Context: an optimization exercise on an open-source flow, tuned for small area. The choices shown serve that exercise and are no tape-out recipe.
In this exercise RTL edits were held to simulation tests only and were not proved equivalent to the original.
Some runs may be left out. An edit can pass the tests and still lose a function that they never use.
In runs 5 and 6 the design's own scripts or RTL, not TritonCTS, make the clock network.
The flow treats the clock pin as an ideal source. Dropping or thinning the clock tree relies on that and would not hold on a real chip.

==> run_1/placement_by_type.png <==
The bar under the picture is 50 um long.
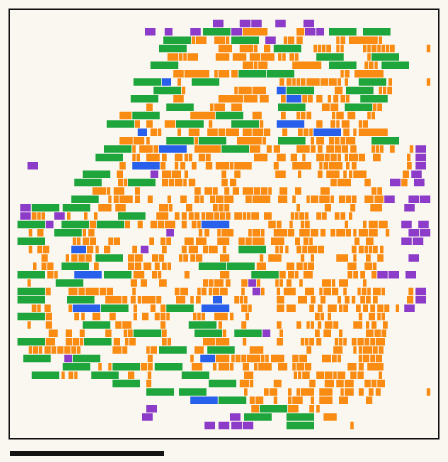
==> run_1/routing.png <==
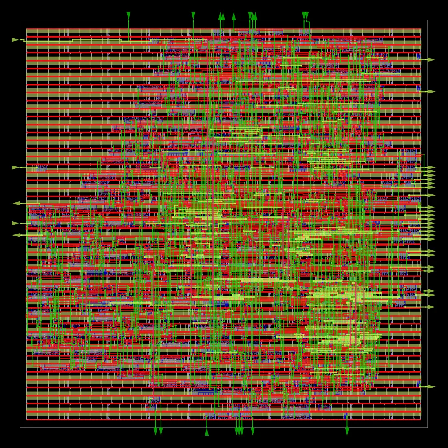
==> run_1/layer_met1.png <==
Supply wires on this layer in grey.
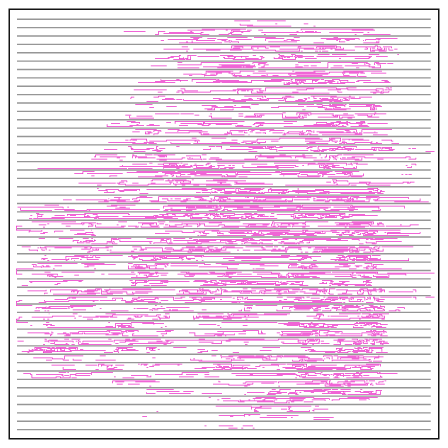
--- flow/design.v ---
module battleship (
    input            clk  ,
    input            rst  ,
    input            start,
    input      [1:0] X    ,
    input      [1:0] Y    ,
    input            pAb  ,
    input            pBb  ,
    output reg [7:0] disp0,
    output reg [7:0] disp1,
    output reg [7:0] disp2,
    output reg [7:0] disp3,
    output reg [7:0] led
);
  parameter IDLE        = 4'b0000;
  parameter SHOW_A      = 4'b0001;
  parameter A_IN        = 4'b0010;
  parameter ERROR_A     = 4'b0011;
  parameter SHOW_B      = 4'b0100;
  parameter B_IN        = 4'b0101;
  parameter ERROR_B     = 4'b0110;
  parameter SHOW_SCORE  = 4'b0111;
  parameter A_SHOOT     = 4'b1000;
  parameter B_SHOOT     = 4'b1001;
  parameter A_SINK      = 4'b1010;
  parameter B_SINK      = 4'b1011;
  parameter A_WIN       = 4'b1100;
  parameter B_WIN       = 4'b1101;
  parameter A_ROUND_WIN = 4'b1110;  
  parameter B_ROUND_WIN = 4'b1111;  
  parameter SSD_0     = 8'b00111111;  
  parameter SSD_1     = 8'b00000110;  
  parameter SSD_2     = 8'b01011011;  
  parameter SSD_3     = 8'b01001111;  
  parameter SSD_4     = 8'b01100110;  
  parameter SSD_5     = 8'b01101101;  
  parameter SSD_6     = 8'b01111101;  
  parameter SSD_7     = 8'b00000111;  
  parameter SSD_8     = 8'b01111111;  
  parameter SSD_9     = 8'b01101111;  
  parameter SSD_b     = 8'b01111100;  
  parameter SSD_A     = 8'b01110111;  
  parameter SSD_D     = 8'b01011110;  
  parameter SSD_I     = 8'b00000110;  
  parameter SSD_L     = 8'b00111000;  
  parameter SSD_E     = 8'b01111001;  
  parameter SSD_r     = 8'b01010000;  
  parameter SSD_o     = 8'b01011100;  
  parameter SSD_LINE  = 8'b01000000;  
  parameter SSD_BLANK = 8'b00000000;  
  parameter LED_IDLE  = 8'b10011001;  
  parameter LED_OFF   = 8'b00000000;  
  parameter timer_limit = 50;
  reg [3:0]  state;
  reg [15:0] mapA, mapB;      
  reg [3:0]  Score_A, Score_B;
  reg [31:0] timer;
  reg [3:0]  input_count;
  reg [3:0]  input_countB;
  reg        Z;  
  reg [1:0] roundWinsA;   
  reg [1:0] roundWinsB;   
  reg       next_starter; 
  always @(posedge clk or posedge rst) begin
    if (rst) begin
      state        <= IDLE;
      mapA         <= 16'b0;
      mapB         <= 16'b0;
      Score_A      <= 4'b0;
      Score_B      <= 4'b0;
      timer        <= 32'b0;
      input_count  <= 4'b0;
      input_countB <= 4'b0;
      Z            <= 1'b0;
      roundWinsA   <= 2'b00;
      roundWinsB   <= 2'b00;
      next_starter <= 1'b0;  
    end 
    else begin
      case (state)
        IDLE: begin
          if (start) begin
            state <= SHOW_A;   
          end
        end
        SHOW_A: begin
          if (timer < timer_limit) begin
            timer <= timer + 1;
            state <= SHOW_A;
          end 
          else begin
            timer <= 0;
            state <= A_IN;
          end
        end
        A_IN: begin
          if (pAb == 0) begin
            state <= A_IN;
          end 
          else begin
            if (mapA[{X, Y}] == 1) begin
              state <= ERROR_A;
            end 
            else begin
              mapA[{X, Y}] <= 1'b1;
              if (input_count >= 3) begin
                input_count <= 0;
                if(next_starter == 0 )
                  state       <= SHOW_B;
                else 
                  state <= SHOW_SCORE;
              end 
              else begin
                input_count <= input_count + 1;
                state       <= A_IN;
              end
            end
          end
        end
        ERROR_A: begin
          if (timer < timer_limit) begin
            timer <= timer + 1;
            state<= ERROR_A;
          end 
          else begin
            timer <= 0;
            state <= A_IN;
          end
        end
        SHOW_B: begin
          if (timer < timer_limit) begin
            timer <= timer + 1;
            state <= SHOW_B;
          end 
          else begin
            timer <= 0;
            state <= B_IN;
          end
        end
        B_IN: begin
          if (pBb == 0) begin
            state <= B_IN;
          end 
          else begin
            if (mapB[{X, Y}] == 1) begin
              state <= ERROR_B;
            end 
            else begin
              mapB[{X, Y}] <= 1'b1;
              if (input_countB >= 3) begin
                input_countB <= 0;
                if(next_starter == 0)
                  state        <= SHOW_SCORE;
                else
                  state <= SHOW_A;
              end 
              else begin
                input_countB <= input_countB + 1;
                state        <= B_IN;
              end
            end
          end
        end
        ERROR_B: begin
          if (timer < timer_limit) begin
            timer <= timer + 1;
            state <=ERROR_B;
          end 
          else begin
            timer <= 0;
            state <= B_IN;
          end
        end
        SHOW_SCORE: begin
          if (timer < timer_limit) begin
            timer <= timer + 1;
            state<= SHOW_SCORE;
          end 
          else begin
            timer <= 0;
            if(next_starter == 0)
              state <= A_SHOOT;   
            else
              state <= B_SHOOT;
          end
        end
        A_SHOOT: begin
          if (pAb == 0) begin
            state <= A_SHOOT;
          end 
          else begin
            if (mapB[{X, Y}] == 1) begin
              Score_A       <= Score_A + 1;
              Z             <= 1;
              mapB[{X, Y}]  <= 0;
              state         <= A_SINK;
            end 
            else begin
              Z     <= 0;
              state <= A_SINK;
            end
          end
        end
        A_SINK: begin
          if (timer < timer_limit) begin
            timer <= timer + 1;
            state <= A_SINK;
          end 
          else begin
            timer <= 0;
            if (Score_A > 3) begin
              state <= A_ROUND_WIN;   
            end 
            else begin
              state <= B_SHOOT;
            end
          end
        end
        B_SHOOT: begin
          if (pBb == 0) begin
            state <= B_SHOOT;
          end 
          else begin
            if (mapA[{X, Y}] == 1) begin
              Score_B      <= Score_B + 1;
              Z            <= 1;
              mapA[{X, Y}] <= 0;
              state        <= B_SINK;
            end 
            else begin
              Z     <= 0;
              state <= B_SINK;
            end
          end
        end
        B_SINK: begin
          if (timer < timer_limit) begin
            timer <= timer + 1;
            state <= B_SINK;
          end 
          else begin
            timer <= 0;
            if (Score_B > 3) begin
              state <= B_ROUND_WIN;  
            end 
            else begin
              state <= A_SHOOT;
            end
          end
        end
        A_ROUND_WIN: begin
          if (timer < timer_limit) begin
            timer <= timer + 1;
          end
          else begin
            next_starter <= 1'b0;
            timer <= 0;
            roundWinsA <= roundWinsA + 1;
            if (roundWinsA == 2'b01) begin
              state <= A_WIN;
            end
            else begin
              next_starter <= 1'b0;  
              mapA         <= 16'b0;
              mapB         <= 16'b0;
              Score_A      <= 4'b0;
              Score_B      <= 4'b0;
              Z            <= 1'b0;
              input_count  <= 4'b0;
              input_countB <= 4'b0;
              state <= SHOW_A;
            end
          end
        end
        B_ROUND_WIN: begin
          if (timer < timer_limit) begin
            timer <= timer + 1;
          end
          else begin
            next_starter <= 1'b1;
            timer <= 0;
            roundWinsB <= roundWinsB + 1;
            if (roundWinsB == 2'b01) begin
              state <= B_WIN;
            end
            else begin
              next_starter <= 1'b1;
              mapA         <= 16'b0;
              mapB         <= 16'b0;
              Score_A      <= 4'b0;
              Score_B      <= 4'b0;
              Z            <= 1'b0;
              input_count  <= 4'b0;
              input_countB <= 4'b0;
              state <= SHOW_B;
            end
          end
        end
        A_WIN: begin
          if (timer < timer_limit) begin
            timer <= timer + 1;
          end 
          else begin
            timer <= 0;
          end
        end
        B_WIN: begin
          if (timer < timer_limit) begin
            timer <= timer + 1;
          end 
          else begin
            timer <= 0;
          end
        end
        default: begin
          state <= IDLE;
        end
      endcase
    end
  end
  always @(*) begin
    disp3 = SSD_BLANK;
    disp2 = SSD_BLANK;
    disp1 = SSD_BLANK;
    disp0 = SSD_BLANK;
    led   = LED_OFF;
    case (state)
      IDLE: begin
        disp3 = SSD_I;
        disp2 = SSD_D;
        disp1 = SSD_L;
        disp0 = SSD_E;
        led   = LED_IDLE;
      end
      SHOW_A: begin
        disp3 = SSD_A;
        disp2 = SSD_BLANK;
        disp1 = SSD_BLANK;
        disp0 = SSD_BLANK;
        led   = LED_IDLE;
      end
      A_IN: begin
        disp2 = SSD_BLANK;
        disp3 = SSD_BLANK;
        if (X == 2'b00) disp1 = SSD_0;
        else if (X == 2'b01) disp1 = SSD_1;
        else if (X == 2'b10) disp1 = SSD_2;
        else                 disp1 = SSD_3;
        if (Y == 2'b00) disp0 = SSD_0;
        else if (Y == 2'b01) disp0 = SSD_1;
        else if (Y == 2'b10) disp0 = SSD_2;
        else                 disp0 = SSD_3;
        if(input_count==4'b0000)        led = 8'b10000000;
        else if(input_count==4'b0001)   led = 8'b10010000;
        else if(input_count==4'b0011)   led = 8'b10110000;
        else                            led = 8'b10100000;
      end
      ERROR_A: begin
        disp3 = SSD_E;
        disp2 = SSD_r;
        disp1 = SSD_r;
        disp0 = SSD_o;
        led   = LED_IDLE;
      end
      SHOW_B: begin
        disp2 = SSD_BLANK;
        disp1 = SSD_BLANK;
        disp0 = SSD_BLANK;
        disp3 = SSD_b;
        led   = LED_IDLE;
      end
      B_IN: begin
        if (X == 2'b00) disp1 = SSD_0;
        else if (X == 2'b01) disp1 = SSD_1;
        else if (X == 2'b10) disp1 = SSD_2;
        else                 disp1 = SSD_3;
        if (Y == 2'b00) disp0 = SSD_0;
        else if (Y == 2'b01) disp0 = SSD_1;
        else if (Y == 2'b10) disp0 = SSD_2;
        else                 disp0 = SSD_3;
        if      (input_countB==4'b0000) led = 8'b00110001;
        else if (input_countB==4'b0001) led = 8'b00110101;
        else if (input_countB==4'b0011) led = 8'b00111101;
        else                            led = 8'b00111001;
      end
      ERROR_B: begin
        disp3 = SSD_E;
        disp2 = SSD_r;
        disp1 = SSD_r;
        disp0 = SSD_o;
        led   = LED_IDLE;
      end
      SHOW_SCORE: begin
        disp3 = SSD_BLANK;
        disp2 = SSD_0;
        disp1 = SSD_LINE;
        disp0 = SSD_0;
        led   = LED_IDLE;
      end
      A_SHOOT: begin
        disp2 = SSD_BLANK;
        disp3 = SSD_BLANK;
        if (X == 2'b00) disp1 = SSD_0;
        else if (X == 2'b01) disp1 = SSD_1;
        else if (X == 2'b10) disp1 = SSD_2;
        else                 disp1 = SSD_3;
        if (Y == 2'b00) disp0 = SSD_0;
        else if (Y == 2'b01) disp0 = SSD_1;
        else if (Y == 2'b10) disp0 = SSD_2;
        else                 disp0 = SSD_3;
        if      (Score_A==0 && Score_B==0) led=8'b10000000;
        else if (Score_A==0 && Score_B==1) led=8'b10000100;
        else if (Score_A==0 && Score_B==2) led=8'b10001000;
        else if (Score_A==0 && Score_B==3) led=8'b10001100;
        else if (Score_A==1 && Score_B==0) led=8'b10010000;
        else if (Score_A==1 && Score_B==1) led=8'b10010100;
        else if (Score_A==1 && Score_B==2) led=8'b10011000;
        else if (Score_A==1 && Score_B==3) led=8'b10011100;
        else if (Score_A==2 && Score_B==0) led=8'b10100000;
        else if (Score_A==2 && Score_B==1) led=8'b10100100;
        else if (Score_A==2 && Score_B==2) led=8'b10101000;
        else if (Score_A==2 && Score_B==3) led=8'b10101100;
        else if (Score_A==3 && Score_B==0) led=8'b10110000;
        else if (Score_A==3 && Score_B==1) led=8'b10110100;
        else if (Score_A==3 && Score_B==2) led=8'b10111000;
        else if (Score_A==3 && Score_B==3) led=8'b10111100;
      end
      A_SINK: begin
        if (Score_A==0 && Score_B==0) begin
          disp3 = SSD_BLANK; disp2 = SSD_0; disp1 = SSD_LINE; disp0 = SSD_0;
        end else if (Score_A==0 && Score_B==1) begin
          disp3 = SSD_BLANK; disp2 = SSD_0; disp1 = SSD_LINE; disp0 = SSD_1;
        end else if (Score_A==0 && Score_B==2) begin
          disp3 = SSD_BLANK; disp2 = SSD_0; disp1 = SSD_LINE; disp0 = SSD_2;
        end else if (Score_A==0 && Score_B==3) begin
          disp3 = SSD_BLANK; disp2 = SSD_0; disp1 = SSD_LINE; disp0 = SSD_3;
        end else if (Score_A==1 && Score_B==0) begin
          disp3 = SSD_BLANK; disp2 = SSD_1; disp1 = SSD_LINE; disp0 = SSD_0;
        end else if (Score_A==1 && Score_B==1) begin
          disp3 = SSD_BLANK; disp2 = SSD_1; disp1 = SSD_LINE; disp0 = SSD_1;
        end else if (Score_A==1 && Score_B==2) begin
          disp3 = SSD_BLANK; disp2 = SSD_1; disp1 = SSD_LINE; disp0 = SSD_2;
        end else if (Score_A==1 && Score_B==3) begin
          disp3 = SSD_BLANK; disp2 = SSD_1; disp1 = SSD_LINE; disp0 = SSD_3;
        end else if (Score_A==2 && Score_B==0) begin
          disp3 = SSD_BLANK; disp2 = SSD_2; disp1 = SSD_LINE; disp0 = SSD_0;
        end else if (Score_A==2 && Score_B==1) begin
          disp3 = SSD_BLANK; disp2 = SSD_2; disp1 = SSD_LINE; disp0 = SSD_1;
        end else if (Score_A==2 && Score_B==2) begin
          disp3 = SSD_BLANK; disp2 = SSD_2; disp1 = SSD_LINE; disp0 = SSD_2;
        end else if (Score_A==2 && Score_B==3) begin
          disp3 = SSD_BLANK; disp2 = SSD_2; disp1 = SSD_LINE; disp0 = SSD_3;
        end else if (Score_A==3 && Score_B==0) begin
          disp3 = SSD_BLANK; disp2 = SSD_3; disp1 = SSD_LINE; disp0 = SSD_0;
        end else if (Score_A==3 && Score_B==1) begin
          disp3 = SSD_BLANK; disp2 = SSD_3; disp1 = SSD_LINE; disp0 = SSD_1;
        end else if (Score_A==3 && Score_B==2) begin
          disp3 = SSD_BLANK; disp2 = SSD_3; disp1 = SSD_LINE; disp0 = SSD_2;
        end else if (Score_A==3 && Score_B==3) begin
          disp3 = SSD_BLANK; disp2 = SSD_3; disp1 = SSD_LINE; disp0 = SSD_3;
        end else if (Score_A==4 && Score_B==0) begin
          disp3 = SSD_BLANK; disp2 = SSD_4; disp1 = SSD_LINE; disp0 = SSD_0;
        end else if (Score_A==4 && Score_B==1) begin
          disp3 = SSD_BLANK; disp2 = SSD_4; disp1 = SSD_LINE; disp0 = SSD_1;
        end else if (Score_A==4 && Score_B==2) begin
          disp3 = SSD_BLANK; disp2 = SSD_4; disp1 = SSD_LINE; disp0 = SSD_2;
        end else if (Score_A==4 && Score_B==3) begin
          disp3 = SSD_BLANK; disp2 = SSD_4; disp1 = SSD_LINE; disp0 = SSD_3;
        end
        if (timer < timer_limit) begin
          if (Z == 1) led = 8'b11111111;
          else        led = 8'b00000000;
        end 
        else begin
          led = 8'b00000000;
        end
      end
      B_SHOOT: begin
        disp2 = SSD_BLANK;
        disp3 = SSD_BLANK;
        if (X == 2'b00) disp1 = SSD_0;
        else if (X == 2'b01) disp1 = SSD_1;
        else if (X == 2'b10) disp1 = SSD_2;
        else                 disp1 = SSD_3;
        if (Y == 2'b00) disp0 = SSD_0;
        else if (Y == 2'b01) disp0 = SSD_1;
        else if (Y == 2'b10) disp0 = SSD_2;
        else                 disp0 = SSD_3;
        if      (Score_A==0 && Score_B==0) led=8'b00000001;
        else if (Score_A==0 && Score_B==1) led=8'b00000101;
        else if (Score_A==0 && Score_B==2) led=8'b00001001;
        else if (Score_A==0 && Score_B==3) led=8'b00001101;
        else if (Score_A==1 && Score_B==0) led=8'b00010001;
        else if (Score_A==1 && Score_B==1) led=8'b00010101;
        else if (Score_A==1 && Score_B==2) led=8'b00011001;
        else if (Score_A==1 && Score_B==3) led=8'b00011101;
        else if (Score_A==2 && Score_B==0) led=8'b00100001;
        else if (Score_A==2 && Score_B==1) led=8'b00100101;
        else if (Score_A==2 && Score_B==2) led=8'b00101001;
        else if (Score_A==2 && Score_B==3) led=8'b00101101;
        else if (Score_A==3 && Score_B==0) led=8'b00110001;
        else if (Score_A==3 && Score_B==1) led=8'b00110101;
        else if (Score_A==3 && Score_B==2) led=8'b00111001;
        else if (Score_A==3 && Score_B==3) led=8'b00111101;
      end
      B_SINK: begin
        if (Score_A==0 && Score_B==0) begin
          disp3=SSD_BLANK; disp2=SSD_0; disp1=SSD_LINE; disp0=SSD_0;
        end else if (Score_A==0 && Score_B==1) begin
          disp3=SSD_BLANK; disp2=SSD_0; disp1=SSD_LINE; disp0=SSD_1;
        end else if (Score_A==0 && Score_B==2) begin
          disp3=SSD_BLANK; disp2=SSD_0; disp1=SSD_LINE; disp0=SSD_2;
        end else if (Score_A==0 && Score_B==3) begin
          disp3=SSD_BLANK; disp2=SSD_0; disp1=SSD_LINE; disp0=SSD_3;
        end else if (Score_A==1 && Score_B==0) begin
          disp3=SSD_BLANK; disp2=SSD_1; disp1=SSD_LINE; disp0=SSD_0;
        end else if (Score_A==1 && Score_B==1) begin
          disp3=SSD_BLANK; disp2=SSD_1; disp1=SSD_LINE; disp0=SSD_1;
        end else if (Score_A==1 && Score_B==2) begin
          disp3=SSD_BLANK; disp2=SSD_1; disp1=SSD_LINE; disp0=SSD_2;
        end else if (Score_A==1 && Score_B==3) begin
          disp3=SSD_BLANK; disp2=SSD_1; disp1=SSD_LINE; disp0=SSD_3;
        end else if (Score_A==2 && Score_B==0) begin
          disp3=SSD_BLANK; disp2=SSD_2; disp1=SSD_LINE; disp0=SSD_0;
        end else if (Score_A==2 && Score_B==1) begin
          disp3=SSD_BLANK; disp2=SSD_2; disp1=SSD_LINE; disp0=SSD_1;
        end else if (Score_A==2 && Score_B==2) begin
          disp3=SSD_BLANK; disp2=SSD_2; disp1=SSD_LINE; disp0=SSD_2;
        end else if (Score_A==2 && Score_B==3) begin
          disp3=SSD_BLANK; disp2=SSD_2; disp1=SSD_LINE; disp0=SSD_3;
        end else if (Score_A==3 && Score_B==0) begin
          disp3=SSD_BLANK; disp2=SSD_3; disp1=SSD_LINE; disp0=SSD_0;
        end else if (Score_A==3 && Score_B==1) begin
          disp3=SSD_BLANK; disp2=SSD_3; disp1=SSD_LINE; disp0=SSD_1;
        end else if (Score_A==3 && Score_B==2) begin
          disp3=SSD_BLANK; disp2=SSD_3; disp1=SSD_LINE; disp0=SSD_2;
        end else if (Score_A==3 && Score_B==3) begin
          disp3=SSD_BLANK; disp2=SSD_3; disp1=SSD_LINE; disp0=SSD_3;
        end else if (Score_A==0 && Score_B==4) begin
          disp3=SSD_BLANK; disp2=SSD_0; disp1=SSD_LINE; disp0=SSD_4;
        end else if (Score_A==1 && Score_B==4) begin
          disp3=SSD_BLANK; disp2=SSD_1; disp1=SSD_LINE; disp0=SSD_4;
        end else if (Score_A==2 && Score_B==4) begin
          disp3=SSD_BLANK; disp2=SSD_2; disp1=SSD_LINE; disp0=SSD_4;
        end else if (Score_A==3 && Score_B==4) begin
          disp3=SSD_BLANK; disp2=SSD_3; disp1=SSD_LINE; disp0=SSD_4;
        end
        if (timer < timer_limit) begin
          if (Z == 1) led = 8'b11111111;
          else        led = 8'b00000000;
        end 
        else begin
          led = 8'b00000000;
        end
      end
      A_ROUND_WIN: begin
        disp3 = SSD_A;
        if (roundWinsA == 2'b00) begin
          disp2 = SSD_1;
        end else if (roundWinsA == 2'b01) begin
          disp2 = SSD_2;
        end else begin
          disp2 = SSD_2;   
        end
        disp1 = SSD_LINE;
        if (roundWinsB == 2'b00) begin
          disp0 = SSD_0;
        end else if (roundWinsB == 2'b01) begin
          disp0 = SSD_1;
        end else begin
          disp0 = SSD_2;
        end
        led = 8'b11111111;
      end
      B_ROUND_WIN: begin
        disp3 = SSD_b;
        if (roundWinsB == 2'b00) begin
          disp0 = SSD_1;
        end else if (roundWinsB == 2'b01) begin
          disp0 = SSD_2;
        end else begin
          disp0 = SSD_2;   
        end
        disp1 = SSD_LINE;
        if (roundWinsA == 2'b00) begin
          disp2 = SSD_0;
        end else if (roundWinsA == 2'b01) begin
          disp2 = SSD_1;
        end else begin
          disp2 = SSD_2;
        end
        led = 8'b11111111;
      end
      A_WIN: begin
        disp3 = SSD_A;
        if (roundWinsA == 2 && roundWinsB == 0) begin
          disp2 = SSD_2;  
          disp1 = SSD_LINE;
          disp0 = SSD_0;
        end 
        else if (roundWinsA == 2 && roundWinsB == 1) begin
          disp2 = SSD_2;
          disp1 = SSD_LINE;
          disp0 = SSD_1;
        end
        if (timer < (timer_limit - 40)) begin
          led = 8'b10000001;
        end else if (timer < (timer_limit - 30)) begin
          led = 8'b11000011;
        end else if (timer < (timer_limit - 20)) begin
          led = 8'b11100111;
        end else if (timer < (timer_limit - 10)) begin
          led = 8'b01111110;
        end else if (timer < timer_limit) begin
          led = 8'b00111100;
        end else begin
          led = 8'b00011000;
        end
      end
      B_WIN: begin
        disp3 = SSD_b;
        if (roundWinsB == 2 && roundWinsA == 0) begin
          disp2 = SSD_0;  
          disp1 = SSD_LINE;
          disp0 = SSD_2;
        end 
        else if (roundWinsB == 2 && roundWinsA == 1) begin
          disp2 = SSD_1;
          disp1 = SSD_LINE;
          disp0 = SSD_2;
        end
        if (timer < (timer_limit - 40)) begin
          led = 8'b10000001;
        end else if (timer < (timer_limit - 30)) begin
          led = 8'b11000011;
        end else if (timer < (timer_limit - 20)) begin
          led = 8'b11100111;
        end else if (timer < (timer_limit - 10)) begin
          led = 8'b01111110;
        end else if (timer < timer_limit) begin
          led = 8'b00111100;
        end else begin
          led = 8'b00011000;
        end
      end
      default: begin
        disp3 = SSD_BLANK;
        disp2 = SSD_BLANK;
        disp1 = SSD_BLANK;
        disp0 = SSD_BLANK;
        led   = LED_OFF;
      end
    endcase
  end
endmodule
--- flow/run.sh ---
#!/bin/bash
# synth_recipe.tcl (not shown) runs the flow's synth.tcl, then flattens the netlist and writes it again
# the make line also repeats each setting of config.mk as NAME=value (left out here)
make -C /OpenROAD-flow-scripts/flow DESIGN_CONFIG=/design/flow/config.mk WORK_HOME=/design/flow/orfs CLKGATE_MAP_FILE= SYNTH_SCRIPT=/design/flow/synth_recipe.tcl finish
--- flow/config.mk ---
export PLATFORM = sky130hd
export DESIGN_NAME = battleship
export DESIGN_NICKNAME = battleship
export VERILOG_FILES = /design/flow/design.v
export SDC_FILE = /design/flow/constraint.sdc
export NUM_CORES = 4
export LEC_CHECK = 0
export CAP_MARGIN = 20
export CORE_MARGIN = 2
export CORE_UTILIZATION = 40
export SLEW_MARGIN = 20
--- flow/constraint.sdc ---
create_clock -name core_clock -period 10.0 [get_ports {clk}]
set_input_delay 2.0000 -clock core_clock [delete_from_list [all_inputs] [get_ports {clk}]]
set_output_delay 2.0000 -clock core_clock [all_outputs]
set_load 0.01 [all_outputs]
==> flow_summary.ini, run 1 <==
[status]
outcome = finished clean

[placement]
placed_area_um2 = 7754
dp_cells = 1125
pre_cts_slack_ns = 3.214
gp_congestion = 0.9350
io_buffers = 44
dp_hpwl_mm = 16.21

[worst_setup_path]
r2r_cells = 7
r2r_start = state[2]
path_cells = clkdlybuf4s50_1 > inv_1 > ha_1 > inv_1 > a2111oi_0 > o31ai_1 > clkdlybuf4s50_1
worstSetupPathDepth = 7
worst-path-max-fanout = 15
critical_path_class = in -> out
crit_arrival_ns = 4.84
r2r-end = mapA[3]
critPathLaunchType = primary input
critPathMaxStageDelay_ns = 0.77
setup.worst_path.start = Y[1]
r2r_slack_ns = 6.08
worstSetupEndpointType = output pin
endpoint = disp0[6]
crit_slowest_cell = clkdlybuf4s50_1
crit_required_ns = 8.00
crit_buf_inv = 4
crit_family = buffers and inverters

[cells_and_area]
multi_input_area_share_pct = 56.88
diodes = 0
clkCellAreaFrac_pct = 3.743
multi_input_area_um2 = 4582
buffer_area_share_pct = 6.399
final_util_pct = 45.00
top_regs = timer x32, mapA x16, mapB x16
most-common-layout-cells = nor2_1, nand2_1, dfrtp_1
nMultiInputCombCells = 721
inverters = 31
top_register = timer
signal_buffers = 54
seq_share_pct = 27.96
layout-drive-gt1-share_pct = 7.566
fill_cells = 1777
final-instance-count-excl-fill = 1141
design_area_um2 = 8055
seqCellArea_um2 = 2252
area_delta_synth_final_pct = 10.49
layout_commonest_cell = nor2_1
largest_reg_flops = 32
largest_class = multi-input combinational cells
seq_cell_count = 90
final_net_count = 943
n_clock_buffer = 12

[route]
met2_length_mm = 9.875
routed_via_density = 6.166
drt-initial-drc-count = 817
first_pass_iters = 6
ant_nets = 0
drc = 0
vias = 7035

[logic_synthesis]
synth_most_common_cell = nor2_1
avgSynthCellArea_um2 = 8.065
synth_top_family_by_area = simple AND/OR/NAND/NOR gates
synth-seq-cells = 90
ys_async_sr_fraction_pct = 100.0
synthFlopType = dfrtp_1
syn_inst = 904
synth_edf_count = 0
yosys_warnings = 1
ys_top_cells_by_area = dfrtp_1, nor2_1, nand2_1, o21ai_0, ha_1
synthAdderAreaFrac_pct = 4.634
synth.top_cell.area_share_pct = 30.89
synth_simple_gate_area_share_pct = 28.78
synth_compound_area_share_pct = 21.33
synth_area_leader_cell = dfrtp_1
ys_seq_area_share_pct = 30.89
muxShareOfSynthArea_pct = 7.053
yosys.area_share.xor_xnor_pct = 0.8409
ys_types = 86
syn_area_um2 = 7291
synth_commonest_cells = nor2_1, nand2_1, dfrtp_1

[timing]
setup_violations = 0
min_period_ns = 6.837
whs_ns = 0.4903
finalCritPeriodShare_pct = 68.37
slew_headroom_pct = 28.11
clock-skew-final_ns = 0.01441
max_freq_ghz = 0.1463
final-hold-violation-count = 0
tns_ns = 0
rsz0062_at_grt = false
worstMarginPinSlew_ns = 1.076
timing.final.ws_setup_ns = 3.163
slew_violations = 0

[clock_network]
cts-htree-levels = 3
cts_made_buffers = 9
cts-root-buf = clkbuf_16
post-cts-setup-buffers = 0
clock_path_buffers = 2
hold_buffers = 0
clock_latency_ns = 0.35
post_cts_resized = 0
cts_tree = built
cts.sinks = 90
worst_setup_hold_path_clk_slew_ns = 0.07

[die]
row_count = 49
die_h_um = 139.0
die_w_um = 139.0
core_um2 = 17900
taps = 229
start_util_pct = 40.73
fp.dieArea_um2 = 19320
pin_count = 49

[global_route]
grt_pass1_vias = 6339
grt_max_degree = 55
grt.overflow.total = 0
grtUsageMet1_pct = 34.48
antenna_found_initial = 0
grt_pass1_wl_mm = 35.84
busiest_layer = met2
gr-usage-all-layers_pct = 23.02
grt_util_met2_pct = 34.69
met3_usage_pct = 3.626

[flow_run]
drv_cap = 0

[min_path]
holdPathEnd = mapB[12]
hold_class = reg -> reg
whs_path_depth = 2
hold_start = mapB[12]
About placement_by_type.png:
class	colour	cells	share of their area
clock drivers and dummy loads	blue	16	3.9%
combinational and other logic	orange	752	60%
sequential cells	green	90	29%
remaining buffers and delay cells	purple	54	6.6%

About routing.png:
Post-Route M1 WL: 10.26 mm
final wirelength: 22.14 mm
top layer in use: met4
met3 WL post-DR: 1.699 mm
DR WL/cell: 19.40 um

About layer_met1.png:
nets with wire on the layer	855
wire length on this layer	10,300 um

==> run_1/logic_types.png <==
The bar under the picture is 50 um long.
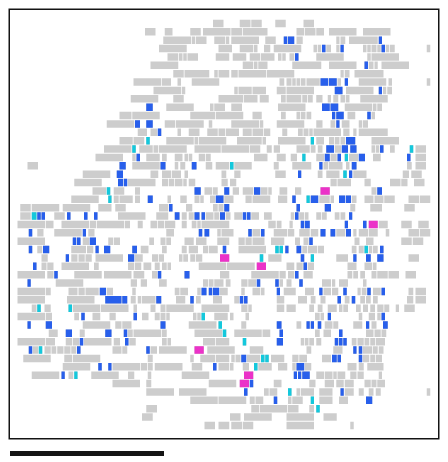

==> run 2: a larger rewrite; changed files in full <==
==> flow/design.v <==
module battleship (
    input            clk  ,
    input            rst  ,
    input            start,
    input      [1:0] X    ,
    input      [1:0] Y    ,
    input            pAb  ,
    input            pBb  ,
    output reg [7:0] disp0,
    output reg [7:0] disp1,
    output reg [7:0] disp2,
    output reg [7:0] disp3,
    output reg [7:0] led
);
  localparam PH_IDLE  = 3'd0;  
  localparam PH_SHOW  = 3'd1;  
  localparam PH_IN    = 3'd2;  
  localparam PH_ERR   = 3'd3;  
  localparam PH_SHOOT = 3'd4;  
  localparam PH_SINK  = 3'd5;  
  localparam PH_RWIN  = 3'd6;  
  localparam PH_WIN   = 3'd7;  
  localparam SSD_0    = 8'b00111111;
  localparam SSD_1    = 8'b00000110;
  localparam SSD_2    = 8'b01011011;
  localparam SSD_3    = 8'b01001111;
  localparam SSD_4    = 8'b01100110;
  localparam SSD_b    = 8'b01111100;
  localparam SSD_A    = 8'b01110111;
  localparam SSD_D    = 8'b01011110;
  localparam SSD_I    = 8'b00000110;
  localparam SSD_L    = 8'b00111000;
  localparam SSD_E    = 8'b01111001;
  localparam SSD_r    = 8'b01010000;
  localparam SSD_o    = 8'b01011100;
  localparam SSD_LINE = 8'b01000000;
  localparam LED_IDLE = 8'b10011001;
  reg [2:0]  ph;
  reg        pl;
  reg [5:0]  timer;      
  reg [15:0] mapA, mapB;
  reg [1:0]  cA, cB;     
  reg        Z;          
  reg        rwA, rwB;   
  reg        ns;         
  wire idle  = (ph == PH_IDLE) & ~pl;
  wire tc    = timer[5] & timer[4] & timer[1];   
  wire timed = ~(idle | (ph == PH_IN) | (ph == PH_SHOOT));
  wire btn   = pl ? pBb : pAb;
  wire [3:0] addr = {X, Y};
  wire show  = (ph == PH_SHOW);
  wire [3:0] waddr = show ? timer[3:0] : addr;
  wire [15:0] dec = 16'd1 << waddr;
  wire rdA   = |(dec & mapA);
  wire rdB   = |(dec & mapB);
  wire own   = pl ? rdB : rdA;
  wire opp   = pl ? rdA : rdB;
  wire [1:0] cown = pl ? cB : cA;
  wire rwown = pl ? rwB : rwA;
  wire is4   = (cown == 2'd0) & Z;
  always @(posedge clk or posedge rst) begin
    if (rst) begin
      ph <= PH_IDLE;
      pl <= 1'b0;
    end else begin
      case (ph)
        PH_IDLE:
          if (~pl) begin
            if (start) ph <= PH_SHOW;
          end else if (tc) begin
            ph <= PH_SHOOT;
            pl <= ns;
          end
        PH_SHOW:
          if (tc) ph <= PH_IN;
        PH_IN:
          if (btn) begin
            if (own) ph <= PH_ERR;
            else if (cown == 2'd3) begin
              if (ns == pl) begin
                ph <= PH_SHOW;
                pl <= ~pl;
              end else begin
                ph <= PH_IDLE;
                pl <= 1'b1;
              end
            end
          end
        PH_ERR:
          if (tc) ph <= PH_IN;
        PH_SHOOT:
          if (btn) ph <= PH_SINK;
        PH_SINK:
          if (tc) begin
            if (is4) ph <= PH_RWIN;
            else begin
              ph <= PH_SHOOT;
              pl <= ~pl;
            end
          end
        PH_RWIN:
          if (tc) ph <= rwown ? PH_WIN : PH_SHOW;
        default: ;
      endcase
    end
  end
  wire wd   = (ph == PH_IN);
  wire weA  = ~pl ? (show | (wd & btn)) : ((ph == PH_SHOOT) & btn);
  wire weB  =  pl ? (show | (wd & btn)) : ((ph == PH_SHOOT) & btn);
  wire rwin_end = (ph == PH_RWIN) & tc;
  integer i;
  always @(posedge clk) begin
    timer <= (timed & ~tc) ? timer + 6'd1 : 6'd0;
    for (i = 0; i < 16; i = i + 1) begin
      if (weA & dec[i]) mapA[i] <= wd;
      if (weB & dec[i]) mapB[i] <= wd;
    end
    if (show) begin
      cA <= 2'd0;
      cB <= 2'd0;
    end else if (btn & (((ph == PH_IN) & ~own) | ((ph == PH_SHOOT) & opp))) begin
      if (pl) cB <= cB + 2'd1;
      else    cA <= cA + 2'd1;
    end
    if (ph == PH_SHOOT) Z <= opp;
    if (idle) begin
      rwA <= 1'b0;
      rwB <= 1'b0;
      ns  <= 1'b0;
    end else if (rwin_end) begin
      if (pl) rwB <= 1'b1;
      else    rwA <= 1'b1;
      ns <= pl;
    end
  end
  function [7:0] dig;
    input [2:0] v;
    case (v)
      3'd0: dig = SSD_0;
      3'd1: dig = SSD_1;
      3'd2: dig = SSD_2;
      3'd3: dig = SSD_3;
      default: dig = SSD_4;
    endcase
  endfunction
  wire hiph = (ph == PH_RWIN) | (ph == PH_WIN);
  wire [2:0] va = hiph ? {1'b0, rwA & ~pl, rwA ^ ~pl}
                       : {(ph == PH_SINK) & ~pl & is4, cA};
  wire [2:0] vb = hiph ? {1'b0, rwB & pl, rwB ^ pl}
                       : {(ph == PH_SINK) & pl & is4, cB};
  always @(*) begin
    disp3 = 8'd0;
    disp2 = 8'd0;
    disp1 = 8'd0;
    disp0 = 8'd0;
    led   = LED_IDLE;
    case (ph)
      PH_IDLE:
        if (~pl) begin
          disp3 = SSD_I; disp2 = SSD_D; disp1 = SSD_L; disp0 = SSD_E;
        end else begin
          disp2 = dig(va); disp1 = SSD_LINE; disp0 = dig(vb);
        end
      PH_SHOW:
        disp3 = pl ? SSD_b : SSD_A;
      PH_IN: begin
        disp1 = dig({1'b0, X});
        disp0 = dig({1'b0, Y});
        led   = pl ? {4'b0011, cB, 2'b01} : {2'b10, cA, 4'b0000};
      end
      PH_ERR: begin
        disp3 = SSD_E; disp2 = SSD_r; disp1 = SSD_r; disp0 = SSD_o;
      end
      PH_SHOOT: begin
        disp1 = dig({1'b0, X});
        disp0 = dig({1'b0, Y});
        led   = {~pl, 1'b0, cA, cB, 1'b0, pl};
      end
      PH_SINK: begin
        disp2 = dig(va); disp1 = SSD_LINE; disp0 = dig(vb);
        led   = {8{Z & ~tc}};
      end
      PH_RWIN: begin
        disp3 = pl ? SSD_b : SSD_A;
        disp2 = dig(va); disp1 = SSD_LINE; disp0 = dig(vb);
        led   = 8'hFF;
      end
      default: begin  
        disp3 = pl ? SSD_b : SSD_A;
        disp2 = dig(va); disp1 = SSD_LINE; disp0 = dig(vb);
        if      (timer < 6'd10) led = 8'b10000001;
        else if (timer < 6'd20) led = 8'b11000011;
        else if (timer < 6'd30) led = 8'b11100111;
        else if (timer < 6'd40) led = 8'b01111110;
        else if (timer < 6'd50) led = 8'b00111100;
        else                    led = 8'b00011000;
      end
    endcase
  end
endmodule
==> flow/config.mk <==
export PLATFORM = sky130hd
export DESIGN_NAME = battleship
export DESIGN_NICKNAME = battleship
export VERILOG_FILES = /design/flow/design.v
export SDC_FILE = /design/flow/constraint.sdc
export NUM_CORES = 4
export LEC_CHECK = 0
export ABC_AREA = 1
export CAP_MARGIN = 20
export CORE_MARGIN = 2
export CORE_UTILIZATION = 40
export SLEW_MARGIN = 20
==> run_2/logic_types.png <==
The bar under the picture is 20 um long.
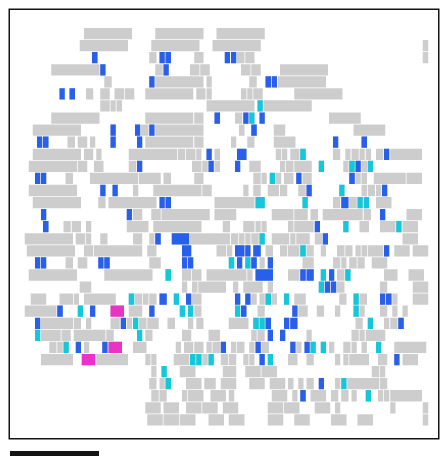
family	colour	cells	most used
xor and xnor cells	magenta	3	xor2_1
inv cells	cyan	50	inv_1
nor cells	blue	100	nor2_1

==> run_2/clocks.png <==
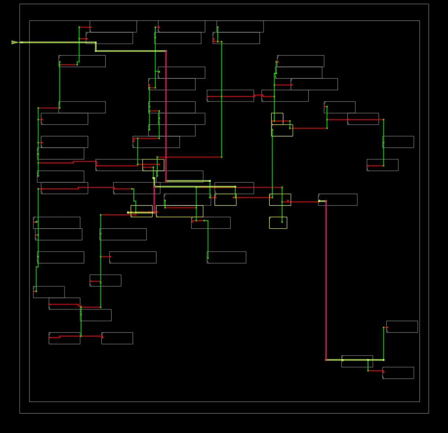
CTS Sinks: 50
CTS Buf Count: 5
num sequential: 50

==> flow_summary.ini, run 2 <==
[cells_and_area]
final_net_count = 524
multi_input_area_um2 = 1727
largest_class = multi-input combinational cells
nMultiInputCombCells = 354
diodes = 0
clkCellAreaFrac_pct = 2.949
fill_cells = 855
area_delta_synth_final_pct = 16.70
layout-drive-gt1-share_pct = 6.667
most-common-layout-cells = nand2_1, nor2_1, inv_1
multi_input_area_share_pct = 43.30
top_regs = mapA x16, mapB x16, timer x6
final_util_pct = 48.29
seq_share_pct = 33.89
final-instance-count-excl-fill = 615
design_area_um2 = 3988
signal_buffers = 48
n_clock_buffer = 5
layout_commonest_cell = nand2_1
seqCellArea_um2 = 1351
inverters = 50
buffer_area_share_pct = 11.80

[logic_synthesis]
synth_top_family_by_area = simple AND/OR/NAND/NOR gates
synth_commonest_cells = nand2_1, nor2_1, inv_1
muxShareOfSynthArea_pct = 0
yosys_warnings = 1
synth.top_cell.area_share_pct = 29.00
synth_area_leader_cell = edfxtp_1
synth_most_common_cell = nand2_1
ys_async_sr_fraction_pct = 8.000
synth_simple_gate_area_share_pct = 36.95
yosys.area_share.xor_xnor_pct = 0.7689
syn_inst = 476
ys_seq_area_share_pct = 39.55
avgSynthCellArea_um2 = 7.179
synth_edf_count = 33
synthFlopType = edfxtp_1
synth_compound_area_share_pct = 10.18
ys_types = 43
synthAdderAreaFrac_pct = 2.197
syn_area_um2 = 3417
synth-seq-cells = 50
ys_top_cells_by_area = edfxtp_1, nand2_1, nor2_1, dfxtp_1, nand4_1

[timing]
final-hold-violation-count = 0
finalCritPeriodShare_pct = 57.57
whs_ns = 0.4805
slew_headroom_pct = 40.19
tns_ns = 0
worstMarginPinSlew_ns = 0.8970
rsz0062_at_grt = false
clock-skew-final_ns = 0.007732
timing.final.ws_setup_ns = 4.243
max_freq_ghz = 0.1737
min_period_ns = 5.757
slew_violations = 0
setup_violations = 0

[route]
met2_length_mm = 4.269
topRoutingLayerUsed = met4
first_pass_iters = 5
routed_via_density = 5.311
wirelength_mm = 9.129
drc = 0
avgRoutedWirePerCell_um = 14.84
ant_nets = 0
wl_met3_um = 505
wl_met1_mm = 4.194
drt-initial-drc-count = 189
vias = 3266

[die]
die_h_um = 96.43
core_um2 = 8258
start_util_pct = 41.38
taps = 105
die_w_um = 96.43
fp.dieArea_um2 = 9298
pin_count = 49
row_count = 33

[worst_setup_path]
critical_path_class = reg -> out
endpoint = disp0[6]
r2r_slack_ns = 6.92
r2r_start = ph[1]
crit_required_ns = 8.00
crit_family = simple AND/OR/NAND/NOR gates
worst-path-max-fanout = 38
critPathMaxStageDelay_ns = 0.60
worstSetupPathDepth = 11
r2r_cells = 12
critPathLaunchType = flop
worstSetupEndpointType = output pin
r2r-end = ph[1]
critPathMostFrequentCell = nor2_1
crit_arrival_ns = 3.76
crit_buf_inv = 4
path_cells = inv_2 > nor2_1 > inv_1 > nor2_4 > inv_1 > nand2_1 > nor2_1 > nor2_1 > a21oi_1 > or3b_2 > clkdlybuf4s50_1
crit_slowest_cell = nor2_4
setup.worst_path.start = ph[1]

[global_route]
grt_max_degree = 39
gr-usage-all-layers_pct = 21.02
grt_util_met2_pct = 34.09
grtUsageMet1_pct = 28.45
antenna_found_initial = 0
grt_pass1_vias = 3043
busiest_layer = met2
grt.overflow.total = 0
met3_usage_pct = 3.724
grt_pass1_wl_mm = 15.01

[clock_network]
cts-htree-levels = 2
post-cts-setup-buffers = 0
hold_buffers = 0
cts-root-buf = clkbuf_8
post_cts_resized = 0
cts_tree = built
clock_latency_ns = 0.31
worst_setup_hold_path_clk_slew_ns = 0.11
clock_path_buffers = 2

[placement]
gp_congestion = 0.9199
io_buffers = 44
pre_cts_slack_ns = 4.322
placed_area_um2 = 3870
dp_hpwl_mm = 6.839
dp_cells = 607

[flow_run]
drv_cap = 0

[status]
outcome = finished clean

[min_path]
holdPathEnd = rwB
whs_path_depth = 2
hold_start = rwB
hold_class = reg -> reg
==> run_2/routing.png <==
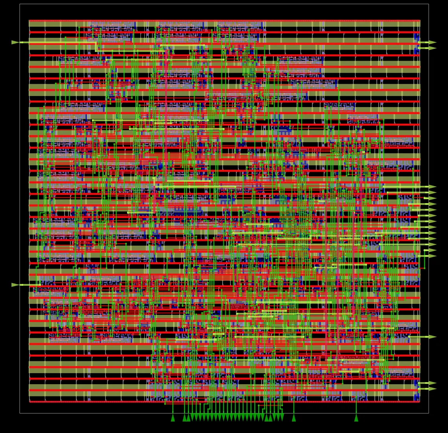

--- run 3 (diff from run 2) ---
--- a/flow/design.v
+++ b/flow/design.v
@@ -37,19 +37,20 @@
   localparam LED_IDLE = 8'b10011001;
   reg [2:0]  ph;
   reg        pl;
-  reg [5:0]  timer;      
+  reg [4:0]  tu;
+  reg [2:0]  tt;
   reg [15:0] mapA, mapB;
   reg [1:0]  cA, cB;     
   reg        Z;          
   reg        rwA, rwB;   
   reg        ns;         
   wire idle  = (ph == PH_IDLE) & ~pl;
-  wire tc    = timer[5] & timer[4] & timer[1];   
+  wire tc    = tt[2] & ~tt[1] & ~tu[4] & ~tu[0];   
   wire timed = ~(idle | (ph == PH_IN) | (ph == PH_SHOOT));
   wire btn   = pl ? pBb : pAb;
   wire [3:0] addr = {X, Y};
   wire show  = (ph == PH_SHOW);
-  wire [3:0] waddr = show ? timer[3:0] : addr;
+  wire [3:0] waddr = show ? {tt[1:0], tu[1:0]} : addr;
   wire [15:0] dec = 16'd1 << waddr;
   wire rdA   = |(dec & mapA);
   wire rdB   = |(dec & mapB);
@@ -110,7 +111,13 @@
   wire rwin_end = (ph == PH_RWIN) & tc;
   integer i;
   always @(posedge clk) begin
-    timer <= (timed & ~tc) ? timer + 6'd1 : 6'd0;
+    if (timed & ~tc) begin
+      tu <= {tu[3:0], ~tu[4]};
+      if (tu[4] & ~tu[3]) tt <= {tt[1:0], ~tt[2]};
+    end else begin
+      tu <= 5'd0;
+      tt <= 3'd0;
+    end
     for (i = 0; i < 16; i = i + 1) begin
       if (weA & dec[i]) mapA[i] <= wd;
       if (weB & dec[i]) mapB[i] <= wd;
@@ -188,12 +195,7 @@
       default: begin  
         disp3 = pl ? SSD_b : SSD_A;
         disp2 = dig(va); disp1 = SSD_LINE; disp0 = dig(vb);
-        if      (timer < 6'd10) led = 8'b10000001;
-        else if (timer < 6'd20) led = 8'b11000011;
-        else if (timer < 6'd30) led = 8'b11100111;
-        else if (timer < 6'd40) led = 8'b01111110;
-        else if (timer < 6'd50) led = 8'b00111100;
-        else                    led = 8'b00011000;
+        led = {~tt[2], tt[0], tt[1], tt[2], tt[2], tt[1], tt[0], ~tt[2]};
       end
     endcase
   end
==> flow/flow/run.sh (new file) <==
#!/bin/bash
# Own layout flow: the standard ORFS flow (via standard.sh) with
#  - area-oriented ABC mapping in synthesis: ABC is run with each of the
#    scripts flow/abc_*.script and the smallest result is kept (flip-flops are
#    mapped before ABC runs, so the registers are those of the standard
#    synthesis),
#  - no separate half-adder mapping (ABC maps the adders),
#  - minimum-size port buffers and clkbuf_8 clock buffers without dummy loads.
set -euo pipefail
HERE=$PWD
cat > $HERE/my_synth.tcl <<'EOF'
proc abc {args} {
  set i [lsearch $args -script]
  set l [lsearch $args -liberty]
  set lib [lindex $args [expr {$l+1}]]
  yosys design -save abc_pre
  set best ""
  set best_area 1e30
  foreach s [lsort [glob $::env(MY_FLOW_DIR)/abc_*.script]] {
    yosys design -load abc_pre
    yosys abc {*}[lreplace $args [expr {$i+1}] [expr {$i+1}] $s]
    yosys tee -q -o $::env(MY_FLOW_WORK)/abc_area.txt stat -liberty $lib
    set fh [open $::env(MY_FLOW_WORK)/abc_area.txt r]
    set txt [read $fh]
    close $fh
    regexp {Chip area for module [^:]*: *([0-9.]+)} $txt -> area
    puts "ABC script $s: area $area"
    if {$area < $best_area} {
      set best_area $area
      set best $s
    }
  }
  puts "ABC best script $best: area $best_area"
  yosys design -load abc_pre
  yosys abc {*}[lreplace $args [expr {$i+1}] [expr {$i+1}] $best]
}
source $::env(MY_FLOW_WORK)/synth_recipe.tcl
EOF
export MY_FLOW_DIR=$HERE/flow MY_FLOW_WORK=$HERE
bash standard.sh SYNTH_SCRIPT=$HERE/my_synth.tcl \
  ADDER_MAP_FILE= \
  "BUFFER_PORTS_ARGS=-buffer_cell sky130_fd_sc_hd__buf_1" \
  "MIN_BUF_CELL_AND_PORTS=sky130_fd_sc_hd__buf_1 A X" \
  "CTS_ARGS=-sink_clustering_enable -repair_clock_nets -dont_use_dummy_load -buf_list sky130_fd_sc_hd__clkbuf_8 -root_buf sky130_fd_sc_hd__clkbuf_8" \
  ${FLOW_TARGET:-finish} > $HERE/standard_flow.log 2>&1
==> flow/flow/abc_s1.script (new file) <==
strash
dch
map -a
mfs2
strash
dch
map -a
==> flow/flow/abc_s2.script (new file) <==
strash
dch -f
map -a
mfs2
strash
dch -f
map -a
mfs2
strash
dch -f
map -a
==> flow/flow/abc_s3.script (new file) <==
strash
&get -n
&deepsyn -T 10
&put
dch
map -a
mfs2
strash
dch
map -a
==> flow/flow/abc_s4.script (new file) <==
strash
balance
rewrite
refactor
balance
rewrite
rewrite -z
balance
refactor -z
rewrite -z
balance
dch
map -a
mfs2
strash
dch
map -a
==> flow/flow/abc_s7.script (new file) <==
strash
ifraig
scorr
dc2
dch -f
map -a
mfs2
strash
dch -f
map -a
mfs2
strash
dch
map -a
==> flow/standard.sh (new file) <==
#!/bin/bash
# synth_recipe.tcl (not shown) runs the flow's synth.tcl, then flattens the netlist and writes it again
# the make line also repeats each setting of config.mk as NAME=value (left out here)
make -C /OpenROAD-flow-scripts/flow DESIGN_CONFIG=/design/flow/config.mk WORK_HOME=/design/flow/orfs CLKGATE_MAP_FILE= SYNTH_SCRIPT=/design/flow/synth_recipe.tcl "${@:-finish}"
removed: flow/run.sh
==> run_3/routing.png <==
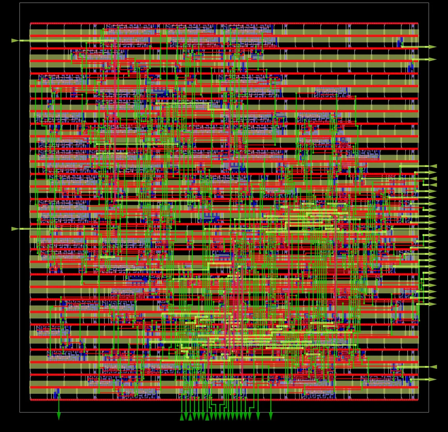
metal2 WL: 3.549 mm
DR WL/cell: 15.28 um
final wirelength: 8.035 mm

==> flow_summary.ini, run 3 <==
[cells_and_area]
inverters = 79
layout-drive-gt1-share_pct = 1.628
top_regs = mapA x16, mapB x16, tu x5
layout_commonest_cell = nor2_1
area_delta_synth_final_pct = 11.79
final_util_pct = 46.79
seq_share_pct = 43.29
n_clock_buffer = 5
multi_input_area_share_pct = 36.47
fill_cells = 738
final-instance-count-excl-fill = 526
largest_class = sequential cells
multi_input_area_um2 = 1172
design_area_um2 = 3214
seqCellArea_um2 = 1391
seq_cell_count = 52
final_net_count = 441
most-common-layout-cells = nor2_1, clkinv_1, buf_1
signal_buffers = 44

[min_path]
holdPathEnd = tu[3]
hold_start = tu[2]
whs_path_depth = 2
hold_class = reg -> reg

[status]
outcome = finished clean

[timing]
finalCritPeriodShare_pct = 65.60
slew_headroom_pct = 42.26
whs_ns = 0.4044
final-hold-violation-count = 0
min_period_ns = 6.560
setup_violations = 0
clock-skew-final_ns = 0.01344
rsz0062_at_grt = false
tns_ns = 0
slew_violations = 0

[worst_setup_path]
critPathMostFrequentCell = clkinv_1
critPathLaunchType = flop
r2r_start = ph[0]
r2r_cells = 20
worstSetupPathDepth = 15
path_cells = nand2_1 > clkinv_1 > nor2_1 > clkinv_1 > nor2_1 > clkinv_1 > nor2_1 > clkinv_1 > nor2_1 > clkinv_1 > nor4_1 > clkinv_1 > a21oi_1 > a31oi_1 > buf_1
crit_arrival_ns = 4.56
worst-path-max-fanout = 33
endpoint = disp0[0]
r2r-end = ph[1]
setup.worst_path.start = ph[1]
crit_family = buffers and inverters
crit_buf_inv = 7
r2r_slack_ns = 5.15

[logic_synthesis]
synth_commonest_cells = nor2_1, clkinv_1, nand2_1
synth_top_family_by_area = simple AND/OR/NAND/NOR gates
synthAdderAreaFrac_pct = 0
muxShareOfSynthArea_pct = 0
synth_edf_count = 33
synth.top_cell.area_share_pct = 34.46
synth_compound_area_share_pct = 17.36
avgSynthCellArea_um2 = 7.468
syn_area_um2 = 2875
ys_async_sr_fraction_pct = 7.692
synth-seq-cells = 52
ys_top_cells_by_area = edfxtp_1, nor2_1, dfxtp_1, clkinv_1, a21oi_1
synth_most_common_cell = nor2_1
synthFlopType = edfxtp_1
synth_simple_gate_area_share_pct = 22.89
ys_types = 27

[global_route]
grt_util_met2_pct = 33.92
grt_pass1_vias = 2513
grt_pass1_wl_mm = 12.57
gr-usage-all-layers_pct = 21.20
antenna_found_initial = 0
busiest_layer = met2
grt.overflow.total = 0
met3_usage_pct = 4.664
grtUsageMet1_pct = 28.73

[clock_network]
cts_tree = built
worst_setup_hold_path_clk_slew_ns = 0.08
clock_latency_ns = 0.30
cts-root-buf = clkbuf_8
post-cts-setup-buffers = 0
cts.sinks = 52
cts-htree-levels = 2
post_cts_resized = 0
clock_path_buffers = 2
cts_made_buffers = 5

[placement]
placed_area_um2 = 3146
dp_cells = 521
dp_hpwl_mm = 6.179
pre_cts_slack_ns = 3.797

[die]
core_um2 = 6869
taps = 96
fp.dieArea_um2 = 7882
die_h_um = 88.78
pin_count = 49
start_util_pct = 41.86
die_w_um = 88.78
row_count = 30

[route]
vias = 2770
drt-initial-drc-count = 230
routed_via_density = 5.266
wl_met1_mm = 3.683
wl_met3_um = 613
drc = 0
topRoutingLayerUsed = met4
==> run_3/flops_by_reg.png <==
Other sequential cells in the stronger grey, the rest of the logic in the fainter grey.
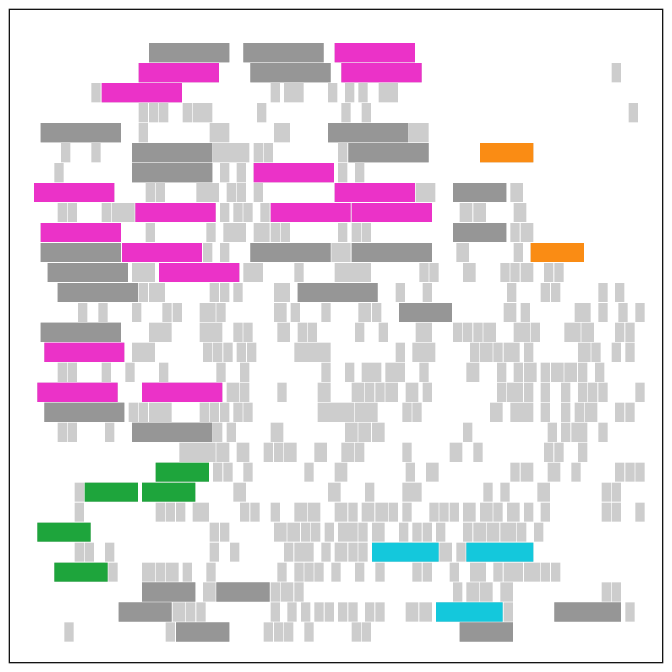
name in the netlist	colour	sequential cells
tu	green	5
cA	orange	2
mapA	magenta	16
ph	cyan	3
not coloured	26

==> run_3/clocks.png <==
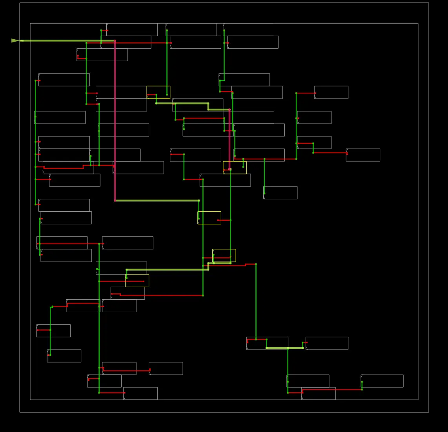

--- run 4 (diff from run 3) ---
--- a/flow/design.v
+++ b/flow/design.v
@@ -52,8 +52,8 @@
   wire show  = (ph == PH_SHOW);
   wire [3:0] waddr = show ? {tt[1:0], tu[1:0]} : addr;
   wire [15:0] dec = 16'd1 << waddr;
-  wire rdA   = |(dec & mapA);
-  wire rdB   = |(dec & mapB);
+  wire rdA   = mapA[addr];
+  wire rdB   = mapB[addr];
   wire own   = pl ? rdB : rdA;
   wire opp   = pl ? rdA : rdB;
   wire [1:0] cown = pl ? cB : cA;
--- a/flow/flow/run.sh
+++ b/flow/flow/run.sh
@@ -1,7 +1,8 @@
 #!/bin/bash
 # Own layout flow: the standard ORFS flow (via standard.sh) with
 #  - area-oriented ABC mapping in synthesis: ABC is run with each of the
-#    scripts flow/abc_*.script and the smallest result is kept (flip-flops are
+#    scripts flow/abc_*.script and the smallest result is kept (the deepsyn
+#    scripts are time-limited, so results can vary from run to run) (flip-flops are
 #    mapped before ABC runs, so the registers are those of the standard
 #    synthesis),
 #  - no separate half-adder mapping (ABC maps the adders),
@@ -28,17 +29,17 @@
     if {$area < $best_area} {
       set best_area $area
       set best $s
+      yosys design -save abc_best
     }
   }
   puts "ABC best script $best: area $best_area"
-  yosys design -load abc_pre
-  yosys abc {*}[lreplace $args [expr {$i+1}] [expr {$i+1}] $best]
+  yosys design -load abc_best
 }
 source $::env(MY_FLOW_WORK)/synth_recipe.tcl
 EOF
 export MY_FLOW_DIR=$HERE/flow MY_FLOW_WORK=$HERE
 bash standard.sh SYNTH_SCRIPT=$HERE/my_synth.tcl \
-  ADDER_MAP_FILE= \
+  ADDER_MAP_FILE= SKIP_REPAIR_TIE_FANOUT=1 \
   "BUFFER_PORTS_ARGS=-buffer_cell sky130_fd_sc_hd__buf_1" \
   "MIN_BUF_CELL_AND_PORTS=sky130_fd_sc_hd__buf_1 A X" \
   "CTS_ARGS=-sink_clustering_enable -repair_clock_nets -dont_use_dummy_load -buf_list sky130_fd_sc_hd__clkbuf_8 -root_buf sky130_fd_sc_hd__clkbuf_8" \
==> flow/flow/abc_d60_1.script (new file) <==
strash
&get -n
&deepsyn -T 60 -S 1
&put
dch
map -a
mfs2
strash
dch
map -a
==> flow/flow/abc_d60_2.script (new file) <==
strash
&get -n
&deepsyn -T 60 -S 2
&put
dch
map -a
mfs2
strash
dch
map -a
==> flow/flow/abc_d60_3.script (new file) <==
strash
&get -n
&deepsyn -T 60 -S 3
&put
dch
map -a
mfs2
strash
dch
map -a
==> flow/flow/abc_t1.script (new file) <==
strash
dch -f
amap
mfs2
strash
dch -f
amap
--- a/flow/config.mk
+++ b/flow/config.mk
@@ -8,5 +8,5 @@
 export ABC_AREA = 1
 export CAP_MARGIN = 20
 export CORE_MARGIN = 2
-export CORE_UTILIZATION = 40
+export CORE_UTILIZATION = 65
 export SLEW_MARGIN = 20
removed: flow/flow/abc_s3.script
removed: flow/flow/abc_s4.script
removed: flow/flow/abc_s7.script
==> run_4/clocks.png <==
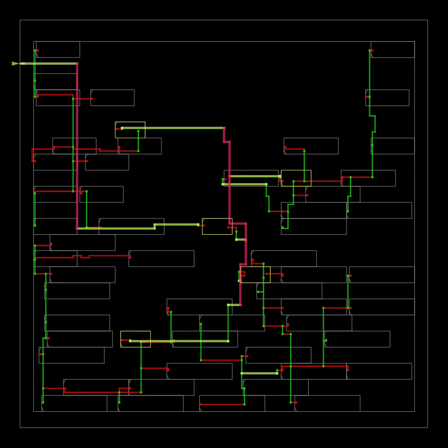
CTS Sinks: 52
num sequential: 52
Worst Skew: 0.02018 ns
worst skew pair latency: 0.31 ns

==> run_4/routing.png <==
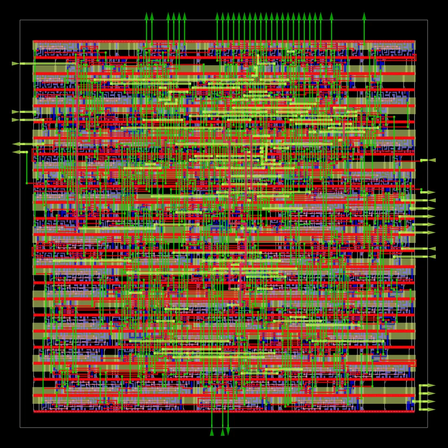
final wirelength: 7.078 mm
met3 WL post-DR: 651 um
metal2 WL: 3.261 mm

==> flow_summary.ini, run 4 <==
[global_route]
met3_usage_pct = 6.169
gr-usage-all-layers_pct = 31.05
grt_util_met2_pct = 47.60
grt_pass1_vias = 2236
antenna_found_initial = 0
grt.overflow.total = 0
busiest_layer = met2

[logic_synthesis]
synth_simple_gate_area_share_pct = 25.31
synth-seq-cells = 52
ys_seq_area_share_pct = 50.80
ys_types = 26
synth_top_family_by_area = simple AND/OR/NAND/NOR gates
avgSynthCellArea_um2 = 7.650

[worst_setup_path]
crit_slowest_cell = nor2_1
worstSetupPathDepth = 16
crit_family = simple AND/OR/NAND/NOR gates
critPathMaxStageDelay_ns = 0.60
crit_required_ns = 8.00
critPathMostFrequentCell = nor2_1
critical_path_class = reg -> out
crit_arrival_ns = 3.33

[min_path]
holdPathEnd = tu[3]
hold_class = reg -> reg
whs_path_depth = 2

[cells_and_area]
layout_commonest_cell = nor2_1
design_area_um2 = 3017
seq_share_pct = 46.12
final_net_count = 412
layout-drive-gt1-share_pct = 2.244
multi_input_area_share_pct = 37.08
top_regs = mapA x16, mapB x16, tu x5
diodes = 0

[route]
first_pass_iters = 6
avgRoutedWirePerCell_um = 15.69
drt-initial-drc-count = 399
drc = 0
ant_nets = 0

[timing]
finalCritPeriodShare_pct = 53.26
whs_ns = 0.4204
max_freq_ghz = 0.1877
worstMarginPinSlew_ns = 0.7828
slew_violations = 0
tns_ns = 0
rsz0062_at_grt = false
slew_headroom_pct = 47.62
final-hold-violation-count = 0

[die]
die_h_um = 68.91
row_count = 23
taps = 50
start_util_pct = 67.98
fp.dieArea_um2 = 4749

[clock_network]
cts_tree = built

[status]
outcome = finished clean

[placement]
dp_hpwl_mm = 5.437
placed_area_um2 = 2948
dp_cells = 446
==> run_4/layer_met1.png <==
Supply wires on this layer in grey.
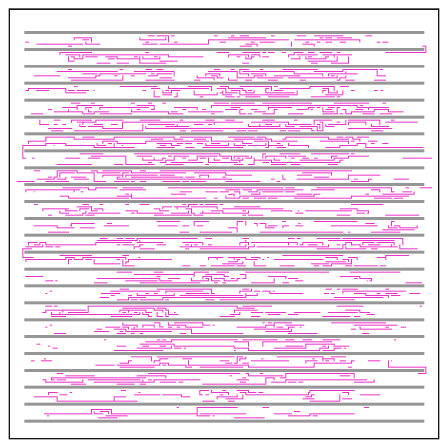

--- run 5 (diff from run 4) ---
==> flow/flow/run.sh (replaced) <==
#!/bin/bash
# Own layout flow: the standard ORFS flow (via standard.sh) with
#  - area-oriented ABC mapping in synthesis: the logic that yosys's abc pass
#    extracts is mapped with every recipe in flow/recipes.txt (in parallel,
#    by flow/abc_par.sh) and the smallest result is read back; flip-flops are
#    mapped before ABC runs, so the registers are those of the standard
#    synthesis; the deepsyn recipes are time-limited, so results can vary
#    from run to run,
#  - no separate half-adder mapping (ABC maps the adders),
#  - minimum-size port buffers,
#  - a two-level clock tree (flow/clock.tcl, run after CTS): one clkbuf_4
#    root and three clkbuf_8 leaves, each driving a third of the flip-flops,
#  - one tie cell for all constant outputs.
set -euo pipefail
HERE=$PWD
cat > $HERE/my_synth.tcl <<'EOF'
proc abc {args} {
  set i [lsearch $args -script]
  set l [lsearch $args -liberty]
  set lib [lindex $args [expr {$l+1}]]
  set xargs {}
  for {set k 0} {$k < [llength $args]} {incr k} {
    if {[lindex $args $k] eq "-dont_use"} { lappend xargs -X [lindex $args [expr {$k+1}]] }
  }
  set W $::env(MY_FLOW_WORK)/abcrun
  file mkdir $W
  yosys design -save abc_pre
  set f [open $W/dump.abc w]
  puts $f "write_blif $W/pre.blif\nstrash\nmap"
  close $f
  yosys abc {*}[lreplace $args [expr {$i+1}] [expr {$i+1}] $W/dump.abc]
  yosys design -load abc_pre
  puts [exec bash $::env(MY_FLOW_DIR)/abc_par.sh $W $lib {*}$xargs 2>@1]
  set f [open $W/load.abc w]
  puts $f "read_blif $W/best.blif"
  close $f
  yosys abc {*}[lreplace $args [expr {$i+1}] [expr {$i+1}] $W/load.abc]
}
source $::env(MY_FLOW_WORK)/synth_recipe.tcl
EOF
export MY_FLOW_DIR=$HERE/flow MY_FLOW_WORK=$HERE
bash standard.sh SYNTH_SCRIPT=$HERE/my_synth.tcl \
  ADDER_MAP_FILE= SKIP_REPAIR_TIE_FANOUT=1 \
  POST_CTS_TCL=$HERE/flow/clock.tcl MY_CLOCK_ROOT=sky130_fd_sc_hd__clkbuf_4 MY_CLOCK_LEAF=sky130_fd_sc_hd__clkbuf_8 MY_CLOCK_LEAVES=3 \
  "BUFFER_PORTS_ARGS=-buffer_cell sky130_fd_sc_hd__buf_1" \
  "MIN_BUF_CELL_AND_PORTS=sky130_fd_sc_hd__buf_1 A X" \
  "CTS_ARGS=-sink_clustering_enable -repair_clock_nets -dont_use_dummy_load -buf_list sky130_fd_sc_hd__clkbuf_8 -root_buf sky130_fd_sc_hd__clkbuf_8" \
  ${FLOW_TARGET:-finish} > $HERE/standard_flow.log 2>&1
==> flow/flow/abc_par.sh (new file) <==
#!/bin/bash
# abc_par.sh WORKDIR LIB [-X cell ...]: maps WORKDIR/pre.blif (the logic that
# yosys's abc pass extracted) with every recipe in recipes.txt, NUM_CORES at
# a time, and copies the smallest mapped result to WORKDIR/best.blif.
set -u
W=$1; LIB=$2; shift 2
XARGS="$*"
HERE=$(dirname "$0")
N=${NUM_CORES:-4}
while read -r name body; do
  [ -z "$name" ] && continue
  while [ "$(jobs -rp | wc -l)" -ge "$N" ]; do sleep 1; done
  yosys-abc -c "read_lib $XARGS -w $LIB; read_blif $W/pre.blif; $body; write_blif $W/out_$name.blif; print_stats" > $W/abc_$name.log 2>&1 &
done < $HERE/recipes.txt
wait
best=""; besta=""
for f in $W/abc_*.log; do
  name=$(basename $f .log); name=${name#abc_}
  a=$(grep -o "area = *[0-9.]*" $f | tail -n 1 | grep -o "[0-9.]*$")
  [ -z "$a" ] && continue
  [ -s $W/out_$name.blif ] || continue
  echo "recipe $name: area $a"
  if [ -z "$besta" ] || awk "BEGIN{exit !($a < $besta)}"; then best=$name; besta=$a; fi
done
echo "best recipe $best: area $besta"
cp $W/out_$best.blif $W/best.blif
==> flow/flow/clock.tcl (new file) <==
# Replace the clock tree that CTS built with a two-level tree: one root
# buffer driving MY_CLOCK_LEAVES leaf buffers, each leaf driving one cluster
# of flip-flops (clusters by k-means on the placed positions, then
# balanced to at most ceil(sinks/leaves) flip-flops per leaf). Every
# register sees the clock through the same two buffer levels.
set block [ord::get_db_block]
set db [ord::get_db]
set root_master [$db findMaster $::env(MY_CLOCK_ROOT)]
set leaf_master [$db findMaster $::env(MY_CLOCK_LEAF)]
set K $::env(MY_CLOCK_LEAVES)
set clk_port_net [[$block findBTerm clk] getNet]
set old_bufs {}
set old_nets {}
set sinks {}
set todo [list $clk_port_net]
while {[llength $todo]} {
  set net [lindex $todo 0]
  set todo [lrange $todo 1 end]
  foreach it [$net getITerms] {
    if {[$it getIoType] ne "INPUT"} { continue }
    set inst [$it getInst]
    set m [[$inst getMaster] getName]
    if {[string match "*clkbuf*" $m] || [string match "*clkinv*" $m]} {
      lappend old_bufs $inst
      foreach ot [$inst getITerms] {
        if {[$ot isOutputSignal]} { lappend todo [$ot getNet]; lappend old_nets [$ot getNet] }
      }
    } else {
      lappend sinks $it
    }
  }
}
puts "clock.tcl: [llength $old_bufs] old clock buffers, [llength $sinks] sinks, $K leaves"
set pts {}
foreach it $sinks {
  set b [[$it getInst] getBBox]
  lappend pts [list [expr {([$b xMin] + [$b xMax]) / 2.0}] [expr {([$b yMin] + [$b yMax]) / 2.0}]]
}
# k-means, deterministic start: sinks sorted by angle around the centroid
set n [llength $pts]
set mx 0; set my 0
foreach p $pts { set mx [expr {$mx + [lindex $p 0]}]; set my [expr {$my + [lindex $p 1]}] }
set mx [expr {$mx / $n}]; set my [expr {$my / $n}]
set order [lsort -real -indices [lmap p $pts {expr {atan2([lindex $p 1] - $my, [lindex $p 0] - $mx)}}]]
set cent {}
for {set k 0} {$k < $K} {incr k} {
  set p [lindex $pts [lindex $order [expr {int(($k + 0.5) * $n / $K)}]]]
  lappend cent $p
}
for {set iter 0} {$iter < 50} {incr iter} {
  set assign {}
  foreach p $pts {
    set best 0; set bd 1e30
    for {set k 0} {$k < $K} {incr k} {
      set c [lindex $cent $k]
      set d [expr {abs([lindex $p 0] - [lindex $c 0]) + abs([lindex $p 1] - [lindex $c 1])}]
      if {$d < $bd} { set bd $d; set best $k }
    }
    lappend assign $best
  }
  set newc {}
  for {set k 0} {$k < $K} {incr k} {
    set sx 0; set sy 0; set c 0
    foreach p $pts a $assign { if {$a == $k} { set sx [expr {$sx + [lindex $p 0]}]; set sy [expr {$sy + [lindex $p 1]}]; incr c } }
    if {$c} { lappend newc [list [expr {$sx / $c}] [expr {$sy / $c}]] } else { lappend newc [lindex $cent $k] }
  }
  set cent $newc
}
# balance: assign sinks nearest-first with at most ceil(n/K) sinks per leaf
set cap [expr {($n + $K - 1) / $K}]
set pairs {}
set idx 0
foreach p $pts {
  for {set k 0} {$k < $K} {incr k} {
    set c [lindex $cent $k]
    lappend pairs [list [expr {abs([lindex $p 0] - [lindex $c 0]) + abs([lindex $p 1] - [lindex $c 1])}] $idx $k]
  }
  incr idx
}
set assign [lrepeat $n -1]
set fill [lrepeat $K 0]
foreach pr [lsort -real -index 0 $pairs] {
  lassign $pr d s k
  if {[lindex $assign $s] >= 0 || [lindex $fill $k] >= $cap} { continue }
  lset assign $s $k
  lset fill $k [expr {[lindex $fill $k] + 1}]
}
set newc {}
for {set k 0} {$k < $K} {incr k} {
  set sx 0; set sy 0; set c 0
  foreach p $pts a $assign { if {$a == $k} { set sx [expr {$sx + [lindex $p 0]}]; set sy [expr {$sy + [lindex $p 1]}]; incr c } }
  if {$c} { lappend newc [list [expr {$sx / $c}] [expr {$sy / $c}]] } else { lappend newc [lindex $cent $k] }
}
set cent $newc
foreach inst $old_bufs { odb::dbInst_destroy $inst }
foreach net [lsort -unique $old_nets] { odb::dbNet_destroy $net }
proc hook_buf {block master name in_net out_net x y} {
  set buf [odb::dbInst_create $block $master $name]
  foreach ot [$buf getITerms] {
    if {[[$ot getMTerm] getSigType] in {POWER GROUND}} { continue }
    if {[$ot isOutputSignal]} { $ot connect $out_net } elseif {[$ot isInputSignal]} { $ot connect $in_net }
  }
  $buf setLocation [expr {int($x)}] [expr {int($y)}]
  $buf setPlacementStatus PLACED
  return $buf
}
set rootnet [odb::dbNet_create $block clknet_root]
$rootnet setSigType CLOCK
hook_buf $block $root_master clkbuf_root $clk_port_net $rootnet $mx $my
for {set k 0} {$k < $K} {incr k} {
  set lnet [odb::dbNet_create $block clknet_leaf_$k]
  $lnet setSigType CLOCK
  set c [lindex $cent $k]
  hook_buf $block $leaf_master clkbuf_leaf_$k $rootnet $lnet [lindex $c 0] [lindex $c 1]
  set cnt 0
  foreach it $sinks a $assign { if {$a == $k} { $it disconnect; $it connect $lnet; incr cnt } }
  puts "clock.tcl: leaf $k at $c drives $cnt sinks"
}
detailed_placement
check_placement -verbose
estimate_parasitics -placement
report_clock_skew
==> flow/flow/recipes.txt (new file) <==
s1 strash; dch; map -a; mfs2; strash; dch; map -a
c1 strash; &get -n; &deepsyn -T 60 -S 1; &put; dch; map -a; mfs2; strash; dch; map -a; mfs2 -a; strash; &get -n; &deepsyn -T 60 -S 1; &put; dch; map -a; mfs2; strash; dch; map -a
c2 strash; &get -n; &deepsyn -T 60 -S 2; &put; dch; map -a; mfs2; strash; dch; map -a; mfs2 -a; strash; &get -n; &deepsyn -T 60 -S 2; &put; dch; map -a; mfs2; strash; dch; map -a
c3 strash; &get -n; &deepsyn -T 60 -S 3; &put; dch; map -a; mfs2; strash; dch; map -a; mfs2 -a; strash; &get -n; &deepsyn -T 60 -S 3; &put; dch; map -a; mfs2; strash; dch; map -a
c4 strash; &get -n; &deepsyn -T 60 -S 1; &put; dch; map -a; mfs2; strash; dch; map -a; strash; &get -n; &deepsyn -T 60 -S 2; &put; dch; map -a; mfs2; strash; dch; map -a
d4 strash; &get -n; &deepsyn -T 120 -S 4; &put; dch; map -a; mfs2; strash; dch; map -a
d5 strash; &get -n; &deepsyn -T 120 -S 7; &put; dch; map -a; mfs2; strash; dch; map -a
d6 strash; &get -n; &deepsyn -T 120 -S 8; &put; dch; map -a; mfs2; strash; dch; map -a
d7 strash; &get -n; &deepsyn -T 120 -S 13; &put; dch; map -a; mfs2; strash; dch; map -a
removed: flow/flow/abc_d60_1.script
removed: flow/flow/abc_d60_2.script
removed: flow/flow/abc_d60_3.script
removed: flow/flow/abc_s1.script
removed: flow/flow/abc_s2.script
removed: flow/flow/abc_t1.script
==> run_5/layer_met1.png <==
Supply wires on this layer in grey.
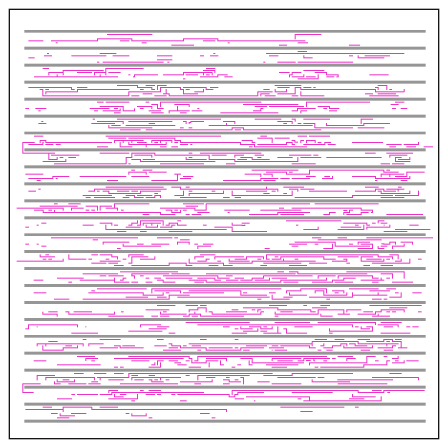
nets with wire on the layer	361
longest straight run	24.8 um
wire length on this layer	3,030 um
main direction	horizontal

==> flow_summary.ini, run 5 <==
[global_route]
grt_pass1_wl_mm = 10.60
antenna_found_initial = 0
busiest_layer = met2
met3_usage_pct = 6.331
grt_util_met2_pct = 47.00
grtUsageMet1_pct = 44.26
grt_max_degree = 34
grt.overflow.total = 0
grt_pass1_vias = 2251
gr-usage-all-layers_pct = 30.60

[cells_and_area]
nMultiInputCombCells = 238
seq_share_pct = 46.59
most-common-layout-cells = nor2_1, clkinv_1, nand2_1
design_area_um2 = 2987
multi_input_area_share_pct = 37.24
largest_class = sequential cells
seqCellArea_um2 = 1391
fill_cells = 340
final_util_pct = 74.13
diodes = 0
final-instance-count-excl-fill = 441
layout-drive-gt1-share_pct = 2.302
area_delta_synth_final_pct = 9.747
top_regs = mapA x16, mapB x16, tu x5
inverters = 51
seq_cell_count = 52
multi_input_area_um2 = 1112
layout_commonest_cell = nor2_1
final_net_count = 402

[placement]
dp_hpwl_mm = 5.315
gp_congestion = 0.9098
io_buffers = 44
placed_area_um2 = 2938
pre_cts_slack_ns = 5.080
dp_cells = 437

[min_path]
whs_path_depth = 2
holdPathEnd = tu[3]
hold_start = tu[2]
hold_class = reg -> reg

[worst_setup_path]
crit_arrival_ns = 3.15
r2r_cells = 12
crit_buf_inv = 6
critPathMaxStageDelay_ns = 0.58
path_cells = clkinv_1 > nor2_1 > nor2_1 > clkinv_1 > nor2_1 > nor2_1 > clkinv_1 > nor2_1 > clkinv_1 > o21ai_0 > clkinv_1 > nand3_1 > buf_1
critPathLaunchType = flop
crit_family = simple AND/OR/NAND/NOR gates
critical_path_class = reg -> out
crit_required_ns = 8.00
r2r_slack_ns = 6.66
endpoint = disp2[6]
worstSetupPathDepth = 13
worstSetupEndpointType = output pin
crit_slowest_cell = dfrtp_1
setup.worst_path.start = ph[1]
worst-path-max-fanout = 9
r2r_start = ph[1]
r2r-end = pl

[timing]
rsz0062_at_grt = false
min_period_ns = 5.146
setup_violations = 0
worstMarginPinSlew_ns = 0.8325
max_freq_ghz = 0.1943
tns_ns = 0
clock-skew-final_ns = 0.01587
final-hold-violation-count = 0
slew_violations = 0
slew_headroom_pct = 44.29
finalCritPeriodShare_pct = 51.46
timing.final.ws_setup_ns = 4.854
whs_ns = 0.4118

[logic_synthesis]
synth_most_common_cell = nor2_1
synth_compound_area_share_pct = 16.51
syn_area_um2 = 2721
synth_top_family_by_area = simple AND/OR/NAND/NOR gates
ys_top_cells_by_area = edfxtp_1, nor2_1, dfxtp_1, clkinv_1, nand2_1
synthAdderAreaFrac_pct = 0
synth_commonest_cells = nor2_1, clkinv_1, nand2_1
yosys_warnings = 1
synth-seq-cells = 52
ys_types = 27
synth_area_leader_cell = edfxtp_1
muxShareOfSynthArea_pct = 0
synthFlopType = edfxtp_1
avgSynthCellArea_um2 = 7.820
yosys.area_share.xor_xnor_pct = 0.9655
ys_seq_area_share_pct = 51.13
synth_simple_gate_area_share_pct = 23.26
synth.top_cell.area_share_pct = 36.41
syn_inst = 348
synth_edf_count = 33
ys_async_sr_fraction_pct = 7.692

[route]
topRoutingLayerUsed = met4
drc = 0
wirelength_mm = 6.948
met2_length_mm = 3.047
drt-initial-drc-count = 300
wl_met1_mm = 3.030
routed_via_density = 5.950
avgRoutedWirePerCell_um = 15.76
wl_met3_um = 744
first_pass_iters = 5
ant_nets = 0
vias = 2624

[die]
die_h_um = 68.71
core_um2 = 4029
die_w_um = 68.71
fp.dieArea_um2 = 4720
start_util_pct = 67.55
pin_count = 49
taps = 50
row_count = 23

[clock_network]
clock_latency_ns = 0.35
worst_setup_hold_path_clk_slew_ns = 0.11
cts.sinks = 52

[flow_run]
drv_cap = 0

[status]
outcome = finished clean
==> run_5/placement_by_type.png <==
The bar under the picture is 20 um long.
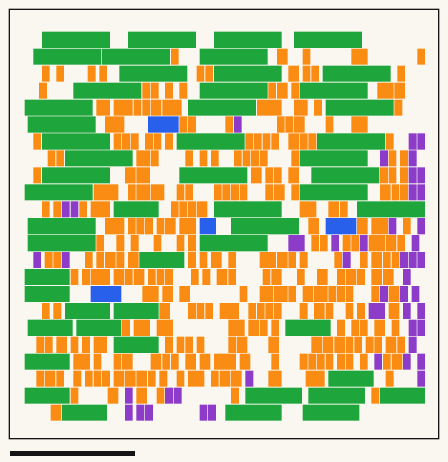
class	colour	cells	share of their area
combinational and other logic	orange	289	45%
remaining buffers and delay cells	purple	46	6.2%
clock drivers	blue	4	1.7%
sequential cells	green	52	48%

==> run_5/flops_by_reg.png <==
Other sequential cells in the stronger grey, the rest of the logic in the fainter grey.
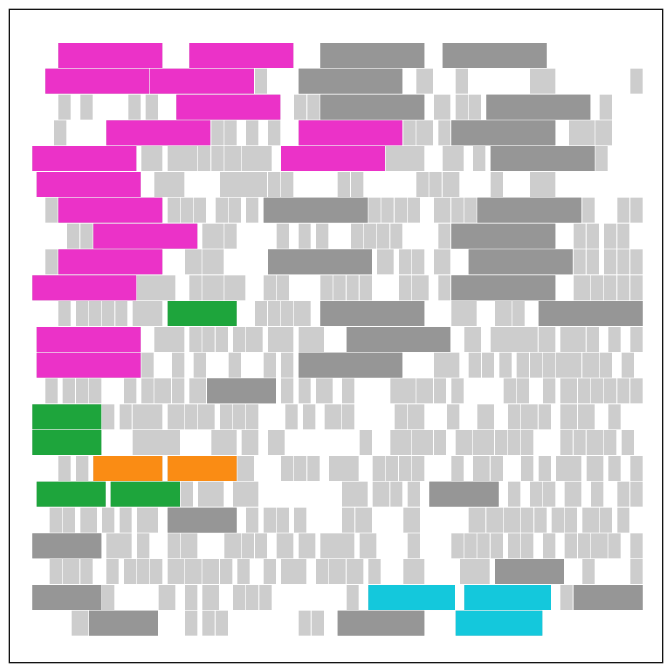

--- run 6 (diff from run 5) ---
--- a/flow/design.v
+++ b/flow/design.v
@@ -37,20 +37,19 @@
   localparam LED_IDLE = 8'b10011001;
   reg [2:0]  ph;
   reg        pl;
-  reg [4:0]  tu;
-  reg [2:0]  tt;
+  reg [5:0]  timer;      
   reg [15:0] mapA, mapB;
   reg [1:0]  cA, cB;     
   reg        Z;          
   reg        rwA, rwB;   
   reg        ns;         
   wire idle  = (ph == PH_IDLE) & ~pl;
-  wire tc    = tt[2] & ~tt[1] & ~tu[4] & ~tu[0];   
+  wire tc    = timer[5] & timer[4] & timer[1];   
   wire timed = ~(idle | (ph == PH_IN) | (ph == PH_SHOOT));
   wire btn   = pl ? pBb : pAb;
   wire [3:0] addr = {X, Y};
   wire show  = (ph == PH_SHOW);
-  wire [3:0] waddr = show ? {tt[1:0], tu[1:0]} : addr;
+  wire [3:0] waddr = show ? timer[3:0] : addr;
   wire [15:0] dec = 16'd1 << waddr;
   wire rdA   = mapA[addr];
   wire rdB   = mapB[addr];
@@ -111,13 +110,7 @@
   wire rwin_end = (ph == PH_RWIN) & tc;
   integer i;
   always @(posedge clk) begin
-    if (timed & ~tc) begin
-      tu <= {tu[3:0], ~tu[4]};
-      if (tu[4] & ~tu[3]) tt <= {tt[1:0], ~tt[2]};
-    end else begin
-      tu <= 5'd0;
-      tt <= 3'd0;
-    end
+    timer <= (timed & ~tc) ? timer + 6'd1 : 6'd0;
     for (i = 0; i < 16; i = i + 1) begin
       if (weA & dec[i]) mapA[i] <= wd;
       if (weB & dec[i]) mapB[i] <= wd;
@@ -150,6 +143,10 @@
       default: dig = SSD_4;
     endcase
   endfunction
+  wire ge10 = timer[5] | timer[4] | (timer[3] & (timer[2] | timer[1]));
+  wire ge20 = timer[5] | (timer[4] & (timer[3] | timer[2]));
+  wire ge30 = timer[5] | (timer[4] & timer[3] & timer[2] & timer[1]);
+  wire ge40 = timer[5] & (timer[4] | timer[3]);
   wire hiph = (ph == PH_RWIN) | (ph == PH_WIN);
   wire [2:0] va = hiph ? {1'b0, rwA & ~pl, rwA ^ ~pl}
                        : {(ph == PH_SINK) & ~pl & is4, cA};
@@ -195,7 +192,7 @@
       default: begin  
         disp3 = pl ? SSD_b : SSD_A;
         disp2 = dig(va); disp1 = SSD_LINE; disp0 = dig(vb);
-        led = {~tt[2], tt[0], tt[1], tt[2], tt[2], tt[1], tt[0], ~tt[2]};
+        led = {~ge30, ge10 & ~ge40, ge20 & ~tc, ge30, ge30, ge20 & ~tc, ge10 & ~ge40, ~ge30};
       end
     endcase
   end
--- a/flow/flow/run.sh
+++ b/flow/flow/run.sh
@@ -9,7 +9,7 @@
 #  - no separate half-adder mapping (ABC maps the adders),
 #  - minimum-size port buffers,
 #  - a two-level clock tree (flow/clock.tcl, run after CTS): one clkbuf_4
-#    root and three clkbuf_8 leaves, each driving a third of the flip-flops,
+#    root and four clkbuf_8 leaves, each driving a quarter of the flip-flops,
 #  - one tie cell for all constant outputs.
 set -euo pipefail
 HERE=$PWD
@@ -41,7 +41,7 @@
 export MY_FLOW_DIR=$HERE/flow MY_FLOW_WORK=$HERE
 bash standard.sh SYNTH_SCRIPT=$HERE/my_synth.tcl \
   ADDER_MAP_FILE= SKIP_REPAIR_TIE_FANOUT=1 \
-  POST_CTS_TCL=$HERE/flow/clock.tcl MY_CLOCK_ROOT=sky130_fd_sc_hd__clkbuf_4 MY_CLOCK_LEAF=sky130_fd_sc_hd__clkbuf_8 MY_CLOCK_LEAVES=3 \
+  POST_CTS_TCL=$HERE/flow/clock.tcl MY_CLOCK_ROOT=sky130_fd_sc_hd__clkbuf_4 MY_CLOCK_LEAF=sky130_fd_sc_hd__clkbuf_8 MY_CLOCK_LEAVES=4 \
   "BUFFER_PORTS_ARGS=-buffer_cell sky130_fd_sc_hd__buf_1" \
   "MIN_BUF_CELL_AND_PORTS=sky130_fd_sc_hd__buf_1 A X" \
   "CTS_ARGS=-sink_clustering_enable -repair_clock_nets -dont_use_dummy_load -buf_list sky130_fd_sc_hd__clkbuf_8 -root_buf sky130_fd_sc_hd__clkbuf_8" \
==> flow/flow/recipes.txt (replaced) <==
s1 strash; dch; map -a; mfs2; strash; dch; map -a
c1 strash; &get -n; &deepsyn -T 60 -S 1; &put; dch; map -a; mfs2; strash; dch; map -a; mfs2 -a; strash; &get -n; &deepsyn -T 60 -S 1; &put; dch; map -a; mfs2; strash; dch; map -a
c2 strash; &get -n; &deepsyn -T 60 -S 2; &put; dch; map -a; mfs2; strash; dch; map -a; mfs2 -a; strash; &get -n; &deepsyn -T 60 -S 2; &put; dch; map -a; mfs2; strash; dch; map -a
c3 strash; &get -n; &deepsyn -T 60 -S 3; &put; dch; map -a; mfs2; strash; dch; map -a; mfs2 -a; strash; &get -n; &deepsyn -T 60 -S 3; &put; dch; map -a; mfs2; strash; dch; map -a
e1 strash; &get -n; &deepsyn -T 60 -S 1; &put; dch; map -a; mfs2; strash; dch; map -a; mfs2 -a; strash; &get -n; &deepsyn -T 60 -S 1; &put; dch; map -a; mfs2; strash; dch; map -a; mfs2 -a; strash; &get -n; &deepsyn -T 60 -S 1; &put; dch; map -a; mfs2; strash; dch; map -a
e2 strash; &get -n; &deepsyn -T 60 -S 4; &put; dch; map -a; mfs2; strash; dch; map -a; mfs2 -a; strash; &get -n; &deepsyn -T 60 -S 4; &put; dch; map -a; mfs2; strash; dch; map -a; mfs2 -a; strash; &get -n; &deepsyn -T 60 -S 4; &put; dch; map -a; mfs2; strash; dch; map -a
a1 strash; &get -n; &deepsyn -T 60 -S 1; &put; dch; amap; mfs2 -a; strash; dch; map -a; mfs2 -a; strash; dch; map -a
a2 strash; &get -n; &deepsyn -T 60 -S 7; &put; dch; amap; mfs2 -a; strash; dch; map -a; mfs2 -a; strash; dch; map -a
==> run_6/flops_by_reg.png <==
Other sequential cells in the stronger grey, the rest of the logic in the fainter grey.
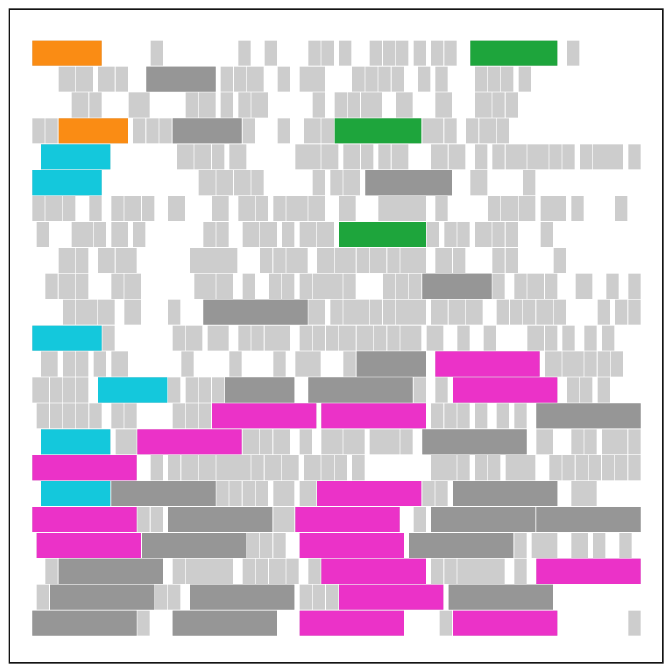
name in the netlist	colour	sequential cells
cA	orange	2
timer	cyan	6
mapA	magenta	16
ph	green	3
not coloured	23

==> run_6/routing.png <==
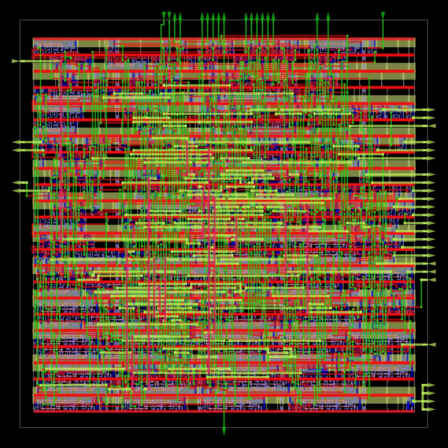
met3 WL post-DR: 1.124 mm
Post-Route M1 WL: 3.024 mm
final wirelength: 7.831 mm
DR WL/cell: 17.56 um
via count: 2,802

==> flow_summary.ini, run 6 <==
[route]
topRoutingLayerUsed = met4
drc = 0
met2_length_mm = 3.461
drt-initial-drc-count = 421

[logic_synthesis]
synthFlopType = edfxtp_1
avgSynthCellArea_um2 = 7.649
synth.top_cell.area_share_pct = 36.70
synth_commonest_cells = nor2_1, clkinv_1, nand2_1
synth_most_common_cell = nor2_1
muxShareOfSynthArea_pct = 0
ys_seq_area_share_pct = 50.05
synthAdderAreaFrac_pct = 0
ys_async_sr_fraction_pct = 8.000
ys_types = 27
synth_area_leader_cell = edfxtp_1

[cells_and_area]
multi_input_area_share_pct = 38.32
design_area_um2 = 2972
final_net_count = 407
layout-drive-gt1-share_pct = 2.020
most-common-layout-cells = nor2_1, clkinv_1, buf_1
top_regs = mapA x16, mapB x16, timer x6
inverters = 49
final-instance-count-excl-fill = 446
largest_class = sequential cells
seq_share_pct = 45.47
seq_cell_count = 50
multi_input_area_um2 = 1139

[timing]
setup_violations = 0
whs_ns = 0.4592
min_period_ns = 6.351
tns_ns = 0
rsz0062_at_grt = false
timing.final.ws_setup_ns = 3.649
finalCritPeriodShare_pct = 63.51
clock-skew-final_ns = 0.01660

[flow_run]
drv_cap = 0

[worst_setup_path]
critical_path_class = reg -> out
critPathLaunchType = flop
crit_arrival_ns = 4.35
setup.worst_path.start = ph[2]
crit_family = simple AND/OR/NAND/NOR gates
r2r_start = ph[2]
endpoint = disp2[6]
critPathMostFrequentCell = nor2_1
r2r_slack_ns = 6.30
worstSetupEndpointType = output pin
r2r_cells = 12

[die]
die_w_um = 68.45
die_h_um = 68.45

[global_route]
grt.overflow.total = 0
busiest_layer = met2
antenna_found_initial = 0
grt_max_degree = 34
grt_pass1_wl_mm = 11.99
grtUsageMet1_pct = 51.83

[clock_network]
cts.sinks = 50
worst_setup_hold_path_clk_slew_ns = 0.10

[placement]
io_buffers = 44
placed_area_um2 = 2909
dp_cells = 441
dp_hpwl_mm = 5.644

[status]
outcome = finished clean

[min_path]
hold_class = reg -> reg

==> screenshots <==
Sequential cells grouped by signal name.
Other sequential cells in the stronger grey, the rest of the logic in the fainter grey.
Plate I
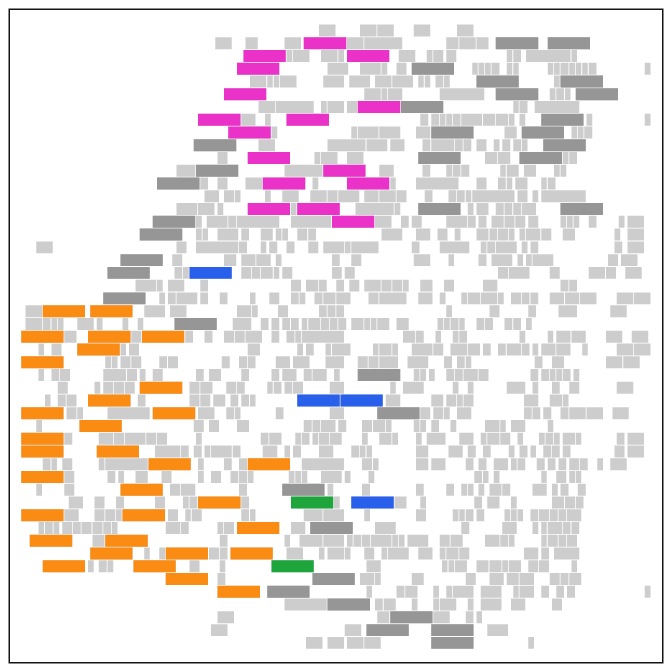
Plate II
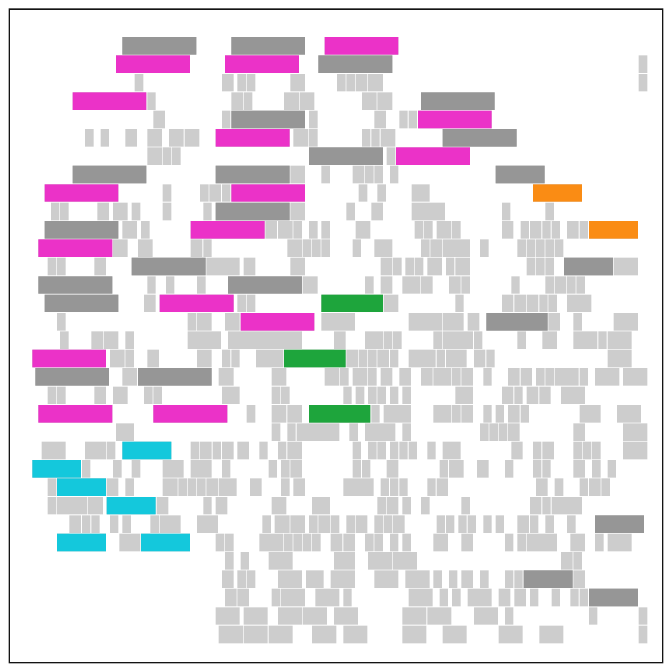
Plate III
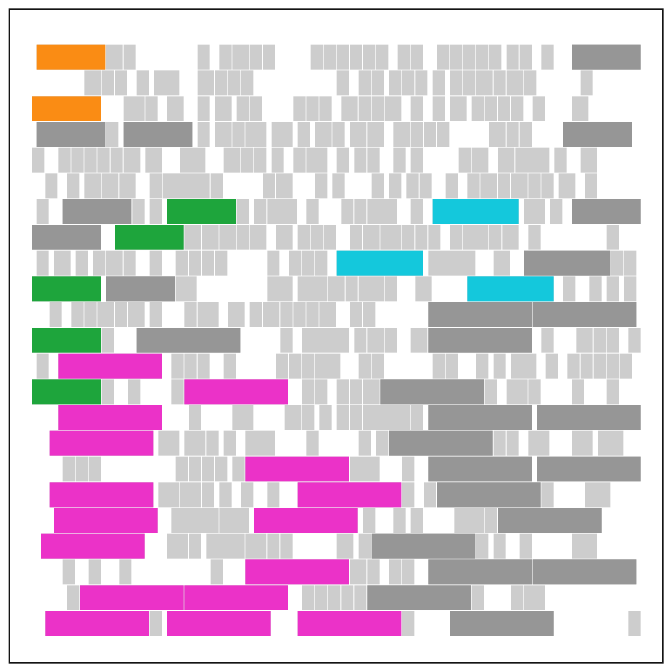
Of these, most cells: Plate I
- Plate I = run 1
- Plate III = run 4
- Plate II = run 2

Key to Plate II:
name in the netlist	colour	sequential cells
timer	cyan	6
cA	orange	2
mapA	magenta	16
ph	green	3


==> screenshots <==
Placement by cell class.
The bar under the picture is 20 um long.
picture 1
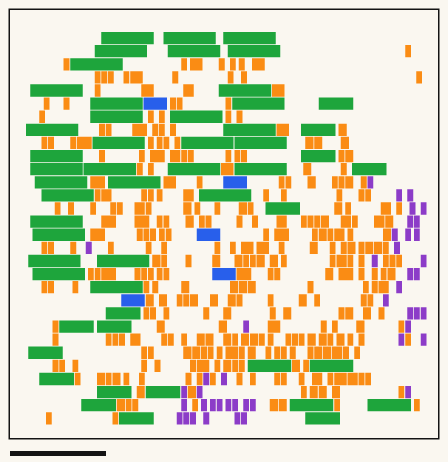
picture 2
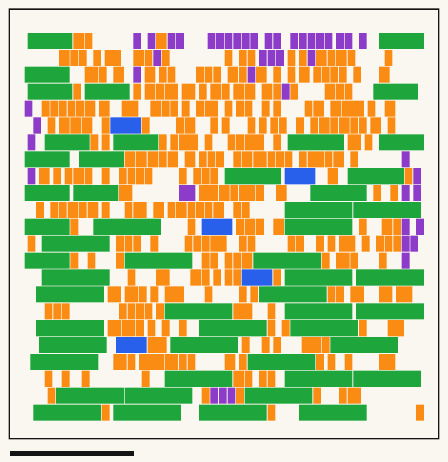
picture 3
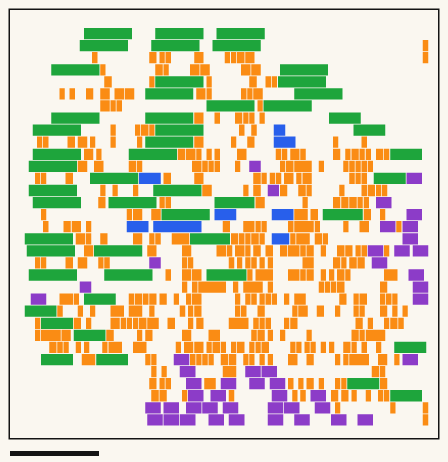
picture 4
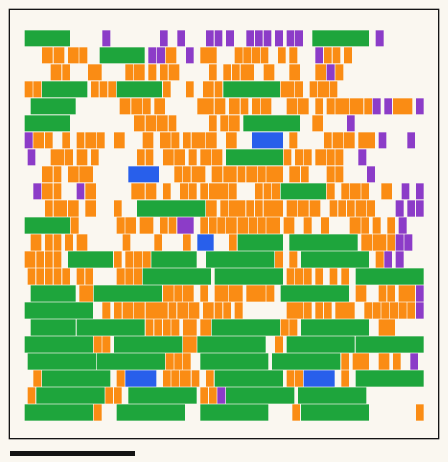
picture 4: run 6
picture 1: run 3
picture 3: run 2
picture 2: run 4
Of these, largest die: picture 3
Of these, most cells: picture 3

Key to picture 4:
class	colour	cells	share of their area
sequential cells	green	50	46%
combinational and other logic	orange	296	45%
remaining buffers and delay cells	purple	45	5.9%
clock drivers	blue	5	2.2%

-- what the ideal ports hide --
How much do the figures lean on ideal ports? The routed layouts below were timed once more, with nothing changed but the port constraints.
Step 1 (the two cells are an assumption about what drives the block):
set clk [get_ports {clk}]
set_driving_cell -lib_cell sky130_fd_sc_hd__clkbuf_16 $clk
set_driving_cell -lib_cell sky130_fd_sc_hd__buf_2 [delete_from_list [all_inputs] $clk]
Step 2, shift: input delay + t, output delay - t, t = (earliest + latest rising clock arrival at the registers) / 2. This alone moves slack from input paths to output paths.
a / b / c = no drivers / after step 1 / after step 2; a / b = the first two.
run	t (ns)	setup WS [ns]	hold WS [ns]	slew at the worst register clock pin (ns)
run 1	0.390	3.163 / 3.142 / 3.142	0.490 / 0.490 / 0.490	0.07 / 0.07
run 2	0.334	4.243 / 4.212 / 4.277	0.480 / 0.480 / 0.480	0.11 / 0.11
run 3	0.326	3.440 / 3.410 / 3.736	0.404 / 0.404 / 0.404	0.09 / 0.09
run 4	0.328	4.674 / 4.645 / 4.973	0.420 / 0.420 / 0.420	0.09 / 0.09
run 5	0.370	4.854 / 4.828 / 5.039	0.412 / 0.412 / 0.412	0.11 / 0.11
run 6	0.388	3.649 / 3.623 / 4.011	0.459 / 0.459 / 0.459	0.10 / 0.10
After both steps every run listed still meets setup and hold. The setup slack of run 1, which loses most, moves by -0.021 ns with the drivers and by -0.021 ns with both steps.
